This design comes from an exercise in tuning for a short achievable clock period, few clock cycles per item and low power on the open sky130 flow, not from production work.
At most, simulation tests tie the RTL to the original design; equivalence was not proved.
The series may have gaps, and a smaller design here may also do less where the tests do not look.
The RTL of runs 1 to 8 was laid out without a check of its function.

==> flow/design.v, too long to show whole: its modules and the start of the top module <==
// module PID_controller: 1503 lines
// module pid_fa: 4 lines
// module pid_ha: 4 lines
module PID_controller #(
    parameter W = 16,
    parameter signed MAX_VAL = 32767,
    parameter signed MIN_VAL = -32768
)(
    input logic clk,
    input logic reset_n,
    input  logic signed [W-1:0] s_axi_tdata,
    input  logic s_axi_tvalid,
    output logic s_axi_tready,
    input  logic signed [W-1:0] Kp, Ki, Kd,
    input  logic signed [W-1:0] setpoint,
    output logic [W-1:0] m_axi_tdata,
    output logic m_axi_tvalid,
    input  logic m_axi_tready
);
  // ...
==> flow/run.sh <==
#!/bin/bash
# synth_recipe.tcl (not shown) runs the flow's synth.tcl, then flattens the netlist and writes it again
# the make line also repeats each setting of config.mk as NAME=value (left out here)
make -C /OpenROAD-flow-scripts/flow DESIGN_CONFIG=/design/flow/config.mk WORK_HOME=/design/flow/orfs CLKGATE_MAP_FILE= SYNTH_SCRIPT=/design/flow/synth_recipe.tcl finish
==> flow/config.mk <==
export PLATFORM = sky130hd
export DESIGN_NAME = PID_controller
export DESIGN_NICKNAME = PID_controller
export VERILOG_FILES = /design/flow/design.v
export SDC_FILE = /design/flow/constraint.sdc
export NUM_CORES = 4
export LEC_CHECK = 0
export CAP_MARGIN = 20
export CORE_MARGIN = 2
export CORE_UTILIZATION = 40
export SLEW_MARGIN = 20
export SYNTH_HIERARCHICAL = 1
export SYNTH_MINIMUM_KEEP_SIZE = 0
==> flow/constraint.sdc <==
create_clock -name core_clock -period 7.5 [get_ports {clk}]
set_input_delay 1.5000 -clock core_clock [delete_from_list [all_inputs] [get_ports {clk}]]
set_output_delay 1.5000 -clock core_clock [all_outputs]
set_load 0.01 [all_outputs]
### Met2 routing, run 1

(1.5 px per um) Cells faint in the background.
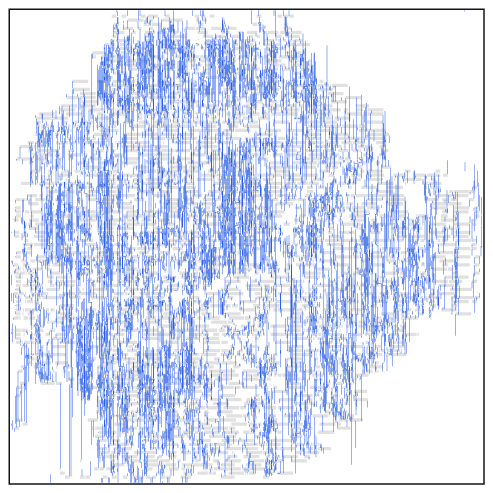
The wires run mostly vertical. The layer holds 46% of the routed length. 3418 nets have wire on it. The longest straight run is 84.7 um. The layer carries 45.9 mm of wire.

### Zoomed window, run 1

Window x 143 to 173, y 80 to 110 um. Cells in gray, sequential cells in the stronger gray; small squares are vias.
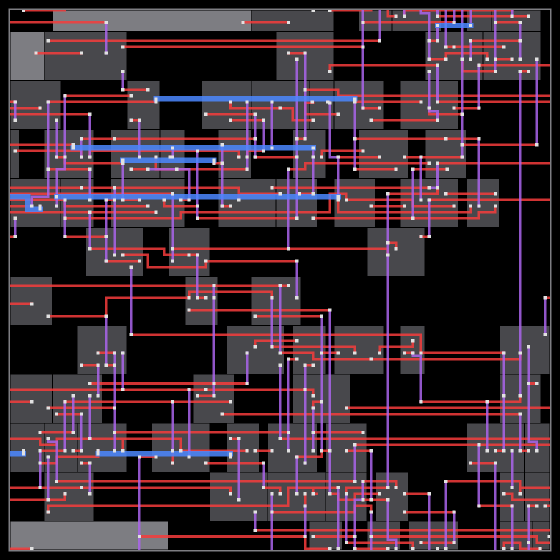
Blue stands for M3. Red stands for M1. Purple stands for M2.
Most frequent: a21oi_1 (10), a21o_1 (9), xnor2_1 (6). Sequential cells in the window: 1. 64 logic cells have their middle in the window.

### PDN straps and rails, run 1

(1.5 px per um) Pins as bars on the die edge. Tap cells in gray.
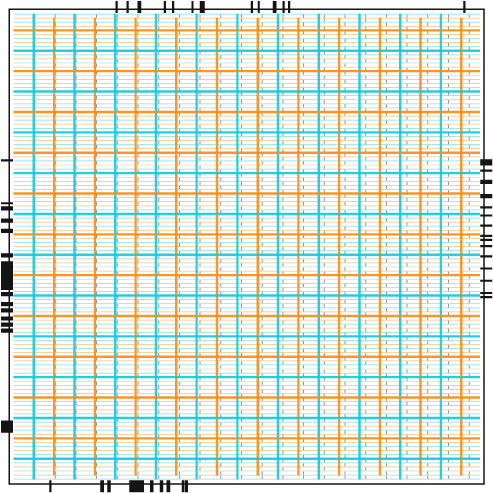
Cyan stands for VSS. Orange stands for VDD.
102 signal pins sit on the boundary. 22 straps on met5. The core has 114 rows. 1276 tap cells.
vertical extent of the die: 315 um
CORE AREA: 0.0964 sq mm

### Wires at chosen ports, followed through buffers, run 1

(2 px per um)
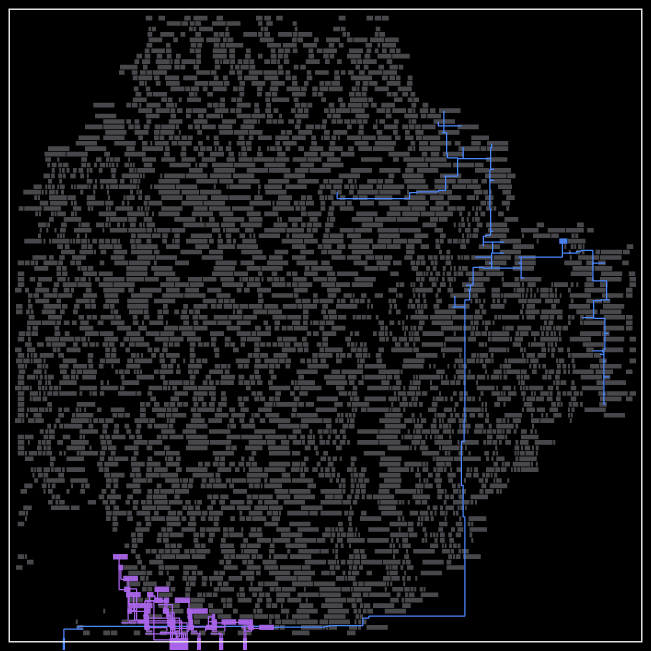
Purple stands for `Ki`, direction input, end cells 38, buffers 16, wire 687 um. Blue stands for `s_axi_tready`, direction output, end cells 1, buffers 1, wire 876 um.

==> results.txt, run 1 <==
Clocking:
- Clock tree synthesis inserted a total of 53 buffers.
- After clock tree synthesis, the clock-pin slew on the worst setup and hold paths is 0.06 ns.
- The number of buffers added to fix hold violations after cts is 0.
- In this run the clock root is driven by a clkbuf_16.
- The clock sink total is 457.

Logic synthesis:
- Counting flops and latches in the post-synthesis netlist gives 457.
- The area share of the leading cell type in the synthesized netlist is 24.1%.
- The sequential fraction of the synthesis area is 32.6%.
- The synthesized netlist contains 76 unique library cells.
- Yosys attributes the largest share of cell area to edfxtp_1 24%, fa_1 20%, xnor2_1 11%.
- The biggest area contributor in the post-synthesis netlist is edfxtp_1.

Detailed routing:
- For this block, wires on met1 add up to 44.1 mm.
- The number of vias per cell after detailed routing is 5.53.
- The highest metal layer used by the detailed router is met4.
- The routed length on met2 is 45.9 mm.
- In this run the remaining antenna-violating nets after routing total 0.
- The count of unresolved DRC violations after routing is 0.

Timing:
- Setup total negative slack on the finished layout was measured at 0 ns.
- In the post-route analysis, the smallest setup slack over all paths is 3.30 ns.
- The final cycle utilization of the critical path is 56.0%.
- The number of pins exceeding their max-slew limit in the final report is 0.

Global routing:
- After global routing the overflow that remains totals 0.
- The initial antenna violation count is 3.
- The met2 usage is 32.1%.
- For met3 alone, demand over resource in global routing was 3.82%.
- The first global-routing pass estimated 155 mm of wire.

Final layout:
- The layout has 147 buffers outside the clock class.
- The proportion of cell area occupied by multi-input gates is 57.3%.
- The fill cell instance count of the final layout is 9113.
- Compared with the post-synthesis result, the final layout area differs by 10.3%.
- The fraction of the core area covered by cells at the end of the flow is 44.4%.
- The count of clock buffers in the final design is 68.

Worst setup path:
- The largest driver fanout on the critical path is 4.
- The kind of critical path is reg -> reg.
- The number of cells on the worst reg-to-reg path is 13.
- In this run the register-to-register setup slack is 3.30 ns.
- The data arrival time at the worst-slack endpoint is 4.59 ns.
- The element type at the critical path start is a flip-flop.

Floorplanning:
- Pin placement for this block handled 102 I/O pins.
- The design received a total of 1276 well taps at floorplan.
- The full die area is 0.0995 sq mm.
- Row generation in the floorplan step produced 114 rows.

Place:
- The post-place instance area is 0.0409 sq mm.
- After detailed placement, the design holds a cell count of 4654.
- Detailed placement finished with a half-perimeter wire length of 71.5 mm.

Run status:
- The flow ran to the end and the layout has no timing, DRC or antenna violations.
[run 1: critical path, stage by stage (launching register included)]
cell	delay [ns]
edfxtp_1	0.40
fa_1	0.57
fa_1	0.42
ha_1	0.34
a21oi_1	0.19
nand2_1	0.10
o211ai_1	0.22
a31oi_1	0.15
o22a_1	0.27
a41o_1	0.27
a21oi_1	0.26
o21ai_0	0.23
a221o_1	0.41
xor2_1	0.15
[run 1: cells by family (layout without fill, tap and decap cells)]
| family | Yosys count | after routing | synth area share, % |
|---|---|---|---|
| XOR/XNOR | 586 | 586 | 13.2 |
| other | 1 | 27 | 0.00966 |
| buffers and inverters | 464 | 441 | 4.49 |
| AND/OR/NAND/NOR | 431 | 431 | 5.47 |
| multiplexers | 22 | 22 | 0.632 |
| AO/OA/AOI/OAI | 860 | 860 | 15.1 |
| adder cells (fa/ha/maj) | 654 | 654 | 28.5 |
| flip-flops | 457 | 457 | 32.6 |
==> run 2: changes to the inputs <==
--- a/flow/config.mk
+++ b/flow/config.mk
@@ -7,2 +7,3 @@
 export LEC_CHECK = 0
+export ABC_CLOCK_PERIOD_IN_PS = 3000
 export CAP_MARGIN = 20
@@ -10,2 +11,3 @@
 export CORE_UTILIZATION = 40
+export SETUP_SLACK_MARGIN = 4.5
 export SLEW_MARGIN = 20
### Zoomed window, run 2

Window x 143 to 173, y 80 to 110 um. Cells in gray, sequential cells in the stronger gray; small squares are vias.
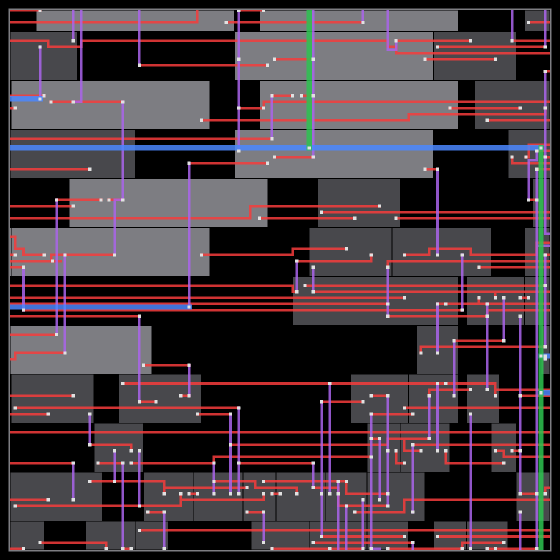
Red stands for M1. Purple stands for M2. Blue stands for M3. Green stands for M4.
Sequential cells in the window: 7. 42 logic cells have their middle in the window. Most frequent: a21o_1 (7), edfxtp_1 (7).

### Wires at chosen ports, followed through buffers, run 2

(2 px per um)
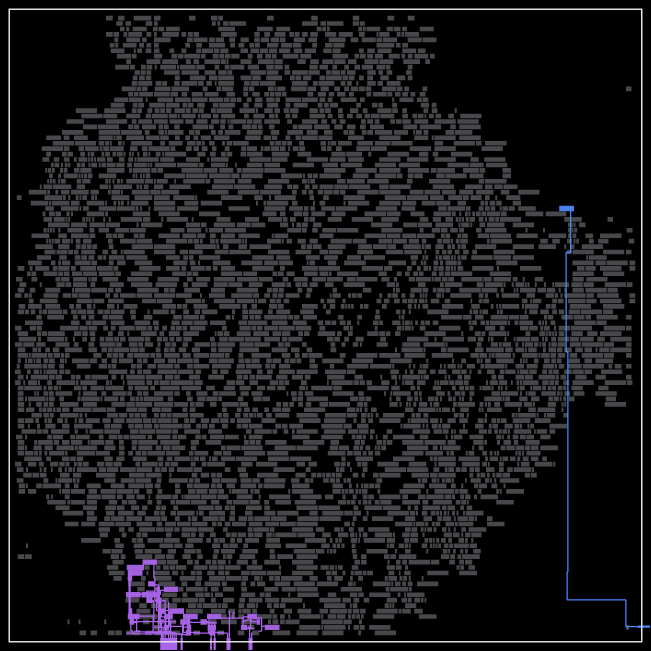
Purple stands for `Ki`, direction input, end cells 38, buffers 16, wire 678 um. Blue stands for `s_axi_tready`, direction output, end cells 1, buffers 1, wire 249 um.
number of I/O pins: 102
number of port buffers: 101

### PDN straps and rails, run 2

(1.5 px per um) Pins as bars on the die edge. Tap cells in gray.
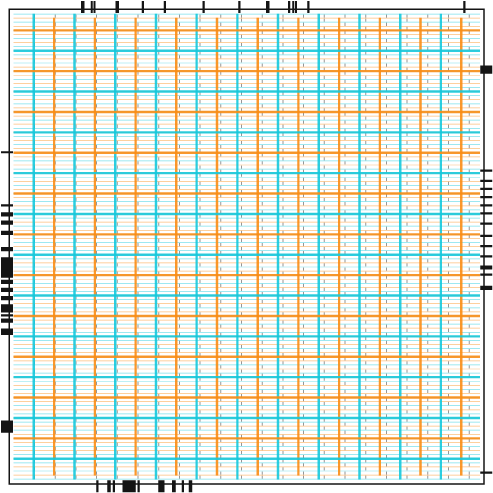
Orange stands for VDD. Cyan stands for VSS.
22 straps on met4. 102 signal pins sit on the boundary. 22 straps on met5. 115 met1 rails follow the rows. 1276 tap cells.

==> run 2 against run 1 <==
Cell area grew 17%. Synthesized area unchanged. Non-clock buffer count rose by 338. Cell count increased by 7.3%. Largest cell class unchanged. Via count rose by 8.2%. Die area is the same. Critical endpoint is now pd[30]$_DFFE_PN_. Critical path depth increased by 1. Worst hold slack better by 0.0049 ns. Flip-flop and latch count stayed put.
==> results.txt, run 2 <==
Worst setup path:
- For this run, the slowest stage of the critical path takes 0.59 ns.
- In this design, the largest share of critical-path delay is due to adder cells.
- In this run the worst path has a maximum fanout of 5.
- The depth of the worst register-to-register path is 14.
- The required time reported for the critical path endpoint is 7.90 ns.
- The critical path depth in cells is 14.
- The sum of buffers and inverters on the critical path is 1.
- The kind of critical path is reg -> reg.
- The element type at the critical path start is a flip-flop.
- The cell at the slowest stage of the critical path is fa_2.
- Data on the critical path arrives at its endpoint at 4.16 ns.

Final layout:
- Of the total standard cell area in the layout, the multi-input combinational portion is 55.5%.
- The clock distribution area overhead in the final layout is 3.64%.
- The clock buffers instantiated in the layout total 69.
- The count of plain and timing-repair buffers is 485.
- For this run, the post-layout net count is 4515.
- The fill cell instance count of the final layout is 8282.
- In the final layout, flip-flops and latches occupy 0.0128 sq mm.
- The area growth from synthesis to layout is 29.3%.

Global routing:
- The met3 usage is 4.14%.
- The aggregate global routing overflow is 0.
- The via count of the first global-routing pass is 29.0k.
- The initial antenna violation count was 2.
- The first global-routing pass estimated 174 mm of wire.
- For this run, global-route usage on met2 was measured as 36.8%.

Detailed routing:
- The final layout contains routed wiring with a total length of 115 mm.
- After detailed routing, the met2 layer carries 53.7 mm of wire.
- The number of nets with antenna violations after routing is 0.
- The detailed router finished its first iteration with 2553 violations.
- The number of vias per cell after detailed routing is 5.58.
- The count of unresolved DRC violations after routing is 0.
- In the final routing, the length of wire on met1 measures 47.6 mm.

Clocking:
- CTS saw 457 sinks.
- The number of buffers added to fix hold violations after cts is 0.
- TritonCTS created 55 clock buffers.
- The clock root buffer is clkbuf_16.
- After clock tree synthesis, the clock-pin slew on the worst setup and hold paths is 0.06 ns.

Run status:
- The run finished with no timing, DRC or antenna violations.

Floorplanning:
- The core region is 0.0964 sq mm.
- The floorplan step set the die height to 315 um.
- The full die area is 0.0995 sq mm.
- For this floorplan the total number of well-tap instances is 1276.
- After floorplanning, the core was divided into 114 placement rows.

Logic synthesis:
- Of the total synthesized cell area, the portion taken by AND, OR, NAND and NOR gates is 5.47%.
- The flop and latch count out of synthesis is 457.
- The dominant combinational cell family by area after synthesis is adder cells.
- Multiplexer cells account for 0.632% of the synthesized area.
- In the post-synthesis netlist, the biggest area contributors are edfxtp_1 24%, fa_1 20%, xnor2_1 11%.
- For this run, asynchronously set or reset flops after synthesis account for 16.0%.
- Sequential cells were found to cover 32.6% of the synthesized design area.
- The synthesized netlist devotes 15.1% of its cell area to compound gates.
- The synthesized-area fraction occupied by xor and xnor cells is 13.2%.
- The dominant cell type by area after synthesis is edfxtp_1.
- The area share of fa/ha/maj cells after synthesis is 28.5%.
- The share of synthesized area in the top cell type comes to 24.1%.
- The unique cell type count in the Yosys netlist is 76.

Timing:
- The summed negative setup slack over all endpoints is 0 ns.
- The post-route worst setup slack is 3.73 ns.
- The final cycle utilization of the critical path is 50.2%.
- The number of pins exceeding their max-slew limit in the final report is 0.
- The relative slew slack is 33.1%.

Place:
- In this run the cell area measured after placement is 0.0417 sq mm.
- The HPWL after detailed placement is 71.8 mm.
- Prior to clock tree synthesis, the placed netlist has a worst setup slack of 2.76 ns.
-- run 2: changes by cell type in the layout (fill, tap and decap cells not counted), sizes merged --
cell           change
or3                +1
clkinv            +11
bufinv             -3
clkinvlp           -5
clkdlybuf4s50     -30
bufbuf             +3
clkbuf             +6
buf              +337
dlygate4sd2       +23
inv                +3
-- run 2: through the flow --
step,cells,utilization (%)
final,5100,52.1
after global routing,5100,52.1
after CTS,5023,50.1
after detailed placement,4669,43.3
after global placement,4669,43.3
after floorplan,3500,-
-- run 2: worst reg2reg max path, cell delays in order, from the launching register on --
cell and delay [ns]:
edfxtp_1 0.40, fa_2 0.59, fa_1 0.46, ha_4 0.27, and3_4 0.20, a31oi_1 0.15, o21ai_1 0.10, a221o_1 0.34
a32o_2 0.25, o211ai_2 0.23, buf_4 0.16, a21oi_2 0.05, o21a_1 0.18, nor2_2 0.09, xnor2_1 0.07
-- run 2: what timing repair did --
| item | CTS | global route |
|---|---|---|
| cloned | 25 | 3 |
| pin swaps | 315 | 257 |
| setup endpoints to repair | 306 | 224 |
| buffers inserted | 226 | 73 |
| resized for setup | 627 | 294 |
==> run 3: changes to the inputs <==
--- a/flow/config.mk
+++ b/flow/config.mk
@@ -11,2 +11,3 @@
 export CORE_UTILIZATION = 40
+export CTS_BUF_LIST = sky130_fd_sc_hd__clkbuf_4 sky130_fd_sc_hd__clkbuf_8
 export SETUP_SLACK_MARGIN = 4.5
### Wires at chosen ports, followed through buffers, run 3

(2 px per um)
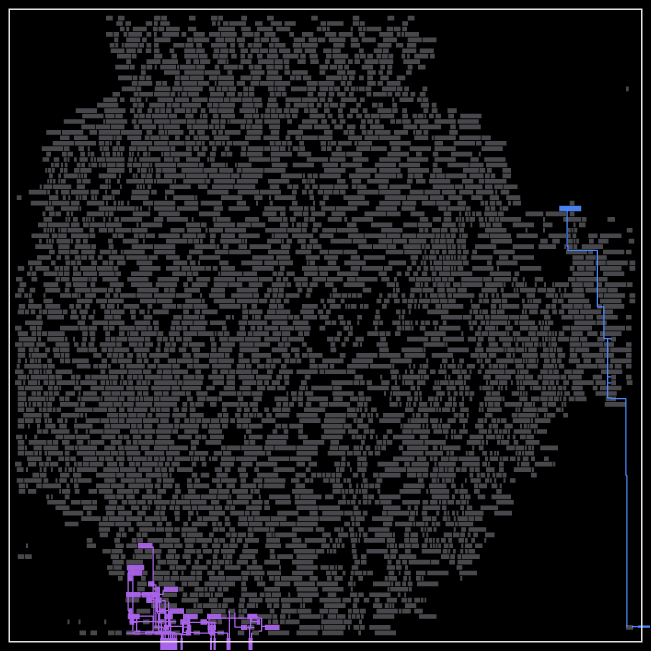
Blue stands for `s_axi_tready`, direction output, end cells 1, buffers 1, wire 250 um. Purple stands for `Ki`, direction input, end cells 38, buffers 16, wire 691 um.

### Zoomed window, run 3

Window x 143 to 173, y 80 to 110 um. Cells in gray, sequential cells in the stronger gray; small squares are vias.
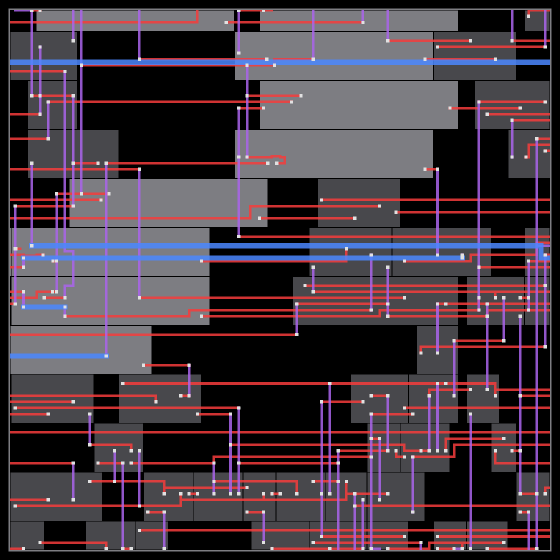
Red stands for M1. Purple stands for M2. Blue stands for M3.
Sequential cells in the window: 7. Most frequent: a21o_1 (7), edfxtp_1 (7). 43 logic cells have their middle in the window.

### Met2 routing, run 3

(1.5 px per um) Cells faint in the background.
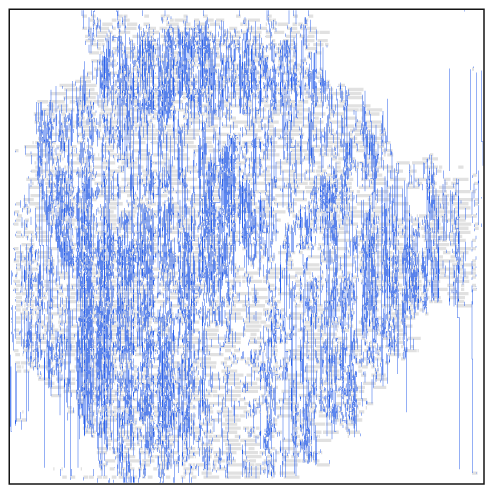
The layer holds 47% of the routed length. The longest straight run is 107 um. 3873 nets have wire on it.

==> run 3 against run 2 <==
Flip-flop and latch count did not move. Global-route usage is 0.22 points higher. Worst hold slack better by 0.00055 ns. Critical endpoint is now pd[32]$_DFFE_PN_. Count of clock-buffer cells in the layout grew 38.
==> results.txt, run 3 <==
Run status:
- The flow ran to the end and the layout has no timing, DRC or antenna violations.

Logic synthesis:
- After synthesis, the netlist uses 76 different library cells.
- The flop and latch count out of synthesis is 457.
- The mean post-synth cell area is 11.2 sq um.
- The proportion of register bits with asynchronous set or reset after synthesis is 16.0%.
- The gate count after technology mapping is 3475.
- The biggest area contributor in the post-synthesis netlist is edfxtp_1.
- The sequential fraction of the synthesis area is 32.6%.
- In the post-synthesis netlist, the biggest area contributors are edfxtp_1 24%, fa_1 20%, xnor2_1 11%.
- The area share of the leading cell type in the synthesized netlist is 24.1%.

Timing:
- The final cycle utilization of the critical path is 51.3%.
- The number of pins exceeding their max-slew limit in the final report is 0.
- Measured against its own limit, the worst slew margin works out to 34.3%.
- Clock skew on the completed layout was measured at 0.0439 ns.
- In the final timing run, aggregate negative setup slack is 0 ns.
- The post-route worst setup slack is 3.65 ns.

Global routing:
- For met2 alone, demand over resource in global routing was 36.9%.
- The total overflow left after global routing is 0.
- The initial antenna violation count is 4.
- The global-route wire length before repair is 175 mm.
- The via count of the first global-routing pass came to 29.2k.
- Global routing used 22.9% of the available tracks.
- Global routing consumed, on the met3 layer, 5.02% of the routing resources.

Clocking:
- The clock tree from TritonCTS is done.
- The number of resized instances in the post-cts repair step is 610.
- The tree built by TritonCTS fans out to 457 sinks.
- Clock-pin slew was measured on the worst setup and hold paths at 0.06 ns.
- The number of setup buffers added after CTS is 225.
- In this run the clock root is driven by a clkbuf_8.
- In this run the number of H-tree levels came out at 3.
- The number of buffers added to fix hold violations after cts is 0.
- Clock tree synthesis inserted a total of 84 buffers.

Place:
- Summed over all nets, the half-perimeter wirelength after detailed placement is 71.8 mm.
- Once placement finished, the instance area stood at 0.0417 sq mm.
- The setup slack at placement is 2.76 ns.
- The number of buffer cells added on primary ports is 101.
- After detailed placement, the design holds a cell count of 4669.

Floorplanning:
- The die span in x is 315 um.
- The total area inside the core boundary comes to 0.0964 sq mm.
- The flow inserted 1276 tap cells.
- The die covers 0.0995 sq mm.
- After floorplanning, the core was divided into 114 placement rows.
- The floorplan die height is 315 um.
- The number of top-level pins is 102.

Final layout:
- Leaving out fill and tap cells, the most frequent cell in the layout is xnor2_1.
- In the layout the commonest cells are 429 x xnor2_1, 312 x edfxtp_1, 237 x buf_4.
- In the final layout, the share of cells above drive strength 1 is 34.1%.
- The count of plain and timing-repair buffers is 503.
- The fraction of final cell area spent on clock buffers and inverters in this run is 3.65%.
- After filler insertion, the fill cell instance count of the layout stands at 8291.
- The data-path buffer share of cell area in the final layout is 11.1%.
- The proportion of cell area occupied by multi-input gates is 55.3%.
- The number of cells in the finished layout apart from fillers is 5170.
- The layout has 107 clock buffers.
- 2580 cells are multi-input combinational gates.
- The growth of design area from synthesis to finish is 30.6%.
- Among all cell classes, the greatest summed area belongs to multi-input gates.
- The register area is 0.0128 sq mm.
- The net count of the finished layout is 4562.

Detailed routing:
- In the routed design, unresolved DRC markers number 0.
- The highest metal layer used by the detailed router is met4.
- Once detail routing completed, the nets flagged for antenna violations numbered 0.
- The total routed wire length on the met1 layer is 47.9 mm.
- The detailed router's first-iteration violation count is 2550.
- The routed design has 116 mm of wire.
- The routed design uses 53.9 mm of met2 wire.
- Dividing the detail-routed via count by the number of cells gives 5.56.

Worst setup path:
- The element type at the critical path start is a flip-flop.
- STA puts the critical path data arrival time at 4.30 ns.
- The largest driver fanout on the critical path is 4.
- The critical path is of the reg -> reg type.
- STA puts the critical path data required time at 7.96 ns.
- The worst register-to-register path has a depth of 13.
-- run 3: cell counts after synthesis --
No cell type changed its count.
-- run 3: critical path, stage by stage, from the launching register on --
cell and delay [ns]:
edfxtp_1 0.41, fa_2 0.60, fa_1 0.47, ha_4 0.25, and3_4 0.19, a31oi_1 0.17, o21ai_1 0.10, a221o_1 0.37
a32o_2 0.26, o211ai_2 0.22, a21oi_2 0.08, a211o_1 0.24, a21oi_2 0.14, xnor2_1 0.09
-- run 3: per-stage QoR --
step	util, %	hold WS (ns)
6_report	52.6	0.489
4_1_cts	50.3	0.494
5_1_grt	52.6	0.516
3_3_place_gp	43.3	0.461
3_5_place_dp	43.3	0.467
2_1_floorplan	-	0.406
-- run 3: logic make-up (layout without fill, tap and decap cells) --
family / count (synthesis) / in the layout / share of synthesized area, %
AO/OA/AOI/OAI: 860 / 860 / 15.1
flip-flops: 457 / 457 / 32.6
multiplexers: 22 / 22 / 0.632
buffers and inverters: 464 / 854 / 4.49
adder cells (fa/ha/maj): 654 / 654 / 28.5
other: 1 / 29 / 0.00966
XOR/XNOR: 586 / 586 / 13.2
AND/OR/NAND/NOR: 431 / 432 / 5.47
==> run 4: changes to the inputs <==
--- a/flow/design.v
+++ b/flow/design.v
@@ -17,3 +17,3 @@
 );
-  logic vA, vB, vC, vo, vs;
+  logic vA, vB, vC, vo, vs, rdy;
   logic [15:0] skid;
@@ -21,5 +21,6 @@
   wire take = s_axi_tvalid & adv;
-  assign s_axi_tready = adv;
+  assign s_axi_tready = rdy;       
   logic [16:0] e1, e0, df;
   logic [7:0] kp_neg, kp_one, kp_two, ki_neg, ki_one, ki_two, kd_neg, kd_one, kd_two;
+  wire [16:0] e_new = {setpoint[15], setpoint} - {s_axi_tdata[15], s_axi_tdata};
   function automatic [23:0] booth_enc(input logic [15:0] k);
@@ -35,3 +36,2 @@
   endfunction
-  wire [16:0] e_new = {setpoint[15], setpoint} - {s_axi_tdata[15], s_axi_tdata};
   always_ff @(posedge clk or negedge reset_n) begin
@@ -1310,3 +1310,3 @@
   end
-  logic [33:0] pdx, pdy, pd, ib;
+  logic [33:0] pdx_d, pdy_d, pd, ib;
   wire hs100001, hc100002;
@@ -1443,7 +1443,7 @@
   pid_fa u_fs100131 (.a(fc100064), .b(pS[33]), .c(dS[33]), .s(fs100131), .co(fc100132));
-  assign pdx = {fc100130, fc100128, fc100126, fc100124, fc100122, fc100120, fc100118, fc100116, fc100114, fc100112, fc100110, fc100108, fc100106, fc100104, fc100102, fc100100, fc100098, fc100096, fc100094, fc100092, fc100090, fc100088, fc100086, fc100084, fc100082, fc100080, fc100078, fc100076, fc100074, fc100072, fc100070, fc100068, hc100066, hs100065};
-  assign pdy = {fs100131, fs100129, fs100127, fs100125, fs100123, fs100121, fs100119, fs100117, fs100115, fs100113, fs100111, fs100109, fs100107, fs100105, fs100103, fs100101, fs100099, fs100097, fs100095, fs100093, fs100091, fs100089, fs100087, fs100085, fs100083, fs100081, fs100079, fs100077, fs100075, fs100073, fs100071, fs100069, fs100067, dC[0]};
+  assign pdx_d = {fc100130, fc100128, fc100126, fc100124, fc100122, fc100120, fc100118, fc100116, fc100114, fc100112, fc100110, fc100108, fc100106, fc100104, fc100102, fc100100, fc100098, fc100096, fc100094, fc100092, fc100090, fc100088, fc100086, fc100084, fc100082, fc100080, fc100078, fc100076, fc100074, fc100072, fc100070, fc100068, hc100066, hs100065};
+  assign pdy_d = {fs100131, fs100129, fs100127, fs100125, fs100123, fs100121, fs100119, fs100117, fs100115, fs100113, fs100111, fs100109, fs100107, fs100105, fs100103, fs100101, fs100099, fs100097, fs100095, fs100093, fs100091, fs100089, fs100087, fs100085, fs100083, fs100081, fs100079, fs100077, fs100075, fs100073, fs100071, fs100069, fs100067, dC[0]};
   always_ff @(posedge clk) begin
     if (adv) begin
-      pd <= pdx + pdy;
+      pd <= pdx_d + pdy_d;
       ib <= iS + iC;
@@ -1455,19 +1455,26 @@
   end
-  logic [33:0] accq;
-  wire [33:0] acc = accq ^ 34'h7fff;
-  wire [33:0] ux = acc;
+  logic [33:0] acc;
+  wire [33:0] ux = acc;      
   wire [33:0] uy = pd;
   wire [16:0] lo_sum = {1'b0, ux[15:0]} + {1'b0, uy[15:0]};
-  wire c16 = lo_sum[16];
-  wire [33:16] hx = ux[33:16] ^ uy[33:16];
-  wire [33:16] ho = ux[33:16] | uy[33:16];
-  wire zhi = (&(hx[33:17] ~^ ho[32:16])) & (hx[16] ~^ c16);       
-  wire [15:0] lx = ux[15:0] ^ uy[15:0];
-  wire [15:0] la = ux[15:0] & uy[15:0];
-  wire ones = &((~lx[15:1]) ~^ la[14:0]);                            
-  wire not_sat = zhi & ~ones;
-  wire [15:0] s_lo = ux[15:0] + uy[15:0] + 16'h8001;                
-  wire [33:0] s_full = ux + uy + 34'h3FFFF8001;                     
-  wire s_neg = s_full[33];
-  wire [15:0] out_new = not_sat ? s_lo : (s_neg ? 16'h8000 : 16'h7fff);
+  wire [15:0] s_lo = lo_sum[15:0];                                    
+  wire [15:0] lo15 = {1'b0, ux[14:0]} + {1'b0, uy[14:0]};
+  wire c15 = lo15[15];                                                
+  wire [33:0] hx = ux ^ uy;
+  wire [33:0] ho = ux | uy;
+  wire [33:0] ha = ux & uy;
+  wire hi_zero_r = &(hx[33:16] ~^ ho[32:15]);        
+  wire hi_ones_r = &(hx[33:16] ^ ha[32:15]);         
+  wire z0 = hi_zero_r & ~hx[15], z1 = hi_zero_r & hx[15];             
+  wire o0 = hi_ones_r & hx[15],  o1 = hi_ones_r & ~hx[15];            
+  wire s_lo_zero = ~hx[0] & (&(hx[14:1] ~^ ho[13:0]));                
+  wire s_lo_ones = hx[0] & (&(hx[14:1] ^ ha[13:0]));                  
+  wire ns0 = (z0 & ~s_lo_ones) | (o0 & ~s_lo_zero);
+  wire ns1 = (z1 & ~s_lo_ones) | (o1 & ~s_lo_zero);
+  wire not_sat = c15 ? ns1 : ns0;
+  wire in_range = c15 ? (z1 | o1) : (z0 | o0);
+  wire [18:0] hi_sum = {1'b0, ux[32:15]} + {1'b0, uy[32:15]};
+  wire c33 = hi_sum[18] | ((&hx[32:15]) & c15);
+  wire s_neg = hx[33] ^ c33;
+  wire [15:0] out_new = in_range ? s_lo : (s_neg ? 16'h8000 : 16'h7fff);
   wire [33:0] acc_inc = acc + ib;
@@ -1475,6 +1482,7 @@
   always_ff @(posedge clk or negedge reset_n) begin
-    if (!reset_n) accq <= '0;
-    else if (fire & not_sat) accq <= acc_inc ^ 34'h7fff;
+    if (!reset_n) acc <= '0;
+    else if (fire & not_sat) acc <= acc_inc;
   end
   wire pop = vo & m_axi_tready;
+  wire vs_next = vo & ~pop & (vs | fire);
   always_ff @(posedge clk or negedge reset_n) begin
@@ -1483,10 +1491,9 @@
       vs <= 1'b0;
+      rdy <= 1'b1;
     end else begin
-      if (vs) begin
-        if (pop) vs <= 1'b0;
-      end else if (fire) begin
-        if (!pop && vo) vs <= 1'b1;
-        vo <= 1'b1;
-      end else if (pop) begin
-        vo <= 1'b0;
+      vs <= vs_next;
+      rdy <= ~vs_next;
+      if (!vs) begin
+        if (fire) vo <= 1'b1;
+        else if (pop) vo <= 1'b0;
       end
--- a/flow/config.mk
+++ b/flow/config.mk
@@ -7,8 +7,9 @@
 export LEC_CHECK = 0
-export ABC_CLOCK_PERIOD_IN_PS = 3000
 export CAP_MARGIN = 20
 export CORE_MARGIN = 2
-export CORE_UTILIZATION = 40
-export CTS_BUF_LIST = sky130_fd_sc_hd__clkbuf_4 sky130_fd_sc_hd__clkbuf_8
-export SETUP_SLACK_MARGIN = 4.5
+export CORE_UTILIZATION = 55
+export CTS_CLUSTER_DIAMETER = 70
+export CTS_CLUSTER_SIZE = 25
+export PLACE_DENSITY = 0.75
+export SETUP_SLACK_MARGIN = 4.0
 export SLEW_MARGIN = 20
### Met2 routing, run 4

(1.5 px per um) Cells faint in the background.
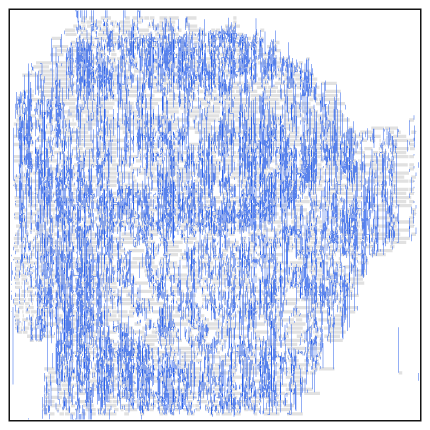
3710 nets have wire on it. The longest straight run is 64.9 um. The wires run mostly vertical. The layer holds 47% of the routed length. The layer carries 46.8 mm of wire.
Total Routed Length: 100 mm
Via Count: 28.3k

### Zoomed window, run 4

Window x 122 to 152, y 67 to 97 um. Cells in gray, sequential cells in the stronger gray; small squares are vias.
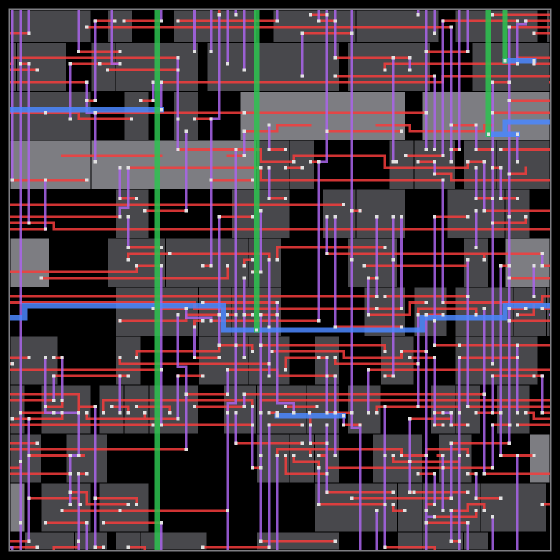
Red stands for M1. Blue stands for M3. Purple stands for M2. Green stands for M4.
Sequential cells in the window: 3. 71 logic cells have their middle in the window. Most frequent: ha_1 (12), nand2_1 (8), a21oi_1 (6).

### PDN straps and rails, run 4

(1.5 px per um) Pins as bars on the die edge. Tap cells in gray.
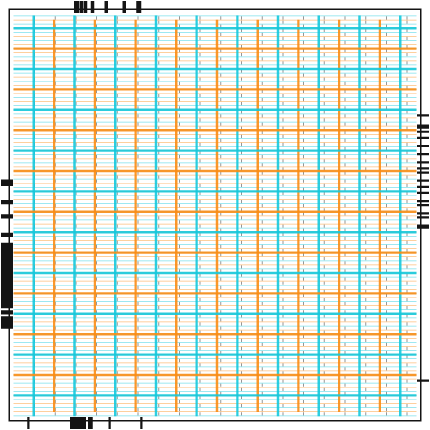
Orange stands for VDD. Cyan stands for VSS.
99 met1 rails follow the rows. 950 tap cells. 19 straps on met5.
horizontal die dimension: 273 um

==> run 4 against run 3 <==
Core utilization grew 9.6 points. Synthesized area is 2.7% higher. Cell area fell by 12%. Critical path type unchanged. Count of clock-buffer cells in the layout decreased by 71. Still clean on timing, DRC and antenna. Clock skew down 0.0015 ns. Synthesized cell count is 3.9% higher.
==> results.txt, run 4 <==
Run status:
- The run finished with no timing, DRC or antenna violations.

Final layout:
- The fraction of the core area covered by cells at the end of the flow is 62.1%.
- Cells with a size suffix above 1 make up 10.7% of the layout.
- Leaving out fill and tap cells, the most frequent cell in the layout is xnor2_1.
- The final layout contains 4382 nets.
- Leaving out filler cells and counting taps, the final layout contains 4607.
- From synthesis to final layout, the design area changed by 11.5%.
- The library cells used most frequently in the layout, excluding fill and tap cells, are 534 x xnor2_1, 394 x fa_1, 382 x a22oi_1.

Logic synthesis:
- The main flop type after synthesis is edfxtp_1.
- In the synthesized netlist, the number of instances is 3612.
- The synthesized netlist devotes 6.73% of its cell area to simple gates.
- The synthesized design contains 458 register bits.
- The mux share of post-synthesis cell area is 0.527%.
- Counting flops with a built-in enable in the synthesized netlist gives 312.
- The proportion of register bits with asynchronous set or reset after synthesis is 16.2%.
- The area share of fa/ha/maj cells after synthesis is 28.4%.
- The synthesized-area fraction occupied by xor and xnor cells is 13.4%.
- The share of the synthesized area in compound gates (AO/OA/AOI/OAI) is 14.8%.
- The cell area after synthesis is 0.0399 sq mm.
- Of all cell types, the one taking the most synthesized area is edfxtp_1.
- Yosys attributes the largest share of cell area to edfxtp_1 23%, fa_1 20%, xnor2_1 12%.
- The unique cell type count in the Yosys netlist is 87.
- The sequential fraction of the synthesis area is 31.8%.
- The synthesized design devotes to its leading area cell type 23.5% of total area.
- The dominant combinational cell family by area after synthesis is adder cells.
- The mean post-synth cell area is 11.0 sq um.

Hold path:
- The worst hold path class is reg -> reg.
- The worst hold path was traced through 2 stages.

Worst setup path:
- The data arrival time at the worst-slack endpoint is 4.19 ns.
- The worst setup path is launched from a flip-flop.
- In this run the worst path has a maximum fanout of 6.
- The critical path goes through fa_1, fa_1, ha_4, o21ai_4, a211o_1, nor2_2, a211oi_2, o31ai_4, buf_6, nand2_4, a31o_4, o31ai_4, nand2_1, buf_4, xnor2_1.
- In this run the number of cells on the critical path is 15.
- In this design, the stage delay of the slowest critical-path cell is 0.59 ns.
- The number of cells on the worst reg-to-reg path is 15.
- By startpoint and endpoint, the worst setup path is classified as reg -> reg.
- Data on the critical path is required at its endpoint by 7.84 ns.
- STA classifies the critical path endpoint as a flip-flop.
- The kind of cell with the highest combined delay along the critical path is adder cells.
- The cell at the slowest stage of the critical path is fa_1.
- The critical path contains buffers and inverters numbering 2 combined.

Place:
- After detailed placement, the total cell area comes to 0.0414 sq mm.
- Buffers placed on the I/O ports in this run total 101.
- Routability-driven placement finished with a final weighted congestion of 0.898.
- The placed instance count is 4446.
- The setup slack at placement is 3.31 ns.
- After legalization and detailed placement, the total HPWL measured 68.8 mm.

Global routing:
- For this run the aggregate overflow at the end of global routing stands at 0.
- The global-route wire length before repair is 157 mm.
- The via count of the first global-routing pass is 28.6k.
- Global routing consumed, over all layers together, 26.5% of the routing resources.
- The initial antenna violation count is 1.

Flow run:
- The tool flagged a number of max-cap violations equal to 0.

Timing:
- The post-route worst setup slack is 3.65 ns.
- For the pin with the worst max-slew slack, the measured transition is 1.01 ns.
- Setup repair after global routing could not meet its margin everywhere.
- The number of pins exceeding their max-slew limit in the final report is 0.
- The worst clock skew on the final layout is 0.0424 ns.
- The relative slew slack is 32.7%.
- Final hold analysis gives a worst-case slack of 0.499 ns.
- Summed over all failing endpoints, the final setup total negative slack is 0 ns.
- In the finished design, the share of the clock period the worst path needs comes to 51.3%.

Clocking:
- Hold repair after CTS inserted 0 buffers.
- The number of resized instances in the post-cts repair step is 102.
- The clock sink total is 458.
- TritonCTS built the clock tree.
- The maximum level of the CTS H-tree is 2.
- The clock transition at the registers of the reported paths is 0.10 ns.
- The total CTS buffers is 34.
- The clock root buffer is clkbuf_16.
- The deepest clock path buffer count is 3.
- The number of setup buffers added after CTS is 47.
- The later pin in the worst-skew pair is clocked with a latency of 0.60 ns.

Detailed routing:
- In the routed design, unresolved DRC markers number 0.
- The first-pass iteration count of the detailed router is 10.
- The detailed router's first-iteration violation count is 3053.
- The number of nets with antenna violations after routing is 0.
- The number of vias per cell after detailed routing is 6.15.

Floorplanning:
- The number of top-level pins is 102.
- The floorplan has 98 rows.
- The core region is 0.0716 sq mm.
- The floorplan step defined a die boundary enclosing 0.0747 sq mm.
[run 4: cell types whose count changed after synthesis, sizes merged, moves of 14 or more]
cell	previous run	this run
a21o	69	45
o211ai	8	22
nor2	90	105
inv	194	180
o21ai	153	167
nand2	143	210
fa	385	399
xnor2	507	537
a21oi	121	96
[run 4: routing by layer]
| metal | GRT usage [%] | share of wire, % | wire length (um) | up-vias |
|---|---|---|---|---|
| met1 | 36.4 | 41 | 40800 | 14058 |
| met3 | 5.20 | 8.9 | 8910 | 215 |
| met2 | 42.4 | 47 | 46800 | 1391 |
| met4 | 9.07 | 3.6 | 3640 | 0 |
| met5 | 0 | 0 | 0 | - |
| li1 | - | - | - | 12665 |
[run 4: final cells by class]
class,instances,area [sq um]
tap,950,1190
sequential,458,12800
clock buffer,36,858
inverter,181,696
timing repair inverter,1,5.00
clock inverter,26,353
multi-input combinational,2721,26200
timing repair buffer,234,2410
fill,5632,27100
==> run 5: changes to the inputs <==
--- a/flow/design.v
+++ b/flow/design.v
@@ -17,3 +17,3 @@
 );
-  logic vA, vB, vC, vo, vs, rdy;
+  logic vA, vB, vC, vo, vs;
   logic [15:0] skid;
@@ -21,3 +21,3 @@
   wire take = s_axi_tvalid & adv;
-  assign s_axi_tready = rdy;       
+  assign s_axi_tready = adv;
   logic [16:0] e1, e0, df;
@@ -1310,3 +1310,3 @@
   end
-  logic [33:0] pdx_d, pdy_d, pd, ib;
+  logic [33:0] pdx_d, pdy_d, pdx, pdy, ib;
   wire hs100001, hc100002;
@@ -1447,3 +1447,3 @@
     if (adv) begin
-      pd <= pdx_d + pdy_d;
+      pdx <= pdx_d; pdy <= pdy_d;
       ib <= iS + iC;
@@ -1456,21 +1456,85 @@
   logic [33:0] acc;
-  wire [33:0] ux = acc;      
-  wire [33:0] uy = pd;
+  logic [33:0] ux, uy;      
+  wire hs200001, hc200002;
+  pid_ha u_hs200001 (.a(acc[0]), .b(pdx[0]), .s(hs200001), .co(hc200002));
+  wire fs200003, fc200004;
+  pid_fa u_fs200003 (.a(acc[1]), .b(pdx[1]), .c(pdy[1]), .s(fs200003), .co(fc200004));
+  wire fs200005, fc200006;
+  pid_fa u_fs200005 (.a(acc[2]), .b(pdx[2]), .c(pdy[2]), .s(fs200005), .co(fc200006));
+  wire fs200007, fc200008;
+  pid_fa u_fs200007 (.a(acc[3]), .b(pdx[3]), .c(pdy[3]), .s(fs200007), .co(fc200008));
+  wire fs200009, fc200010;
+  pid_fa u_fs200009 (.a(acc[4]), .b(pdx[4]), .c(pdy[4]), .s(fs200009), .co(fc200010));
+  wire fs200011, fc200012;
+  pid_fa u_fs200011 (.a(acc[5]), .b(pdx[5]), .c(pdy[5]), .s(fs200011), .co(fc200012));
+  wire fs200013, fc200014;
+  pid_fa u_fs200013 (.a(acc[6]), .b(pdx[6]), .c(pdy[6]), .s(fs200013), .co(fc200014));
+  wire fs200015, fc200016;
+  pid_fa u_fs200015 (.a(acc[7]), .b(pdx[7]), .c(pdy[7]), .s(fs200015), .co(fc200016));
+  wire fs200017, fc200018;
+  pid_fa u_fs200017 (.a(acc[8]), .b(pdx[8]), .c(pdy[8]), .s(fs200017), .co(fc200018));
+  wire fs200019, fc200020;
+  pid_fa u_fs200019 (.a(acc[9]), .b(pdx[9]), .c(pdy[9]), .s(fs200019), .co(fc200020));
+  wire fs200021, fc200022;
+  pid_fa u_fs200021 (.a(acc[10]), .b(pdx[10]), .c(pdy[10]), .s(fs200021), .co(fc200022));
+  wire fs200023, fc200024;
+  pid_fa u_fs200023 (.a(acc[11]), .b(pdx[11]), .c(pdy[11]), .s(fs200023), .co(fc200024));
+  wire fs200025, fc200026;
+  pid_fa u_fs200025 (.a(acc[12]), .b(pdx[12]), .c(pdy[12]), .s(fs200025), .co(fc200026));
+  wire fs200027, fc200028;
+  pid_fa u_fs200027 (.a(acc[13]), .b(pdx[13]), .c(pdy[13]), .s(fs200027), .co(fc200028));
+  wire fs200029, fc200030;
+  pid_fa u_fs200029 (.a(acc[14]), .b(pdx[14]), .c(pdy[14]), .s(fs200029), .co(fc200030));
+  wire fs200031, fc200032;
+  pid_fa u_fs200031 (.a(acc[15]), .b(pdx[15]), .c(pdy[15]), .s(fs200031), .co(fc200032));
+  wire fs200033, fc200034;
+  pid_fa u_fs200033 (.a(acc[16]), .b(pdx[16]), .c(pdy[16]), .s(fs200033), .co(fc200034));
+  wire fs200035, fc200036;
+  pid_fa u_fs200035 (.a(acc[17]), .b(pdx[17]), .c(pdy[17]), .s(fs200035), .co(fc200036));
+  wire fs200037, fc200038;
+  pid_fa u_fs200037 (.a(acc[18]), .b(pdx[18]), .c(pdy[18]), .s(fs200037), .co(fc200038));
+  wire fs200039, fc200040;
+  pid_fa u_fs200039 (.a(acc[19]), .b(pdx[19]), .c(pdy[19]), .s(fs200039), .co(fc200040));
+  wire fs200041, fc200042;
+  pid_fa u_fs200041 (.a(acc[20]), .b(pdx[20]), .c(pdy[20]), .s(fs200041), .co(fc200042));
+  wire fs200043, fc200044;
+  pid_fa u_fs200043 (.a(acc[21]), .b(pdx[21]), .c(pdy[21]), .s(fs200043), .co(fc200044));
+  wire fs200045, fc200046;
+  pid_fa u_fs200045 (.a(acc[22]), .b(pdx[22]), .c(pdy[22]), .s(fs200045), .co(fc200046));
+  wire fs200047, fc200048;
+  pid_fa u_fs200047 (.a(acc[23]), .b(pdx[23]), .c(pdy[23]), .s(fs200047), .co(fc200048));
+  wire fs200049, fc200050;
+  pid_fa u_fs200049 (.a(acc[24]), .b(pdx[24]), .c(pdy[24]), .s(fs200049), .co(fc200050));
+  wire fs200051, fc200052;
+  pid_fa u_fs200051 (.a(acc[25]), .b(pdx[25]), .c(pdy[25]), .s(fs200051), .co(fc200052));
+  wire fs200053, fc200054;
+  pid_fa u_fs200053 (.a(acc[26]), .b(pdx[26]), .c(pdy[26]), .s(fs200053), .co(fc200054));
+  wire fs200055, fc200056;
+  pid_fa u_fs200055 (.a(acc[27]), .b(pdx[27]), .c(pdy[27]), .s(fs200055), .co(fc200056));
+  wire fs200057, fc200058;
+  pid_fa u_fs200057 (.a(acc[28]), .b(pdx[28]), .c(pdy[28]), .s(fs200057), .co(fc200058));
+  wire fs200059, fc200060;
+  pid_fa u_fs200059 (.a(acc[29]), .b(pdx[29]), .c(pdy[29]), .s(fs200059), .co(fc200060));
+  wire fs200061, fc200062;
+  pid_fa u_fs200061 (.a(acc[30]), .b(pdx[30]), .c(pdy[30]), .s(fs200061), .co(fc200062));
+  wire fs200063, fc200064;
+  pid_fa u_fs200063 (.a(acc[31]), .b(pdx[31]), .c(pdy[31]), .s(fs200063), .co(fc200064));
+  wire fs200065, fc200066;
+  pid_fa u_fs200065 (.a(acc[32]), .b(pdx[32]), .c(pdy[32]), .s(fs200065), .co(fc200066));
+  wire fs200067, fc200068;
+  pid_fa u_fs200067 (.a(acc[33]), .b(pdx[33]), .c(pdy[33]), .s(fs200067), .co(fc200068));
+  assign ux = {fc200066, fc200064, fc200062, fc200060, fc200058, fc200056, fc200054, fc200052, fc200050, fc200048, fc200046, fc200044, fc200042, fc200040, fc200038, fc200036, fc200034, fc200032, fc200030, fc200028, fc200026, fc200024, fc200022, fc200020, fc200018, fc200016, fc200014, fc200012, fc200010, fc200008, fc200006, fc200004, hc200002, hs200001};
+  assign uy = {fs200067, fs200065, fs200063, fs200061, fs200059, fs200057, fs200055, fs200053, fs200051, fs200049, fs200047, fs200045, fs200043, fs200041, fs200039, fs200037, fs200035, fs200033, fs200031, fs200029, fs200027, fs200025, fs200023, fs200021, fs200019, fs200017, fs200015, fs200013, fs200011, fs200009, fs200007, fs200005, fs200003, pdy[0]};
   wire [16:0] lo_sum = {1'b0, ux[15:0]} + {1'b0, uy[15:0]};
   wire [15:0] s_lo = lo_sum[15:0];                                    
-  wire [15:0] lo15 = {1'b0, ux[14:0]} + {1'b0, uy[14:0]};
-  wire c15 = lo15[15];                                                
-  wire [33:0] hx = ux ^ uy;
-  wire [33:0] ho = ux | uy;
-  wire [33:0] ha = ux & uy;
-  wire hi_zero_r = &(hx[33:16] ~^ ho[32:15]);        
-  wire hi_ones_r = &(hx[33:16] ^ ha[32:15]);         
-  wire z0 = hi_zero_r & ~hx[15], z1 = hi_zero_r & hx[15];             
-  wire o0 = hi_ones_r & hx[15],  o1 = hi_ones_r & ~hx[15];            
-  wire s_lo_zero = ~hx[0] & (&(hx[14:1] ~^ ho[13:0]));                
-  wire s_lo_ones = hx[0] & (&(hx[14:1] ^ ha[13:0]));                  
-  wire ns0 = (z0 & ~s_lo_ones) | (o0 & ~s_lo_zero);
-  wire ns1 = (z1 & ~s_lo_ones) | (o1 & ~s_lo_zero);
-  wire not_sat = c15 ? ns1 : ns0;
-  wire in_range = c15 ? (z1 | o1) : (z0 | o0);
+  wire c15 = lo_sum[15] ^ ux[15] ^ uy[15];                            
+  wire [33:15] hx = ux[33:15] ^ uy[33:15];
+  wire [33:15] ho = ux[33:15] | uy[33:15];
+  wire [33:15] ha = ux[33:15] & uy[33:15];
+  wire s_hi_zero = (&(hx[33:16] ~^ ho[32:15])) & (hx[15] ~^ c15);
+  wire s_hi_ones = (&(hx[33:16] ^ ha[32:15])) & (hx[15] ^ c15);
+  wire s_lo_zero = ~|lo_sum[14:0];
+  wire s_lo_ones = &lo_sum[14:0];
+  wire not_sat = (s_hi_zero & ~s_lo_ones) | (s_hi_ones & ~s_lo_zero);
+  wire in_range = s_hi_zero | s_hi_ones;
   wire [18:0] hi_sum = {1'b0, ux[32:15]} + {1'b0, uy[32:15]};
@@ -1486,3 +1550,2 @@
   wire pop = vo & m_axi_tready;
-  wire vs_next = vo & ~pop & (vs | fire);
   always_ff @(posedge clk or negedge reset_n) begin
@@ -1491,9 +1554,10 @@
       vs <= 1'b0;
-      rdy <= 1'b1;
     end else begin
-      vs <= vs_next;
-      rdy <= ~vs_next;
-      if (!vs) begin
-        if (fire) vo <= 1'b1;
-        else if (pop) vo <= 1'b0;
+      if (vs) begin
+        if (pop) vs <= 1'b0;
+      end else if (fire) begin
+        if (!pop && vo) vs <= 1'b1;
+        vo <= 1'b1;
+      end else if (pop) begin
+        vo <= 1'b0;
       end
--- a/flow/config.mk
+++ b/flow/config.mk
@@ -9,7 +9,3 @@
 export CORE_MARGIN = 2
-export CORE_UTILIZATION = 55
-export CTS_CLUSTER_DIAMETER = 70
-export CTS_CLUSTER_SIZE = 25
-export PLACE_DENSITY = 0.75
-export SETUP_SLACK_MARGIN = 4.0
+export CORE_UTILIZATION = 40
 export SLEW_MARGIN = 20
### Met2 routing, run 5

(1.5 px per um) Cells faint in the background.
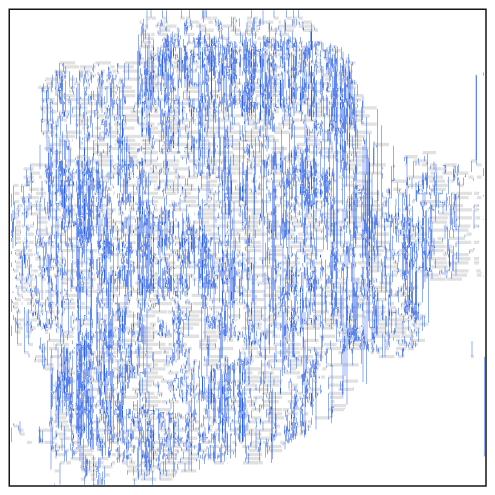
The layer carries 44.2 mm of wire. The layer holds 45% of the routed length. The longest straight run is 110 um.

### Zoomed window, run 5

Window x 143 to 173, y 80 to 110 um. Cells in gray, sequential cells in the stronger gray; small squares are vias.
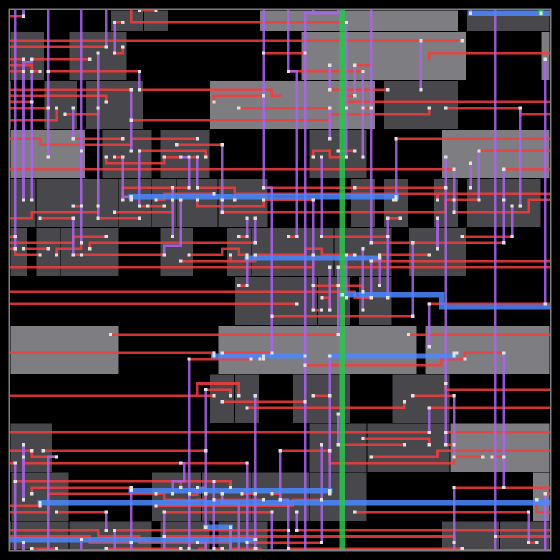
Red stands for M1. Purple stands for M2. Blue stands for M3. Green stands for M4.
54 logic cells have their middle in the window. Sequential cells in the window: 7. Most frequent: xnor2_1 (11), ha_1 (6).

### Wires at chosen ports, followed through buffers, run 5

(2 px per um)
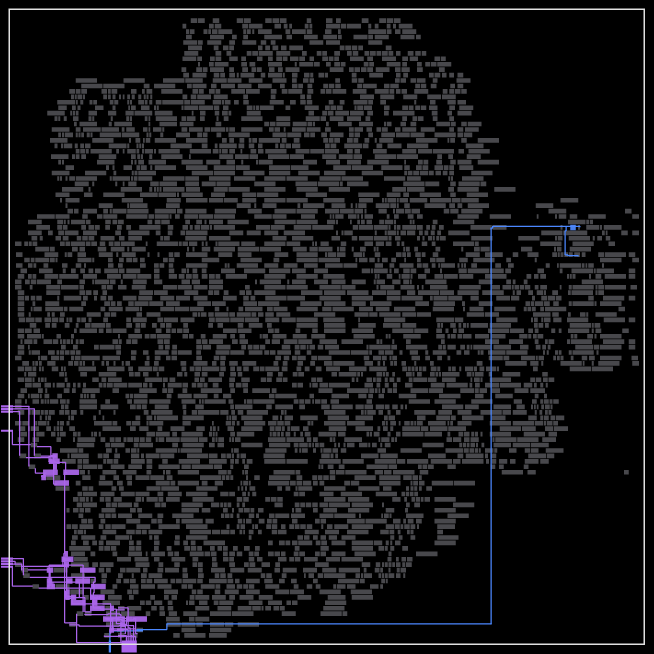
Purple stands for `Ki`, direction input, end cells 38, buffers 16, wire 933 um. Blue stands for `s_axi_tready`, direction output, end cells 1, buffers 1, wire 468 um.

==> run 5 against run 4 <==
Synthesized cell count fell by 7.4%. Worst hold slack got worse by 0.050 ns. First-iteration DRC count shrank 23%. Core utilization fell by 18 points. Fmax decreased by 20%. Critical path depth shrank 4. Non-clock buffer count down 90. Clock skew is 0.013 ns lower. Count of clock-buffer cells in the layout up 44. Cell count is 0.48% higher. Largest cell class unchanged.
==> results.txt, run 5 <==
Run status:
- The flow ran to the end and the layout has no timing, DRC or antenna violations.

Global routing:
- The met3 usage is 3.42%.
- The initial antenna violation count is 2.
- The first global-routing pass estimated 154 mm of wire.

Final layout:
- The library cells used most frequently in the layout, excluding fill and tap cells, are 495 x xnor2_1, 418 x fa_1, 385 x a22oi_1.
- The fill cell instance count of the final layout is 8869.
- The leading cell type in the layout, fill and taps excluded is xnor2_1.
- The fraction of the core area covered by cells at the end of the flow is 44.6%.
- The growth of design area from synthesis to finish is 10.3%.

Worst setup path:
- The element type at the critical path start is a flip-flop.
- The depth of the worst register-to-register path is 11.
- The sum of buffers and inverters on the critical path is 0.
- In this design, the stage delay of the slowest critical-path cell is 0.86 ns.
- Of all nets on the critical path, the largest fanout is 12.

Clocking:
- Clock-pin slew was measured on the worst setup and hold paths at 0.06 ns.
- The total CTS buffers is 59.
- The maximum level of the CTS H-tree is 2.
- The deepest clock path buffer count is 3.
- Post-CTS repair changed the size of 0 cells.
- The number of setup buffers added after CTS is 0.
- The cell sitting at the root of the clock tree is a clkbuf_16.
- TritonCTS built the clock tree.

Timing:
- The worst clock skew on the final layout is 0.0290 ns.
- The number of pins exceeding their max-slew limit in the final report was 0.
- In the finished design, the share of the clock period the worst path needs comes to 63.8%.
- The summed negative setup slack over all endpoints is 0 ns.

Logic synthesis:
- The main flop type after synthesis is edfxtp_1.
- The area share of the leading cell type in the synthesized netlist is 26.5%.
- Synthesis inferred 491 register bits.
- The cell count after synthesis came out at 3345.
- The mean post-synth cell area is 11.7 sq um.
- The number of enable flip-flop cells after synthesis is 346.
- The largest total area in the synthesized netlist belongs to edfxtp_1.
- The synthesized netlist contains 76 unique library cells.

Detailed routing:
- The count of vias placed by the detailed router is 25.5k.
- The first detailed-routing pass ran for 6 iterations.
- The wire length after detailed routing is 98.4 mm.
- The total routed wire length on the met1 layer is 43.7 mm.
- The routed length on met2 is 44.2 mm.

Hold path:
- The number of cells on the worst hold path is 0.

Flow run:
- The max-cap violation count is 0.

Floorplanning:
- Measured along the x axis, the die boundary spans 317 um.
-- run 5: final cells by class --
type                    count  share of cell area [%]
multi-input cells        2460                    55.5
inverters                 146                    1.28
flip-flops and latches    491                    31.6
repair buffers            144                    3.19
clock buffers              80                    3.89
clock inverters            32                   0.748
well taps                1276                    3.70
-- run 5: kinds of logic after synthesis --
group / synth area share [%]
buffers and inverters: 4.12
flip-flops: 34.9
AND/OR/NAND/NOR: 5.45
multiplexers: 0.368
XOR/XNOR: 12.7
other: 0.00958
adder cells (fa/ha/maj): 28.5
AO/OA/AOI/OAI: 14.0
-- run 5: stage by stage --
stage | cells | hold WS, ns | cell area [sq um] | worst slack, ns
2_1_floorplan | 3370 | 0.400 | 39200 | 1.27
3_3_place_gp | 4516 | 0.418 | 41100 | 2.73
3_5_place_dp | 4516 | 0.449 | 41100 | 2.63
4_1_cts | 4628 | 0.461 | 43100 | 2.64
5_1_grt | 4629 | 0.464 | 43200 | 2.42
6_report | 4629 | 0.448 | 43200 | 2.72
==> run 6: changes to the inputs <==
--- a/flow/design.v
+++ b/flow/design.v
@@ -17,3 +17,3 @@
 );
-  logic vA, vB, vC, vo, vs;
+  logic vA, vB, vC, vo, vs, rdy;
   logic [15:0] skid;
@@ -21,3 +21,3 @@
   wire take = s_axi_tvalid & adv;
-  assign s_axi_tready = adv;
+  assign s_axi_tready = rdy;       
   logic [16:0] e1, e0, df;
@@ -1550,2 +1550,3 @@
   wire pop = vo & m_axi_tready;
+  wire vs_next = vs ? ~pop : (fire & vo & ~pop);
   always_ff @(posedge clk or negedge reset_n) begin
@@ -1554,10 +1555,9 @@
       vs <= 1'b0;
+      rdy <= 1'b1;
     end else begin
-      if (vs) begin
-        if (pop) vs <= 1'b0;
-      end else if (fire) begin
-        if (!pop && vo) vs <= 1'b1;
-        vo <= 1'b1;
-      end else if (pop) begin
-        vo <= 1'b0;
+      vs <= vs_next;
+      rdy <= ~vs_next;
+      if (!vs) begin
+        if (fire) vo <= 1'b1;
+        else if (pop) vo <= 1'b0;
       end
--- a/flow/config.mk
+++ b/flow/config.mk
@@ -10,2 +10,3 @@
 export CORE_UTILIZATION = 40
+export SETUP_SLACK_MARGIN = 3.6
 export SLEW_MARGIN = 20
### Zoomed window, run 6

Window x 143 to 173, y 80 to 110 um. Cells in gray, sequential cells in the stronger gray; small squares are vias.
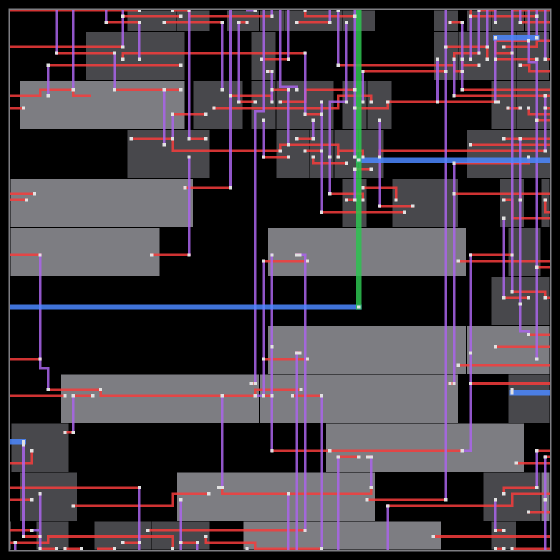
Red stands for M1. Blue stands for M3. Green stands for M4. Purple stands for M2.
Most frequent: edfxtp_1 (9), nand2_1 (7). 41 logic cells have their middle in the window. Sequential cells in the window: 11.

### Met2 routing, run 6

(1.5 px per um) Cells faint in the background.
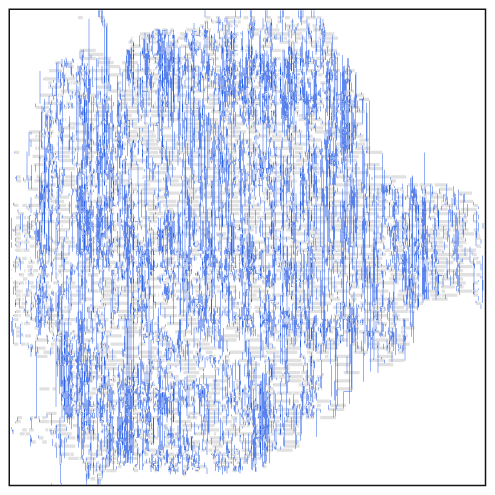
The longest straight run is 107 um. The wires run mostly vertical. The layer carries 45.5 mm of wire. The layer holds 47% of the routed length.

### PDN straps and rails, run 6

(1.5 px per um) Pins as bars on the die edge. Tap cells in gray.
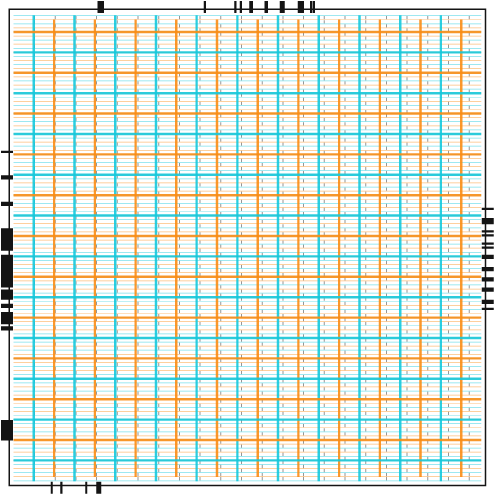
Cyan stands for VSS. Orange stands for VDD.
22 straps on met5. 102 signal pins sit on the boundary. 115 met1 rails follow the rows. 1276 tap cells.

==> run 6 against run 5 <==
Still clean on timing, DRC and antenna. Synthesized cell count shrank 1.3%. Flip-flop and latch count is 1 higher. Core utilization increased by 1.2 points. First-iteration DRC count decreased by 10%. Register-to-register slack better by 0.62 ns. Cell area increased by 2.5%. Sequential share of layout area decreased by 0.63 points. Global-route usage fell by 0.26 points. Non-clock buffer count grew 40. Critical endpoint is now acc[5]$_DFFE_PN0P_.
==> results.txt, run 6 <==
Detailed routing:
- The count of vias placed by the detailed router is 25.3k.
- The pre-antenna-repair detailed-routing pass consisted of 8 iterations.
- The detail route stage leaves a number of antenna-violating nets equal to 0.
- For this run, design rule violations remaining after detail routing come to 0.
- The first routing iteration left 2104 violations.

Worst setup path:
- The slowest stage of the critical path is the fa_1 cell.
- In this design, the stage delay of the slowest critical-path cell is 0.59 ns.
- In this run the register-to-register setup slack is 3.34 ns.
- The worst register-to-register path has a depth of 14.
- The sum of buffers and inverters on the critical path is 4.
- The critical path depth in cells is 14.
- The required time reported for the critical path endpoint is 8.00 ns.
- The setup path with the least slack is of type reg -> reg.

Final layout:
- The leading cell type in the layout, fill and taps excluded is xnor2_1.
- The count of cells in the finished layout, fillers not included, comes to 4633.
- The growth of design area from synthesis to finish is 13.2%.

Global routing:
- The first global-routing pass estimated 153 mm of wire.
- The aggregate global routing overflow is 0.

Logic synthesis:
- After synthesis, the cell types taking the most area are edfxtp_1 27%, fa_1 21%, xnor2_1 11%.
- The area share of fa/ha/maj cells after synthesis is 28.5%.
- The share of the Yosys chip area taken by registers is 35.0%.
- The synthesized netlist occupies a cell area of 0.0391 sq mm.
- The mux share of post-synthesis cell area is 1.45%.
- The flop and latch count out of synthesis is 492.
- After technology mapping, the gate count stands at 3301.
- The area share of the leading cell type in the synthesized netlist is 26.6%.
- The unique cell type count in the Yosys netlist is 79.
- In the synthesized netlist the dominant register cell turns out to be edfxtp_1.
- The synthesized-area fraction occupied by xor and xnor cells is 12.9%.
- After synthesis, the mean cell area works out to 11.8 sq um.

Timing:
- The number of pins exceeding their max-slew limit in the final report is 0.
- Across all hold checks on the routed design, the worst slack comes to 0.419 ns.
- Setup repair after global routing could not meet its margin everywhere.
- The relative slew slack is 22.2%.

Hold path:
- The worst hold path belongs to the class reg -> reg.
- Along the worst hold path, the cell count comes to 0.

Place:
- The post-detailed-placement half-perimeter wirelength is 68.5 mm.
- The final weighted congestion in routability-driven placement is 0.818.
- The placed instance count is 4479.

Floorplanning:
- The row count is 114.
- The core region is 0.0967 sq mm.
- The die covers 0.100 sq mm.

Flow run:
- The max-cap violation count is 0.

Run status:
- The run finished with no timing, DRC or antenna violations.

Clocking:
- The insertion delay of the later-clocked pin in the worst-skew pair is 0.63 ns.
- The deepest clock path buffer count is 3.
-- run 6: cell types whose count changed after synthesis, sizes merged, moves of 7 or more --
cell,delta
nand2,-27
xnor2,+10
o31ai,-7
o311ai,-13
a2111oi,+9
a21o,-9
mux2,+36
o21ai,-17
nor2,+16
-- run 6: what timing repair did --
action                     CTS  global route
pin swaps                   13            32
setup endpoints to repair   78            94
setup buffers               23            14
cloned                       5             2
resized for setup           60            95
-- run 6: metrics by stage --
stage          cell area, sq um  utilization, %
2_1_floorplan             39200               -
3_3_place_gp              41100            42.5
3_5_place_dp              41100            42.5
4_1_cts                   43700            45.2
5_1_grt                   44200            45.7
6_report                  44200            45.7
-- run 6: final cells by class --
class	count	area [sq um]
clock buffer	74	1600
sequential	492	13700
timing repair buffer	184	1870
multi-input combinational	2424	24500
fill	8867	52500
tap	1276	1600
clock inverter	36	382
inverter	147	559
-- run 6: routing by layer --
metal / up-vias / part of all wire, % / GRT usage (%)
met5: - / 0 / 0
met4: 0 / 2.1 / 4.76
met3: 145 / 6.0 / 2.91
met2: 820 / 47 / 31.8
met1: 12674 / 45 / 27.9
li1: 11618 / - / -
==> run 7: changes to the inputs <==
--- a/flow/config.mk
+++ b/flow/config.mk
@@ -7,2 +7,3 @@
 export LEC_CHECK = 0
+export ABC_CLOCK_PERIOD_IN_PS = 4000
 export CAP_MARGIN = 20
### Wires at chosen ports, followed through buffers, run 7

(2 px per um)
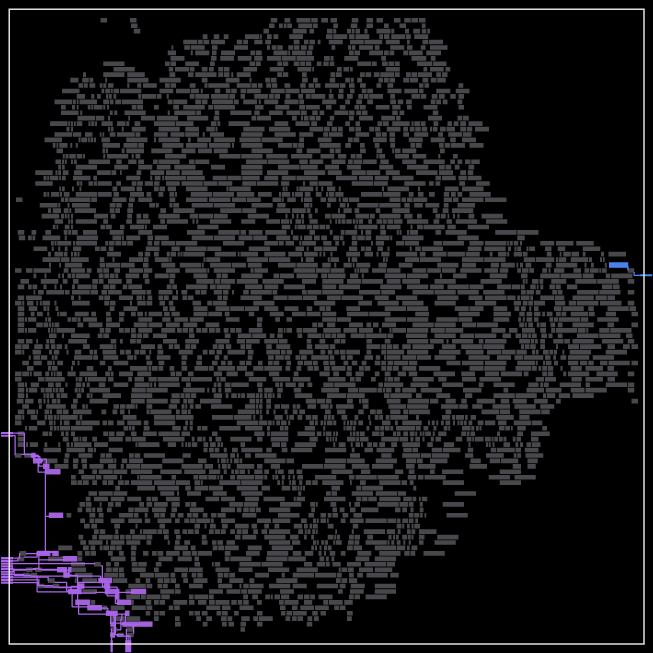
Purple stands for `Ki`, direction input, end cells 38, buffers 16, wire 786 um. Blue stands for `s_axi_tready`, direction output, end cells 1, buffers 1, wire 7.50 um.

==> run 7 against run 6 <==
Via count did not move. Setup slack did not move. Cell area did not move. Cell count did not move. First-iteration DRC count did not move. Critical path type unchanged. Core utilization did not move. Die area did not move. Still clean. Flip-flop and latch count did not move. Count of clock-buffer cells in the layout did not move.
==> results.txt, run 7 <==
Final layout:
- The register area is 0.0137 sq mm.
- The leading cell type in the layout, fill and taps excluded is xnor2_1.
- The count of clock buffers in the final design is 74.
- The fill cell instance count of the final layout is 8867.
- The fraction of final layout cells with drive strength greater than 1 is 9.71%.
- For this run, the number of standard cells in the final layout without fillers is 4633.
- The top cell class by occupied area is multi-input gates.
- The count of multi-input combinational gates is 2424.
- The clock network takes up 4.47% of total cell area after layout.
- After the last flow step, the layout net total stands at 4031.
- The library cells used most frequently in the layout, excluding fill and tap cells, are 503 x xnor2_1, 414 x fa_1, 385 x a22oi_1.
- The fraction of the core area covered by cells at the end of the flow is 45.7%.
- The number of sequential cells is 492.
- Of the total standard cell area in the layout, the sequential portion is 31.0%.
- Counting plain and timing-repair buffers in the layout gives 184.
- The finished cells cover 0.0442 sq mm.
- Of the total standard cell area in the layout, the multi-input combinational portion is 55.4%.
- The number of ordinary inverters in the final layout is 147.

Floorplanning:
- For this design the top-level I/O count stands at 102.
- The flow inserted 1276 tap cells.
- The die span in x is 317 um.
- The area of the core region is 0.0967 sq mm.
- The row count is 114.
- The die covers 0.100 sq mm.
- The floorplan die height is 317 um.

Worst setup path:
- The data arrival time at the worst-slack endpoint is 4.66 ns.
- STA puts the critical path data required time at 8.00 ns.
- The highest cell delay on the worst timing path is 0.59 ns.
- The critical path is of the reg -> reg type.
- The largest driver fanout on the critical path is 6.
- The library cell appearing most often on the critical path is buf_12.
- Among cell families on the critical path, the largest total delay comes from compound AO/OA/AOI/OAI gates.
- The worst setup path is captured at a flip-flop.
- The critical path crosses 14 cells after its start point.

Timing:
- The summed negative setup slack over all endpoints is 0 ns.
- The final cycle utilization of the critical path is 55.5%.
- The worst path meets setup with 3.34 ns of slack.
- The final-layout worst hold slack is 0.419 ns.
- The transition time of the tightest slew-check pin is 1.17 ns.
- The number of pins exceeding their max-slew limit in the final report is 0.
- Setup repair after global routing could not meet its margin everywhere.

Hold path:
- The number of cells on the worst hold path is 0.
- The path class of the tightest hold or removal check is reg -> reg.

Global routing:
- The global-route wire length before repair is 153 mm.
- The met1 demand-to-capacity share in global routing is 27.9%.
- The met2 usage is 31.8%.
- The via count of the first global-routing pass is 26.3k.
- For met3 alone, demand over resource in global routing was 2.91%.
- Global routing finished with a remaining overflow of 0.
- The global routing stage identified its most utilized layer as met2.
- The initial antenna violation count is 1.

Detailed routing:
- In the routed design, unresolved DRC markers number 0.
- The first-pass iteration count of the detailed router is 8.
- The count of vias placed by the detailed router is 25.3k.
- The detailed router's first-iteration violation count is 2104.
- Once detail routing completed, the nets flagged for antenna violations numbered 0.

Logic synthesis:
- The synthesized design devotes to its leading area cell type 26.6% of total area.
- The main flop type after synthesis is edfxtp_1.
- For this run, asynchronously set or reset flops after synthesis account for 15.0%.
- The flop and latch count out of synthesis is 492.
- The mean post-synth cell area is 11.8 sq um.
- The sequential fraction of the synthesis area is 35.0%.
- The unique cell type count in the Yosys netlist is 79.

Place:
- The final weighted congestion in routability-driven placement is 0.818.
- Detailed placement finished with a half-perimeter wire length of 68.5 mm.
- The number of buffer cells added on primary ports is 101.

Clocking:
- The clock passes through at most 3 buffers.
- At the later pin of the worst-skew pair, clock insertion delay measures 0.63 ns.
- The clock transition at the registers of the reported paths is 0.06 ns.

Flow run:
- Max-cap violations in this run came to 0.

Run status:
- The run finished with no timing, DRC or antenna violations.
## run 7: kinds of logic after synthesis
kind of cell	Yosys count	share of synthesized area (%)
AOI/OAI and AO/OA	749	13.2
adders and majority gates	640	28.5
xor gates and xnor gates	574	12.9
DFF	492	35.0
buffers and inverters	411	4.04
and+or+nand+nor	384	4.85
muxes	50	1.45
other	1	0.00960
## run 7: timing repair
| action | CTS | global route |
|---|---|---|
| hold buffers | 0 | 0 |
| gates resized for setup | 60 | 95 |
| buffers inserted | 23 | 14 |
| setup endpoints to repair | 78 | 94 |
| cloned | 5 | 2 |
| pin swaps | 13 | 32 |
## run 7: routing by layer
| layer | vias to the layer above | share of wire, % |
|---|---|---|
| met5 | - | 0 |
| met4 | 0 | 2.1 |
| met3 | 145 | 6.0 |
| met2 | 820 | 47 |
| met1 | 12674 | 45 |
| li1 | 11618 | - |
==> run 8: changes to the inputs <==
--- a/flow/design.v
+++ b/flow/design.v
@@ -1529,12 +1529,17 @@
   wire [15:0] s_lo = lo_sum[15:0];                                    
-  wire c15 = lo_sum[15] ^ ux[15] ^ uy[15];                            
-  wire [33:15] hx = ux[33:15] ^ uy[33:15];
-  wire [33:15] ho = ux[33:15] | uy[33:15];
-  wire [33:15] ha = ux[33:15] & uy[33:15];
-  wire s_hi_zero = (&(hx[33:16] ~^ ho[32:15])) & (hx[15] ~^ c15);
-  wire s_hi_ones = (&(hx[33:16] ^ ha[32:15])) & (hx[15] ^ c15);
-  wire s_lo_zero = ~|lo_sum[14:0];
-  wire s_lo_ones = &lo_sum[14:0];
-  wire not_sat = (s_hi_zero & ~s_lo_ones) | (s_hi_ones & ~s_lo_zero);
-  wire in_range = s_hi_zero | s_hi_ones;
+  wire [15:0] lo15 = {1'b0, ux[14:0]} + {1'b0, uy[14:0]};
+  wire c15 = lo15[15];                                                
+  wire [33:0] hx = ux ^ uy;
+  wire [33:0] ho = ux | uy;
+  wire [33:0] ha = ux & uy;
+  wire hi_zero_r = &(hx[33:16] ~^ ho[32:15]);        
+  wire hi_ones_r = &(hx[33:16] ^ ha[32:15]);         
+  wire z0 = hi_zero_r & ~hx[15], z1 = hi_zero_r & hx[15];             
+  wire o0 = hi_ones_r & hx[15],  o1 = hi_ones_r & ~hx[15];            
+  wire s_lo_zero = ~hx[0] & (&(hx[14:1] ~^ ho[13:0]));                
+  wire s_lo_ones = hx[0] & (&(hx[14:1] ^ ha[13:0]));                  
+  wire ns0 = (z0 & ~s_lo_ones) | (o0 & ~s_lo_zero);
+  wire ns1 = (z1 & ~s_lo_ones) | (o1 & ~s_lo_zero);
+  wire not_sat = c15 ? ns1 : ns0;
+  wire in_range = c15 ? (z1 | o1) : (z0 | o0);
   wire [18:0] hi_sum = {1'b0, ux[32:15]} + {1'b0, uy[32:15]};
--- a/flow/config.mk
+++ b/flow/config.mk
@@ -7,3 +7,2 @@
 export LEC_CHECK = 0
-export ABC_CLOCK_PERIOD_IN_PS = 4000
 export CAP_MARGIN = 20
@@ -11,3 +10,3 @@
 export CORE_UTILIZATION = 40
-export SETUP_SLACK_MARGIN = 3.6
+export SETUP_SLACK_MARGIN = 3.7
 export SLEW_MARGIN = 20
### PDN straps and rails, run 8

(1.5 px per um) Pins as bars on the die edge. Tap cells in gray.
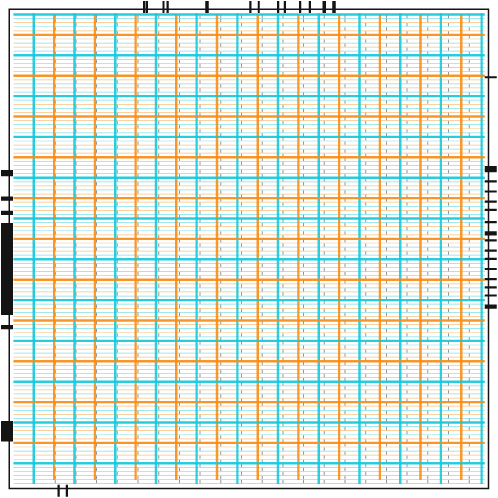
Cyan stands for VSS. Orange stands for VDD.
116 met1 rails follow the rows. 23 straps on met4. 23 straps on met5. 102 signal pins sit on the boundary. 1287 tap cells.
vertical extent of the die: 319 um
CORE AREA: 0.0983 sq mm

### Zoomed window, run 8

Window x 144 to 174, y 81 to 111 um. Cells in gray, sequential cells in the stronger gray; small squares are vias.
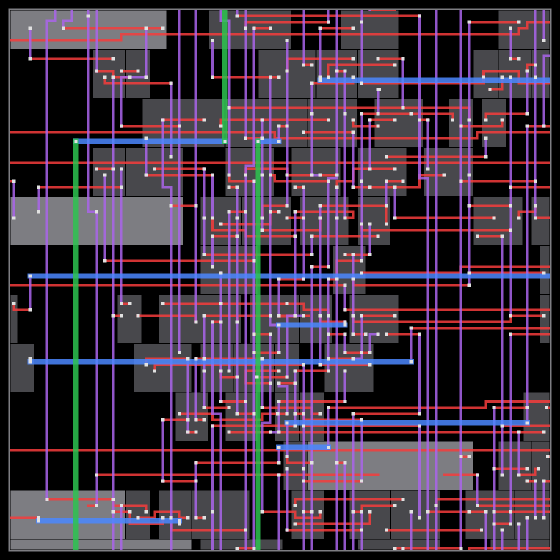
Blue stands for M3. Purple stands for M2. Red stands for M1. Green stands for M4.
Most frequent: a21o_1 (9), nand2_1 (6), o21ai_0 (6). 60 logic cells have their middle in the window. Sequential cells in the window: 4.

### Met2 routing, run 8

(1.5 px per um) Cells faint in the background.
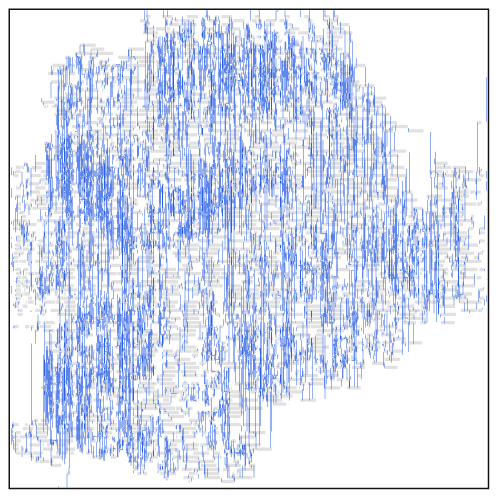
The longest straight run is 87.0 um. The layer holds 46% of the routed length. The layer carries 45.6 mm of wire. 3329 nets have wire on it.

==> run 8 against run 7 <==
Still clean on timing, DRC and antenna. Synthesized area rose by 1.3%. Fmax rose by 7.9%. Via count rose by 0.89%. Flip-flop and latch count is the same. Cell count up 1.1%. Critical path depth grew 1. Clock skew is 0.012 ns higher. Non-clock buffer count decreased by 12. Critical endpoint is now m_axi_tdata[11]$_DFFE_PP_. Highest routed layer is now met5.
==> results.txt, run 8 <==
Detailed routing:
- The wire length on met3 is 6.38 mm.
- After detailed routing, the number of remaining DRC violations is 0.
- The highest metal layer used by the detailed router is met5.
- The final route contains 25.5k vias.
- For this block, wires on met1 add up to 44.7 mm.
- In this run, the number of DRC markers left after iteration 0 of detailed routing was 2219.
- The routed length on met2 is 45.6 mm.
- Dividing the detail-routed wire length by the instance count gives 21.4 um.
- Using the TritonRoute via totals, the vias-per-cell ratio works out to 5.44.
- The first-pass iteration count of the detailed router is 6.
- The detail route stage leaves a number of antenna-violating nets equal to 0.
- The routed design has 100 mm of wire.

Run status:
- The flow ran to the end and the layout has no timing, DRC or antenna violations.

Clocking:
- The maximum level of the CTS H-tree is 2.
- The clock sink total is 492.
- The number of setup buffers added after CTS is 8.
- The clock tree from TritonCTS is done.
- The number of buffers added to fix hold violations after cts is 0.
- The deepest clock path buffer count is 3.
- The number of clock buffers added by TritonCTS is 56.
- The clock transition at the registers of the reported paths is 0.06 ns.
- The insertion delay of the later-clocked pin in the worst-skew pair is 0.65 ns.
- Gates resized during post-CTS repair numbered 33.
- The clock root buffer is clkbuf_16.

Timing:
- The final-report setup violation count is 0.
- Summed over all failing endpoints, the final setup total negative slack is 0 ns.
- For the pin with the worst max-slew slack, the measured transition is 0.961 ns.
- The shortest period the worst path allows is 3.86 ns.
- The final cycle utilization of the critical path is 51.4%.
- Setup repair after global routing could not meet its margin everywhere.
- The number of pins exceeding their max-slew limit in the final report came to 0.
- The maximum achievable frequency is 259 MHz.
- Across the routed clock network, the largest skew measured is 0.0341 ns.
- The final-layout worst hold slack is 0.421 ns.
- The relative slew slack is 36.0%.
- The final-report hold violation count is 0.

Floorplanning:
- The die span in x is 319 um.
- In this run the count of I/O pins placed on the die edge is 102.
- Once the floorplan was initialized, standard cells occupied 40.3% of the core.
- The full die area is 0.101 sq mm.
- After floorplanning, the core was divided into 115 placement rows.

Final layout:
- The library cell used most frequently in the layout, excluding fill and tap cells, is xnor2_1.
- The register area is 0.0138 sq mm.
- The fraction of final layout cells with drive strength greater than 1 is 8.80%.
- The top cell types in the final layout, fill and taps aside, are 515 x xnor2_1, 417 x fa_1, 384 x a22oi_1.
- The layout has 9052 filler cells.
- The area taken by multi-input logic gates is 0.0247 sq mm.
- The net count of the finished layout is 4105.
- Compared with the post-synthesis result, the final layout area differs by 11.7%.

Place:
- Detailed placement finished with a half-perimeter wire length of 72.1 mm.
- The count of buffers added on input and output ports is 101.
- The final weighted congestion in routability-driven placement is 0.881.

Global routing:
- The met2 usage is 30.9%.
- The first global-routing pass estimated 156 mm of wire.
- The via count of the first global-routing pass came to 25.9k.
- The initial antenna violation count was 3.
- The pin count of the biggest net entering global routing is 114.
- The total overflow left after global routing is 0.
- Global routing consumed, on the met3 layer, 3.08% of the routing resources.
- In the global route stage, overall resource usage came out at 19.8%.
- The busiest layer in global routing is met2.
- The met1 demand-to-capacity share in global routing is 27.9%.

Logic synthesis:
- The synthesized design spends more area on one cell type than any other, namely edfxtp_1.
- The number of enable flip-flop cells after synthesis is 346.
- The average instance in the mapped netlist occupies 11.8 sq um.
- The synthesized netlist contains 79 unique library cells.
- Of the post-synthesis cell area, the dominant cell type holds 26.3%.
- The share of the synthesized area in compound gates (AO/OA/AOI/OAI) is 13.0%.
- During synthesis, Yosys emitted a total of 7 warnings.
- In the synthesized netlist the async set-or-reset flop fraction comes to 15.0%.
- Of the total synthesized cell area, the portion taken by XOR and XNOR cells is 13.1%.
- By count the netlist is led by 516 x xnor2_1, 431 x fa_1, 384 x a22oi_1.
- The mux share of post-synthesis cell area is 0.784%.
- By area the synthesized netlist is led by edfxtp_1 26%, fa_1 22%, xnor2_1 11%.
- The dominant cell by count in the synthesized netlist is xnor2_1.
- The mapped netlist covers 0.0396 sq mm.
- The synthesized netlist devotes 4.95% of its cell area to simple gates.
- For this run, the leading register cell type out of synthesis is edfxtp_1.
- The flop and latch count out of synthesis is 492.
- The gate count after technology mapping is 3364.
- The dominant combinational cell family by area after synthesis is adder cells.
- The sequential fraction of the synthesis area is 34.6%.
- The area share of fa/ha/maj cells after synthesis is 29.3%.

Worst setup path:
- On the critical path the largest part of the delay comes from simple AND/OR/NAND/NOR gates.
- The largest driver fanout on the critical path is 6.
- The critical path goes through fa_2, inv_2, ha_4, xor2_2, nand2_1, or3b_1, or4_4, a211oi_4, o21bai_4, a221oi_4, nand2_4, buf_12, buf_12, nand2_4, mux2_4.
- The cell at the slowest stage of the critical path is fa_2.
- The worst setup path is captured at a flip-flop.
- STA classifies the critical path startpoint as a flip-flop.
- The number of buffers and inverters on the critical path is 3.
- The kind of critical path is reg -> reg.
- The highest cell delay on the worst timing path is 0.64 ns.
- For flop-to-flop paths, the worst setup slack is 3.64 ns.
- STA puts the critical path data required time at 7.87 ns.
- The critical path crosses 15 cells after its start point.
- The number of cells on the worst reg-to-reg path is 15.
- STA puts the critical path data arrival time at 4.23 ns.

Flow run:
- The tool flagged a number of max-cap violations equal to 0.

Hold path:
- The number of cells on the worst hold path is 0.
- The worst hold path belongs to the class reg -> reg.
## run 8: cell count changes after synthesis, moves of 11 or more
| cell | before | now |
|---|---|---|
| fa_1 | 418 | 431 |
| ha_1 | 222 | 236 |
| inv_1 | 146 | 177 |
| mux2_1 | 27 | 0 |
| nand2_1 | 120 | 165 |
| nor2_1 | 75 | 42 |
| o21ai_0 | 120 | 141 |
| xnor2_1 | 505 | 516 |
## run 8: metrics by stage
step | util [%] | instance area, sq um | std cells | setup WS (ns)
global placement | 42.3 | 41600 | 4548 | 2.91
floorplan | - | 39700 | 3389 | 3.74
finish | 45.0 | 44200 | 4685 | 3.64
global route | 45.0 | 44200 | 4684 | 3.54
CTS | 44.4 | 43600 | 4658 | 3.58
detailed placement | 42.3 | 41600 | 4548 | 2.84
## run 8: cell type report
class	instances	share of cell area [%]
clock inverters	33	0.889
clock buffers	68	3.32
multi-input cells	2454	55.9
repair buffers	172	3.63
flip-flops and latches	492	31.1
diodes	1	0.00566
inverters	178	1.54
well taps	1287	3.64
==> run 9: changes to the inputs <==
--- a/flow/design.v
+++ b/flow/design.v
@@ -1555,3 +1555,3 @@
   wire pop = vo & m_axi_tready;
-  wire vs_next = vs ? ~pop : (fire & vo & ~pop);
+  wire vs_next = vo & ~pop & (vs | fire);
   always_ff @(posedge clk or negedge reset_n) begin
### PDN straps and rails, run 9

(1.5 px per um) Pins as bars on the die edge. Tap cells in gray.
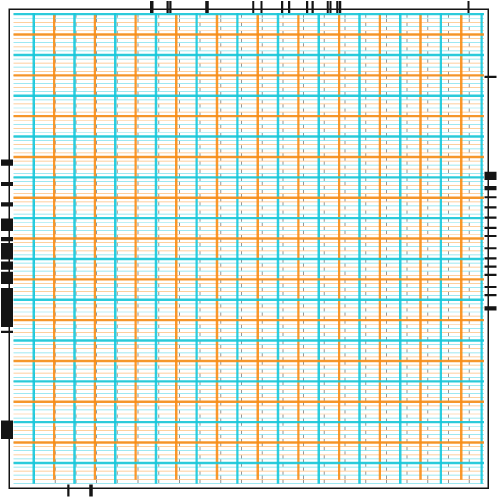
Cyan stands for VSS. Orange stands for VDD.
116 met1 rails follow the rows. 23 straps on met5. The core has 115 rows. 23 straps on met4.
vertical extent of the die: 318 um
CORE AREA: 0.0981 sq mm

### Zoomed window, run 9

Window x 144 to 174, y 80 to 110 um. Cells in gray, sequential cells in the stronger gray; small squares are vias.
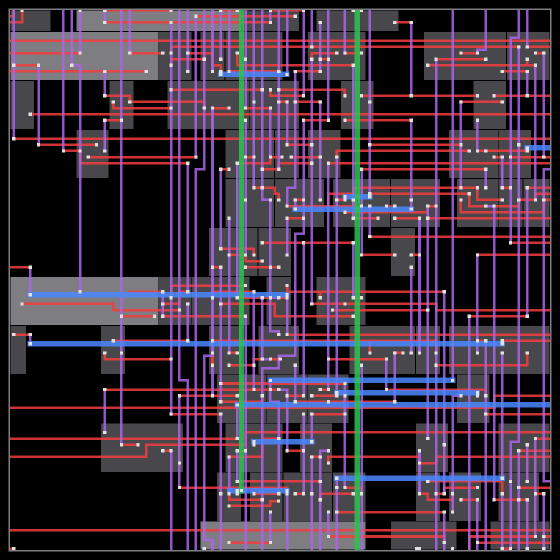
Green stands for M4. Red stands for M1. Blue stands for M3. Purple stands for M2.
58 logic cells have their middle in the window. Most frequent: nand2_1 (9), a21oi_1 (6), o21ai_0 (5). Sequential cells in the window: 3.

### Wires at chosen ports, followed through buffers, run 9

(2 px per um)
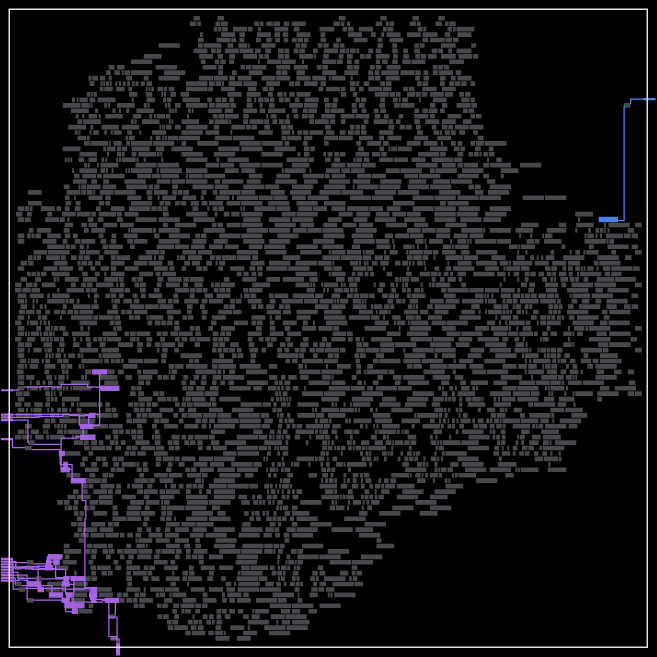
Purple stands for `Ki`, direction input, end cells 38, buffers 16, wire 855 um. Blue stands for `s_axi_tready`, direction output, end cells 1, buffers 1, wire 70.9 um.

==> run 9 against run 8 <==
Worst hold slack got worse by 0.0067 ns. Clock skew is 0.0017 ns higher. Synthesized area is 0.15% lower. Routed wire length up 0.29%. Critical path depth fell by 1. Critical path type is now in -> reg.
==> results.txt, run 9 <==
Run status:
- The flow ran to the end and the layout has no timing, DRC or antenna violations.

Place:
- Detailed placement ended at an HPWL of 72.8 mm.
- At the end of routability-driven placement, the weighted congestion stood at 0.895.
- In this run the tool buffered the top-level ports with 101 buffer cells.
- The setup slack at placement is 2.49 ns.

Worst setup path:
- Walking the worst path, the cells encountered are clkdlybuf4s50_1, inv_1, ha_1, fa_1, nor2b_2, o21ai_1, a21boi_1, o21ai_1, a211o_1, o311a_1, a21oi_2, a21oi_1, xnor2_1, o21ai_1.
- Together, buffers and inverters on the worst path number 2.
- The top cell family by delay on the critical path is compound AO/OA/AOI/OAI gates.
- At the worst endpoint, the required time is 8.02 ns.
- The largest driver fanout on the critical path is 2.
- The depth of the worst register-to-register path is 14.
- The library cell appearing most often on the critical path is o21ai_1.
- On the worst path, the slowest cell contributes a delay of 0.46 ns.
- The worst setup path is launched from an input port.
- The data arrival time at the worst-slack endpoint is 4.33 ns.
- STA classifies the critical path endpoint as a flip-flop.
- The critical path crosses 14 cells after its start point.
- The slowest stage of the critical path belongs to the cell clkdlybuf4s50_1.

Logic synthesis:
- Ranked by instance count, the synthesized netlist is headed by 512 x xnor2_1, 431 x fa_1, 384 x a22oi_1.
- The proportion of register bits with asynchronous set or reset after synthesis is 15.0%.
- The sequential fraction of the synthesis area is 34.6%.
- Of the post-synthesis cell area, the part taken by muxes is 0.472%.
- For this run, the number of Yosys warnings is 7.
- By area the synthesized netlist is led by edfxtp_1 26%, fa_1 22%, xnor2_1 11%.
- The area share of fa/ha/maj cells after synthesis is 29.3%.
- The dominant combinational cell family by area after synthesis is adder cells.
- After Yosys synthesis, XOR and XNOR cells account for 13.1% of the synthesized area.
- The cell count after synthesis came out at 3378.
- After synthesis, the mean cell area works out to 11.7 sq um.
- The synthesized design contains 346 enable-type register cells.
- The flop and latch count out of synthesis is 492.
- After synthesis the cells add up to 0.0395 sq mm.
- The main flop type after synthesis is edfxtp_1.
- Synthesis instantiated 75 different standard cells from the library.

Floorplanning:
- The initial utilization of the core area, before any placement, comes to 40.3%.
- In this run the horizontal extent of the chip is 318 um.
- 102 I/O pins were placed.
- Row generation in the floorplan step produced 115 rows.
- The floorplan step defined a die boundary enclosing 0.101 sq mm.

Detailed routing:
- The count of unresolved DRC violations after routing is 0.
- The first-pass iteration count of the detailed router is 6.
- Routed signal wires occupy layers up through met5.
- The routed length on met2 is 46.4 mm.
- The wire length per cell after detailed routing is 21.3 um.
- After detailed routing, the number of vias per cell comes to 5.46.
- The routed layout has 25.7k vias.
- The total routed wire length on the met1 layer is 45.4 mm.
- The detailed router's first-iteration violation count is 2396.
- The routed design uses 6.31 mm of met3 wire.

Final layout:
- The library cells used most frequently in the layout, excluding fill and tap cells, are 510 x xnor2_1, 425 x fa_1, 384 x a22oi_1.
- The cell area after layout is 0.0443 sq mm.
- The library cell used most frequently in the layout, excluding fill and tap cells, is xnor2_1.
- The net count of the finished layout is 4127.
- The fill cell instance count of the final layout is 9028.
- After the flow finishes, the layout carries non-filler instances totaling 4712.
- The register area is 0.0137 sq mm.
- Measured on the finished design, the core utilization comes to 45.1%.

Global routing:
- The pin count of the biggest net entering global routing is 124.
- The initial antenna violation count is 6.
- The global-route wire length before repair is 157 mm.
- The via count of the first global-routing pass is 26.0k.

Clocking:
- The maximum level of the CTS H-tree is 2.
- Clock tree synthesis inserted a total of 57 buffers.
- The clock tree from TritonCTS is done.
- Hold repair after CTS inserted 0 buffers.
- The cell sitting at the root of the clock tree is a clkbuf_16.
- Clock-pin slew was measured on the worst setup and hold paths at 0.06 ns.
- The clock net in this run drives a total of 492 sinks.
- The deepest clock path buffer count is 3.
- The insertion delay of the later-clocked pin in the worst-skew pair is 0.67 ns.

Timing:
- The maximum achievable frequency is 262 MHz.
- The worst clock skew on the final layout is 0.0358 ns.
- The worst path uses 50.8% of the clock period.
- The final-layout worst hold slack is 0.415 ns.
- The summed negative setup slack over all endpoints is 0 ns.
- Measured against its own limit, the worst slew margin works out to 28.8%.
- Setup repair after global routing could not meet its margin everywhere.
- Setup violations remaining at the end of the flow were counted as 0.

Hold path:
- The number of cells on the worst hold path is 0.

Flow run:
- Max-cap violations in this run came to 0.
Testbench counts for the RTL of run 9, summed over its fixed seeds: cycles 2,432, items 2,400.
run 9: cell types whose count changed in the layout (fill, tap and decap cells not counted), sizes merged, moves of 8 or more:
cell      delta
and3        -10
clkinvlp     +8
mux2         -9
nand2       -11
nor2        +19
o21ai       +15
run 9: worst reg2reg max path, delay by kind of cell (launching register included):
kind	cells	cell delay [ns]
compound gates	6	1.08
fa+ha+maj	3	1.08
buf+inv	1	0.03
flops	1	0.43
mux	1	0.26
simple gates	3	0.63
run 9: area by class of cell:
| type | count | share of cell area [%] |
|---|---|---|
| inverters | 171 | 1.47 |
| multi-input cells | 2477 | 55.6 |
| diodes | 1 | 0.00565 |
| clock inverters | 38 | 0.983 |
| well taps | 1287 | 3.64 |
| repair buffers | 177 | 3.75 |
| clock buffers | 69 | 3.53 |
| flip-flops and latches | 492 | 31.0 |
run 9: repair_timing:
action | CTS | global route
endpoints found under the setup margin | 111 | 110
buffers inserted | 13 | 21
gates cloned | 1 | 1
gates resized for setup | 17 | 88
pin swaps | 12 | 17
run 9: routing by layer:
metal	track usage [%]	vias up
met1	28.3	12911
met3	2.70	149
met4	5.81	6
met2	31.2	911
li1	-	11765
met5	0	-
==> run 10: changes to the inputs <==
--- a/flow/config.mk
+++ b/flow/config.mk
@@ -10,2 +10,4 @@
 export CORE_UTILIZATION = 40
+export CTS_CLUSTER_DIAMETER = 80
+export CTS_CLUSTER_SIZE = 30
 export SETUP_SLACK_MARGIN = 3.7
### Zoomed window, run 10

Window x 144 to 174, y 80 to 110 um. Cells in gray, sequential cells in the stronger gray; small squares are vias.
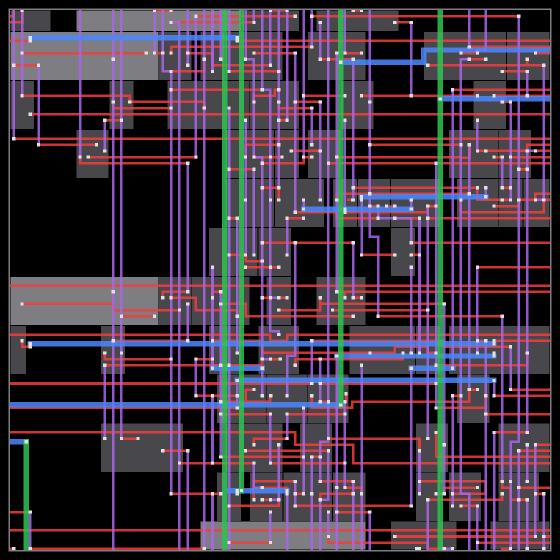
Blue stands for M3. Green stands for M4. Purple stands for M2. Red stands for M1.
Sequential cells in the window: 3. Most frequent: nand2_1 (9), a21oi_1 (6), o21ai_0 (5). 58 logic cells have their middle in the window.

### Wires at chosen ports, followed through buffers, run 10

(2 px per um)
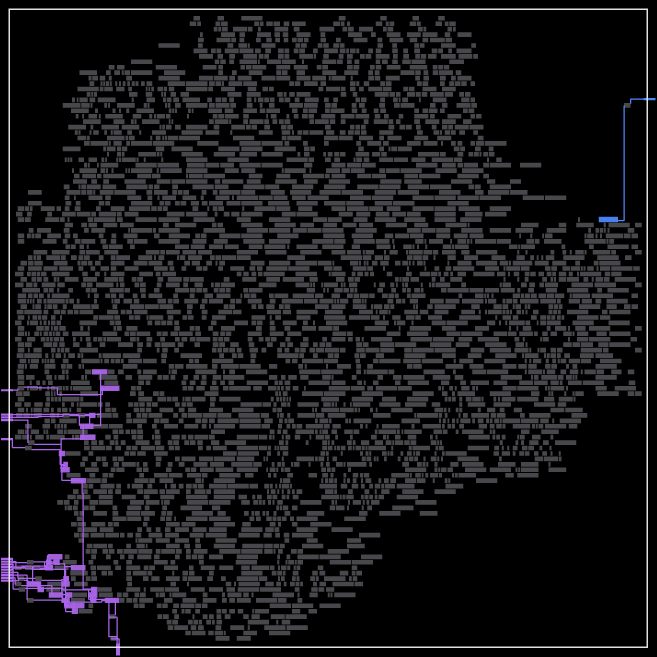
Purple stands for `Ki`, direction input, end cells 38, buffers 16, wire 838 um. Blue stands for `s_axi_tready`, direction output, end cells 1, buffers 1, wire 70.9 um.

### Met2 routing, run 10

(1.5 px per um) Cells faint in the background.
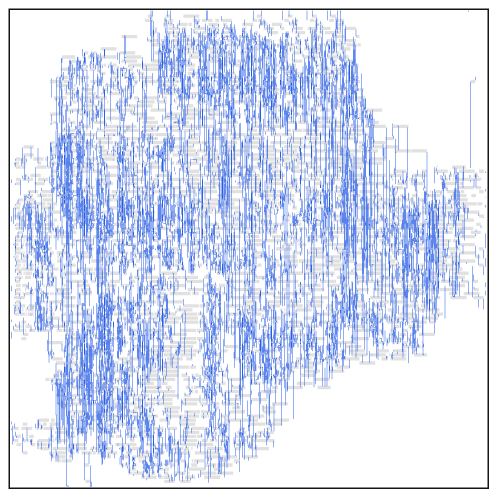
The longest straight run is 119 um. The layer carries 46.4 mm of wire. The layer holds 46% of the routed length. The wires run mostly vertical. 3389 nets have wire on it.
Via Count: 25.7k
Global Route met2 Usage: 31.3%
Total Routed Length: 100 mm

==> run 10 against run 9 <==
Cell count fell by 0.62%. Routed wire length down 0.25%. Synthesized cell count is the same. Fmax is 0.86% higher. Critical endpoint is now e1[15]$_DFFE_PN0P_. Largest cell class unchanged. Highest routed layer unchanged.
==> results.txt, run 10 <==
Run status:
- The run finished with no timing, DRC or antenna violations.

Floorplanning:
- In this run the horizontal extent of the chip is 318 um.
- The number of top-level pins is 102.
- The row count is 115.
- For this floorplan the total number of well-tap instances is 1287.
- The full die area is 0.101 sq mm.
- The effective utilization at floorplan is 40.3%.
- The floorplan die height is 318 um.

Logic synthesis:
- The mean post-synth cell area is 11.7 sq um.
- The proportion of register bits with asynchronous set or reset after synthesis is 15.0%.
- The sequential fraction of the synthesis area is 34.6%.
- The unique cell type count in the Yosys netlist is 75.
- The commonest cells after synthesis are 512 x xnor2_1, 431 x fa_1, 384 x a22oi_1.
- For this run, the leading register cell type out of synthesis is edfxtp_1.
- During synthesis, Yosys emitted a total of 7 warnings.
- The flop and latch count out of synthesis is 492.
- The dominant cell type by area after synthesis is edfxtp_1.

Final layout:
- The number of sequential cells is 492.
- The count of plain and timing-repair buffers is 189.
- The top cell class by occupied area is multi-input gates.
- The layout contains a multi-input combinational cell count of 2477.
- Leaving out fill and tap cells, the most frequent cell in the layout is xnor2_1.
- The fraction of final layout cells with drive strength greater than 1 is 7.78%.
- Excluding fillers, the count of instances in the completed layout stands at 4683.
- In the final layout, the multi-input gates occupy 0.0247 sq mm.
- The top cell types in the final layout, fill and taps aside, are 510 x xnor2_1, 428 x fa_1, 384 x a22oi_1.
- The register area is 0.0137 sq mm.
- After filler insertion, the fill cell instance count of the layout stands at 9043.

Worst setup path:
- The top cell family by delay on the critical path is compound AO/OA/AOI/OAI gates.
- The worst register-to-register path has a depth of 13.
- Data on the critical path arrives at its endpoint at 4.24 ns.
- The setup path with the least slack is of type in -> reg.
- The highest cell delay on the worst timing path is 0.56 ns.
- The element type at the critical path start is an input port.
- The critical path runs through a total of 12 cells.
- Along the worst path, the maximum fanout reaches 3.
- The critical path goes through clkdlybuf4s50_1, inv_1, ha_4, o21a_1, o21ai_2, a31oi_2, o41ai_2, o21ai_2, or4_4, a31oi_4, xor2_1, o21ai_1.
- The nature of the critical path endpoint is a flip-flop.
- Counting stages on the worst path, the most repeated cell is o21ai_2.
- Data on the critical path is required at its endpoint by 7.96 ns.

Clocking:
- The total CTS buffers is 36.
- The insertion delay of the later-clocked pin in the worst-skew pair is 0.62 ns.
- The number of buffers added to fix hold violations after cts is 0.
- Clock-pin slew was measured on the worst setup and hold paths at 0.08 ns.
- The longest clock path from root to sink contains 3 buffers.
- TritonCTS built the clock tree.
- The clock sink total is 492.
- In this run the number of H-tree levels came out at 2.

Hold path:
- The number of cells on the worst hold path is 0.
- The worst hold path class is reg -> reg.

Global routing:
- The first global-routing pass estimated 156 mm of wire.
- For met3 alone, demand over resource in global routing was 2.49%.
- Entering global routing, the biggest net connects 124 pins.
- The via count of the first global-routing pass is 25.9k.
- The aggregate global routing overflow is 0.
- The met1 demand-to-capacity share in global routing is 28.5%.
- The busiest layer in global routing is met2.
- For this run, the total global-route usage over all layers was measured as 19.6%.

Timing:
- The worst path uses 50.4% of the clock period.
- The final-report hold violation count is 0.
- The final-report setup violation count is 0.
- The relative slew slack is 28.3%.
- The transition time of the tightest slew-check pin is 1.07 ns.
- Counting I/O delays and the setup requirement, the final critical path takes 3.78 ns.
- Setup repair after global routing could not meet its margin everywhere.
- For the final routed database, the setup TNS stands at 0 ns.

Detailed routing:
- The wire length on met3 is 6.03 mm.
- The number of nets with antenna violations after routing is 0.
- For this run, the detailed router's first-pass iteration total came to 8.
- The wire length per cell after detailed routing is 21.4 um.
- The number of vias per cell after detailed routing is 5.49.

Place:
- The congestion estimate from routability-driven global placement came to 0.895.
- Detailed placement ended at an HPWL of 72.8 mm.
- Including well taps, the total number of placed cells is 4568.
## run 10: cell counts after synthesis
Identical to the previous run, type by type.
## run 10: logic make-up (layout without fill, tap and decap cells)
family          after synthesis  count (layout)  share of synthesized area, %
other cells                   1              27                       0.00949
compound gates              757             757                          13.1
xor+xnor                    591             591                          13.1
mux                          16              16                         0.472
flops                       492             492                          34.6
buf+inv                     435             426                          4.14
fa+ha+maj                   667             667                          29.3
simple gates                419             420                          5.23
## run 10: stage by stage
stage | util [%] | setup slack (ns) | hold slack (ns) | area [sq um]
CTS | 44.2 | 3.70 | 0.425 | 43400
global placement | 42.3 | 2.65 | 0.413 | 41600
finish | 44.7 | 3.72 | 0.425 | 43800
detailed placement | 42.4 | 2.49 | 0.405 | 41600
global route | 44.7 | 3.57 | 0.445 | 43800
floorplan | - | 3.71 | 0.400 | 39600
## run 10: what timing repair did
action,in CTS,in global routing
cloned,1,2
pin swaps,13,22
gates resized for setup,28,90
setup buffers,33,12
setup endpoints to repair,109,106
==> run 11: changes to the inputs <==
--- a/flow/config.mk
+++ b/flow/config.mk
@@ -10,4 +10,5 @@
 export CORE_UTILIZATION = 40
-export CTS_CLUSTER_DIAMETER = 80
-export CTS_CLUSTER_SIZE = 30
+export CTS_CLUSTER_DIAMETER = 60
+export CTS_CLUSTER_SIZE = 20
+export PLACE_DENSITY = 0.75
 export SETUP_SLACK_MARGIN = 3.7
### Zoomed window, run 11

Window x 144 to 174, y 80 to 110 um. Cells in gray, sequential cells in the stronger gray; small squares are vias.
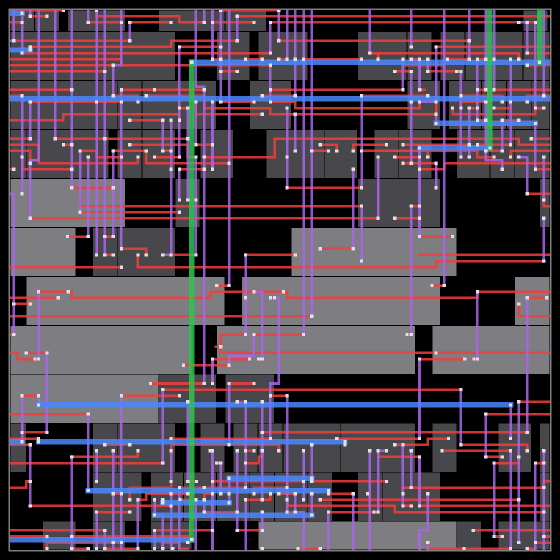
Blue stands for M3. Red stands for M1. Purple stands for M2. Green stands for M4.
66 logic cells have their middle in the window. Most frequent: nor2_1 (8), nand2_1 (8). Sequential cells in the window: 9.

### PDN straps and rails, run 11

(1.5 px per um) Pins as bars on the die edge. Tap cells in gray.
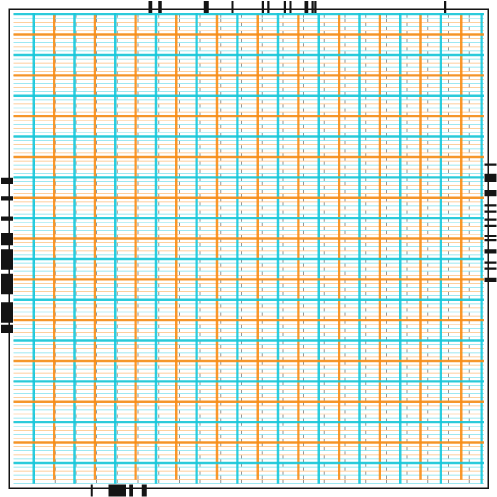
Cyan stands for VSS. Orange stands for VDD.
1287 tap cells. The core has 115 rows. 102 signal pins sit on the boundary. 23 straps on met4. 23 straps on met5.

### Wires at chosen ports, followed through buffers, run 11

(2 px per um)
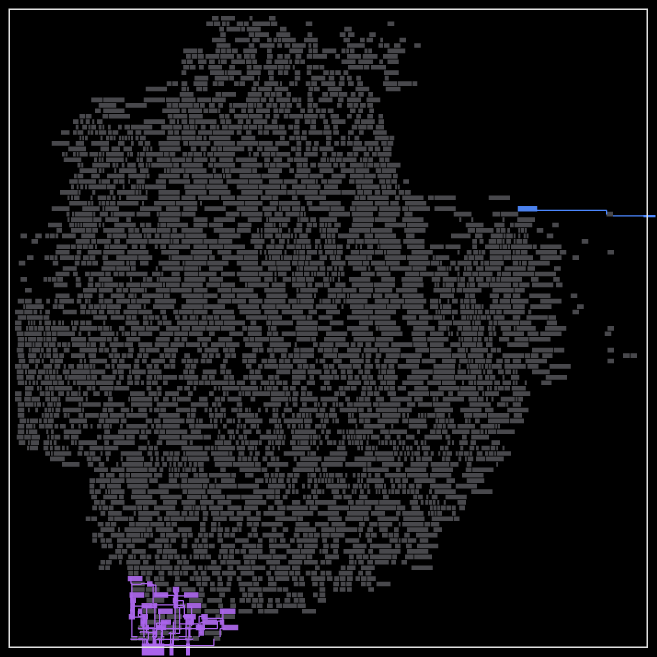
Blue stands for `s_axi_tready`, direction output, end cells 1, buffers 1, wire 54.0 um. Purple stands for `Ki`, direction input, end cells 38, buffers 16, wire 653 um.

==> run 11 against run 10 <==
Synthesized cell count unchanged. Die area unchanged. Flip-flop and latch count unchanged. Worst hold slack improved by 0.019 ns. Clock skew about the same. Critical path depth increased by 1. Critical path type is now reg -> reg.
==> results.txt, run 11 <==
Clocking:
- Clock latency on the worst-skew pair, taken at its later pin, is 0.63 ns.
- The deepest clock path buffer count is 3.
- The maximum level of the CTS H-tree is 2.
- The clock tree from TritonCTS is done.

Detailed routing:
- The number of nets with antenna violations after routing is 0.
- The number of vias per cell after detailed routing is 5.62.
- The wire length on met3 is 7.13 mm.
- The routed length on met2 is 46.4 mm.
- For this block, the initial DRC count from the detailed router was 2867.
- For this block, the routed nets add up to 97.0 mm of wire.

Timing:
- The summed negative setup slack over all endpoints is 0 ns.
- Between clock sinks in the finished design, the worst skew comes to 0.0387 ns.
- The number of pins exceeding their max-slew limit in the final report is 0.
- The worst path needs 3.89 ns of the cycle, external delays included.
- Setup repair after global routing could not meet its margin everywhere.
- The post-route worst setup slack is 3.61 ns.
- The maximum achievable frequency is 257 MHz.
- The transition time of the tightest slew-check pin is 1.07 ns.
- The final-report hold violation count is 0.
- Setup violations remaining at the end of the flow were counted as 0.
- The final cycle utilization of the critical path is 51.9%.

Worst setup path:
- The data arrival time at the worst-slack endpoint is 4.25 ns.
- The largest driver fanout on the critical path is 7.
- For this design, the slowest cell found on the critical path is fa_1.
- The highest cell delay on the worst timing path is 0.53 ns.
- The depth of the worst register-to-register path is 13.
- The kind of critical path is reg -> reg.
- The element type at the critical path start is a flip-flop.
- Data on the critical path is required at its endpoint by 7.85 ns.

Place:
- Buffers placed on the I/O ports in this run total 101.
- After legalization and detailed placement, the total HPWL measured 68.7 mm.
- The final weighted congestion in routability-driven placement is 0.872.

Logic synthesis:
- The mux share of post-synthesis cell area is 0.472%.
- In this run, synthesis inferred 346 flip-flops with an integrated enable.
- Sorting the synthesized cells by how often they occur yields 512 x xnor2_1, 431 x fa_1, 384 x a22oi_1.
- The synthesized-area fraction occupied by xor and xnor cells is 13.1%.
- In this run the biggest area consumer among cell types represents 26.3% of the synthesized area.
- After synthesis, the share of flip-flops with an asynchronous set or reset is 15.0%.
- The main flop type after synthesis is edfxtp_1.

Global routing:
- The met1 demand-to-capacity share in global routing is 24.9%.
- Global routing used 2.95% of the available met3 tracks.
- In the global route stage, met2 resource usage came out at 31.7%.
- The global-route wire length before repair is 154 mm.
- The via count of the first global-routing pass is 27.7k.
- The global-route usage over all layers is 19.0%.

Floorplanning:
- The area of the core region is 0.0981 sq mm.
- Measured along the y axis, the die boundary spans 318 um.
- The row count is 115.

Final layout:
- Measured on the finished design, the core utilization comes to 44.9%.
- The leading cell type in the layout, fill and taps excluded is xnor2_1.
- The number of diodes is 0.
- The fill cell instance count of the final layout is 8765.
- The area taken by multi-input logic gates is 0.0248 sq mm.
- Of the cells placed in the final design, the portion with a size suffix greater than 1 is 8.72%.

Run status:
- The run finished with no timing, DRC or antenna violations.

Flow run:
- Max-cap violations in this run came to 0.

Hold path:
- The tightest min-delay check is of the reg -> reg type.
-- run 11: cell counts after synthesis --
No cell type changed its count.
-- run 11: area by class of cell --
class	count	area share [%]
Clock buffer	48	2.46
Clock inverter	30	0.861
Inverter	171	1.48
Multi-Input combinational cell	2477	56.2
Sequential cell	492	31.2
Tap cell	1287	3.66
Timing Repair Buffer	187	4.11
-- run 11: repair_timing --
item                                    CTS  global route
gates resized for setup                  49            92
endpoints found under the setup margin   69            79
gates cloned                              2             2
pin swaps                                21            23
setup buffers                            29            18
-- run 11: critical path, delay by kind of cell, from the launching register on --
kind / cells / cell delay, ns
buffers and inverters: 2 / 0.27
and+or+nand+nor: 2 / 0.50
AOI/OAI and AO/OA: 3 / 0.65
adders and majority gates: 3 / 1.09
DFF: 1 / 0.41
muxes: 2 / 0.49
xor gates and xnor gates: 1 / 0.19
-- run 11: through the flow --
step	area [sq um]	hold slack, ns	cells
2_1_floorplan	39600	0.400	3403
3_3_place_gp	41500	0.406	4562
3_5_place_dp	41500	0.434	4562
4_1_cts	43500	0.453	4671
5_1_grt	44000	0.460	4692
6_report	44000	0.444	4692
==> run 12: changes to the inputs <==
--- a/flow/config.mk
+++ b/flow/config.mk
@@ -12,4 +12,3 @@
 export CTS_CLUSTER_SIZE = 20
-export PLACE_DENSITY = 0.75
-export SETUP_SLACK_MARGIN = 3.7
+export SETUP_SLACK_MARGIN = 4.0
 export SLEW_MARGIN = 20
### Wires at chosen ports, followed through buffers, run 12

(2 px per um)
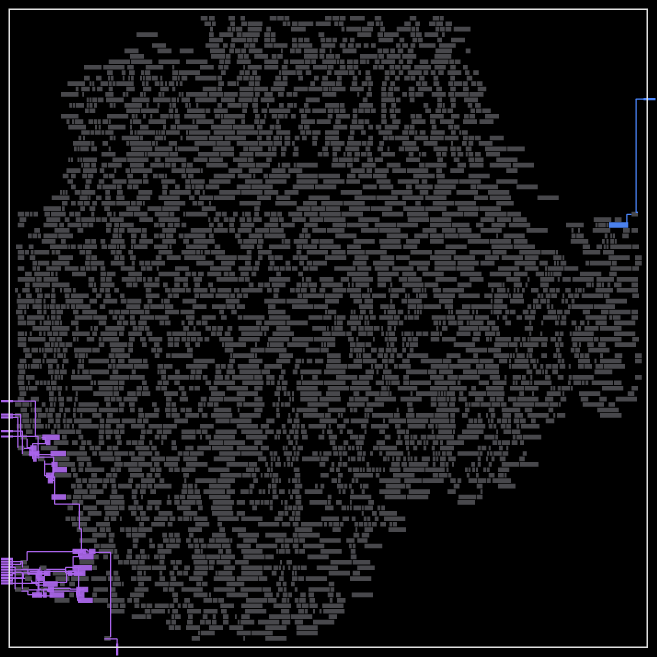
Blue stands for `s_axi_tready`, direction output, end cells 1, buffers 1, wire 69.1 um. Purple stands for `Ki`, direction input, end cells 38, buffers 16, wire 740 um.

### Zoomed window, run 12

Window x 144 to 174, y 80 to 110 um. Cells in gray, sequential cells in the stronger gray; small squares are vias.
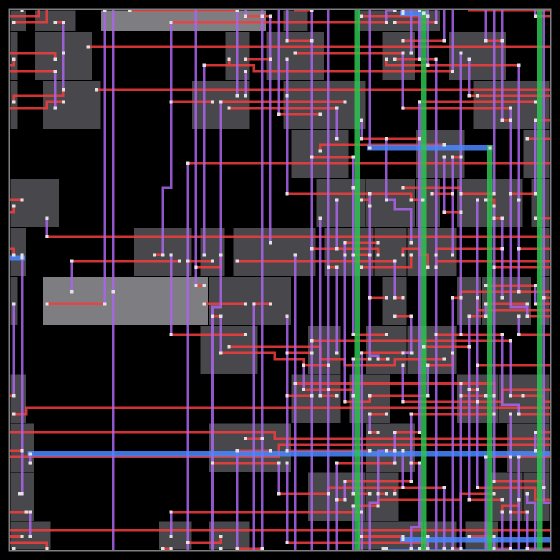
Blue stands for M3. Red stands for M1. Purple stands for M2. Green stands for M4.
Most frequent: a21oi_1 (7), xnor2_1 (5), ha_1 (5). 50 logic cells have their middle in the window. Sequential cells in the window: 1.

### Met2 routing, run 12

(1.5 px per um) Cells faint in the background.
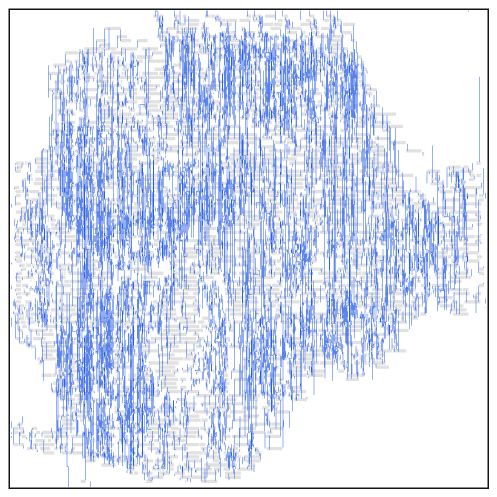
The layer holds 45% of the routed length. The longest straight run is 102 um.
Global Route met2 Usage: 31.7%
Total Routed Length: 103 mm

==> run 12 against run 11 <==
Sequential share of layout area decreased by 0.58 points. Flip-flop and latch count unchanged. Synthesized cell count stayed put. Cell area increased by 2.5%. Non-clock buffer count up 47. First-iteration DRC count is 23% lower. Critical endpoint is now acc[32]$_DFFE_PN0P_. Largest cell class unchanged.
==> results.txt, run 12 <==
Run status:
- The run finished with no timing, DRC or antenna violations.

Final layout:
- The design has 492 sequential cells.
- After filler insertion, the fill cell instance count of the layout stands at 8960.
- By area, multi-input gates come first.
- The register area is 0.0138 sq mm.
- Across the whole layout, storage elements make up 30.6% of the cell area.
- The layout has 171 inverters outside the clock class.
- The count of clock buffers in the final design is 52.
- Leaving out fill and tap cells, the most frequent cells in the layout are 512 x xnor2_1, 425 x fa_1, 384 x a22oi_1.

Floorplanning:
- The initial utilization of the core area, before any placement, comes to 40.3%.
- The die covers 0.101 sq mm.
- The die is 318 um tall.
- For this floorplan the total number of well-tap instances is 1287.

Clocking:
- The deepest clock path buffer count is 3.
- The clock tree from TritonCTS is done.
- For the worst-skew pair, the clock arrives at the later sink with an insertion delay of 0.65 ns.

Timing:
- The relative slew slack is 38.0%.
- The final-report hold violation count is 0.
- For this run, the top clock speed supported by timing is 263 MHz.
- The summed negative setup slack over all endpoints is 0 ns.
- Final hold analysis gives a worst-case slack of 0.425 ns.

Logic synthesis:
- The proportion of register bits with asynchronous set or reset after synthesis is 15.0%.
- The flop and latch count out of synthesis is 492.
- The netlist uses 75 different library cells.
- The synthesized netlist devotes 13.1% of its cell area to compound gates.
- The dominant cell by count in the synthesized netlist is xnor2_1.
- Of the post-synthesis cell area, the part taken by muxes is 0.472%.
- The number of enable flip-flop cells after synthesis is 346.
- Counting every instance in the synthesized netlist gives 3378.
- The synthesized-area fraction occupied by and/or/nand/nor cells is 5.23%.
- For this run, the number of Yosys warnings is 7.
- Of the total synthesized cell area, the portion taken by full adders, half adders and majority gates is 29.3%.

Detailed routing:
- The count of unresolved DRC violations after routing is 0.
- The detailed router placed 26.0k vias in this run.
- The detailed router's first-iteration violation count is 2207.
- Dividing the detail-routed wire length by the instance count gives 21.8 um.
- The number of vias per cell after detailed routing is 5.46.

Worst setup path:
- The cell family contributing the most delay on the critical path is adder cells.
- Of all nets on the critical path, the largest fanout is 4.
- The critical path contains buffers and inverters numbering 4 combined.
- STA classifies the critical path startpoint as a flip-flop.
- On the worst path, the slowest cell contributes a delay of 0.53 ns.

Place:
- The post-detailed-placement half-perimeter wirelength is 72.0 mm.
- The final weighted congestion in routability-driven placement is 0.889.
- The setup slack at placement is 2.84 ns.
- Input and output buffers added on the ports amount to 101.

Global routing:
- The via count of the first global-routing pass came to 26.2k.
- The global-route wire length before repair is 160 mm.
[run 12: cell counts after synthesis]
Identical to the previous run, type by type.
[run 12: what timing repair did]
item                       in CTS  in global routing
pin swaps                      49                 29
buffers inserted               60                 25
cloned                          7                  0
setup endpoints to repair     160                209
resized for setup             180                 74
[run 12: stage by stage]
stage               util [%]  instances  instance area (sq um)
floorplan                  -       3403                  39700
global placement        42.4       4568                  41700
detailed placement      42.5       4568                  41700
CTS                     45.5       4726                  44600
global route            46.0       4751                  45100
finish                  46.0       4752                  45100
[run 12: cell families after synthesis]
| logic type | after synthesis |
|---|---|
| flip-flops | 492 |
| other | 1 |
| multiplexers | 16 |
| XOR/XNOR | 591 |
| adder cells (fa/ha/maj) | 667 |
| AND/OR/NAND/NOR | 419 |
| buffers and inverters | 435 |
| AO/OA/AOI/OAI | 757 |
[run 12: layer usage]
layer	track usage (%)	part of all wire [%]	up-vias
met3	3.11	6.8	163
met1	29.3	45	12963
li1	-	-	11882
met4	6.18	3.4	0
met5	0	0	-
met2	31.7	45	958

==> gallery <==
Met2 routing.
(1.5 px per um) Cells faint in the background.
Plate I
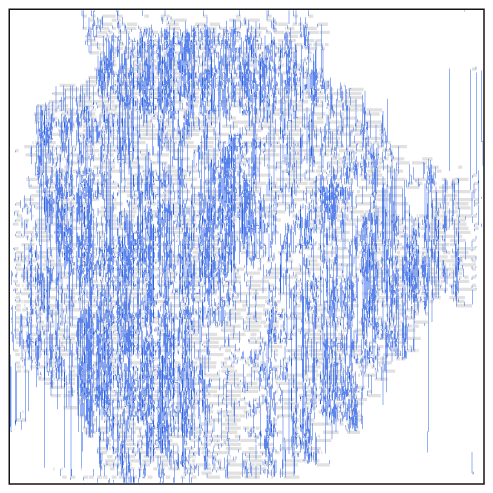
Plate II
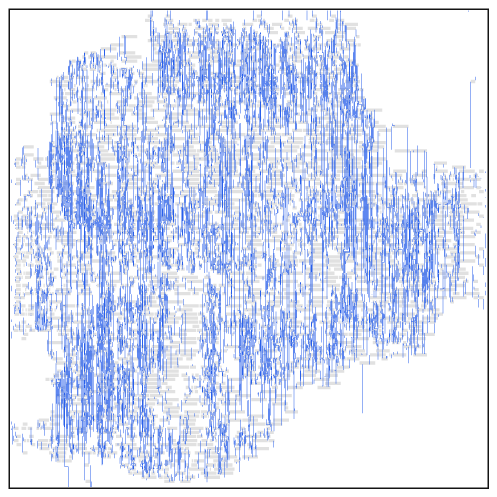
Plate III
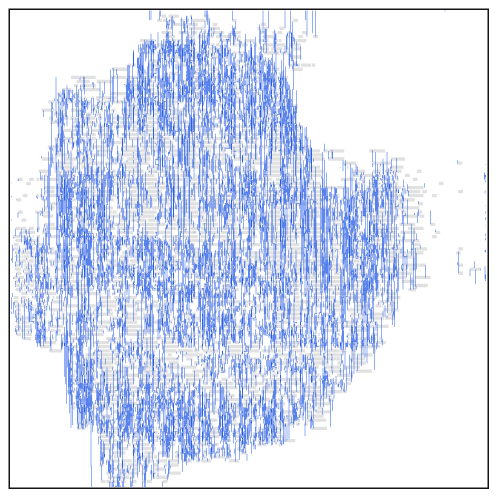
| from | picture |
|---|---|
| run 9 | Plate II |
| run 2 | Plate I |
| run 11 | Plate III |

==> separate check: timing with driven ports <==
In the flow no input, the clock included, has a driving cell. The finished layouts below were timed again as built, in two steps.
Step 1 sets driving cells, clkbuf_16 on the clock port and buf_2 on the other inputs (assumed; they add their load-dependent delay and slew).
Step 2 moves the port delays by t, midway between the first and last clock arrival at a register: inputs arrive t later, outputs are due t later. That takes back most of the time a late clock gives input paths.
Slacks: ideal ports / drivers / drivers and shift; pairs: ideal ports / drivers.
run	shift t [ns]	setup slack, ns	hold slack, ns	worst register clock-pin slew, ns	pins driven straight from the clock port
run 1	0.702	3.297 / 3.297 / 2.801	0.484 / 0.484 / 0.484	0.07 / 0.07	1
run 2	0.708	3.732 / 3.732 / 3.535	0.489 / 0.489 / 0.489	0.06 / 0.06	1
run 3	0.780	3.654 / 3.654 / 3.420	0.489 / 0.489 / 0.489	0.07 / 0.07	1
run 4	0.640	3.654 / 3.654 / 3.511	0.499 / 0.499 / 0.499	0.10 / 0.10	1
run 5	0.704	2.717 / 2.717 / 2.717	0.448 / 0.448 / 0.448	0.06 / 0.06	1
run 6	0.682	3.339 / 3.339 / 3.127	0.419 / 0.419 / 0.419	0.07 / 0.07	1
run 7	0.682	3.339 / 3.339 / 3.127	0.419 / 0.419 / 0.419	0.07 / 0.07	1
run 8	0.695	3.645 / 3.645 / 3.159	0.421 / 0.421 / 0.421	0.07 / 0.07	1
run 9	0.721	3.687 / 3.724 / 3.013	0.415 / 0.415 / 0.415	0.07 / 0.07	1
run 10	0.668	3.719 / 3.733 / 3.101	0.425 / 0.425 / 0.425	0.11 / 0.11	1
run 11	0.678	3.606 / 3.606 / 3.039	0.444 / 0.444 / 0.444	0.09 / 0.09	1
run 12	0.702	3.695 / 3.695 / 3.418	0.425 / 0.425 / 0.425	0.08 / 0.08	1
After both steps every run listed still meets setup and hold. The setup slack of run 9, which loses most, moves by +0.037 ns with the drivers and by -0.674 ns with both steps.
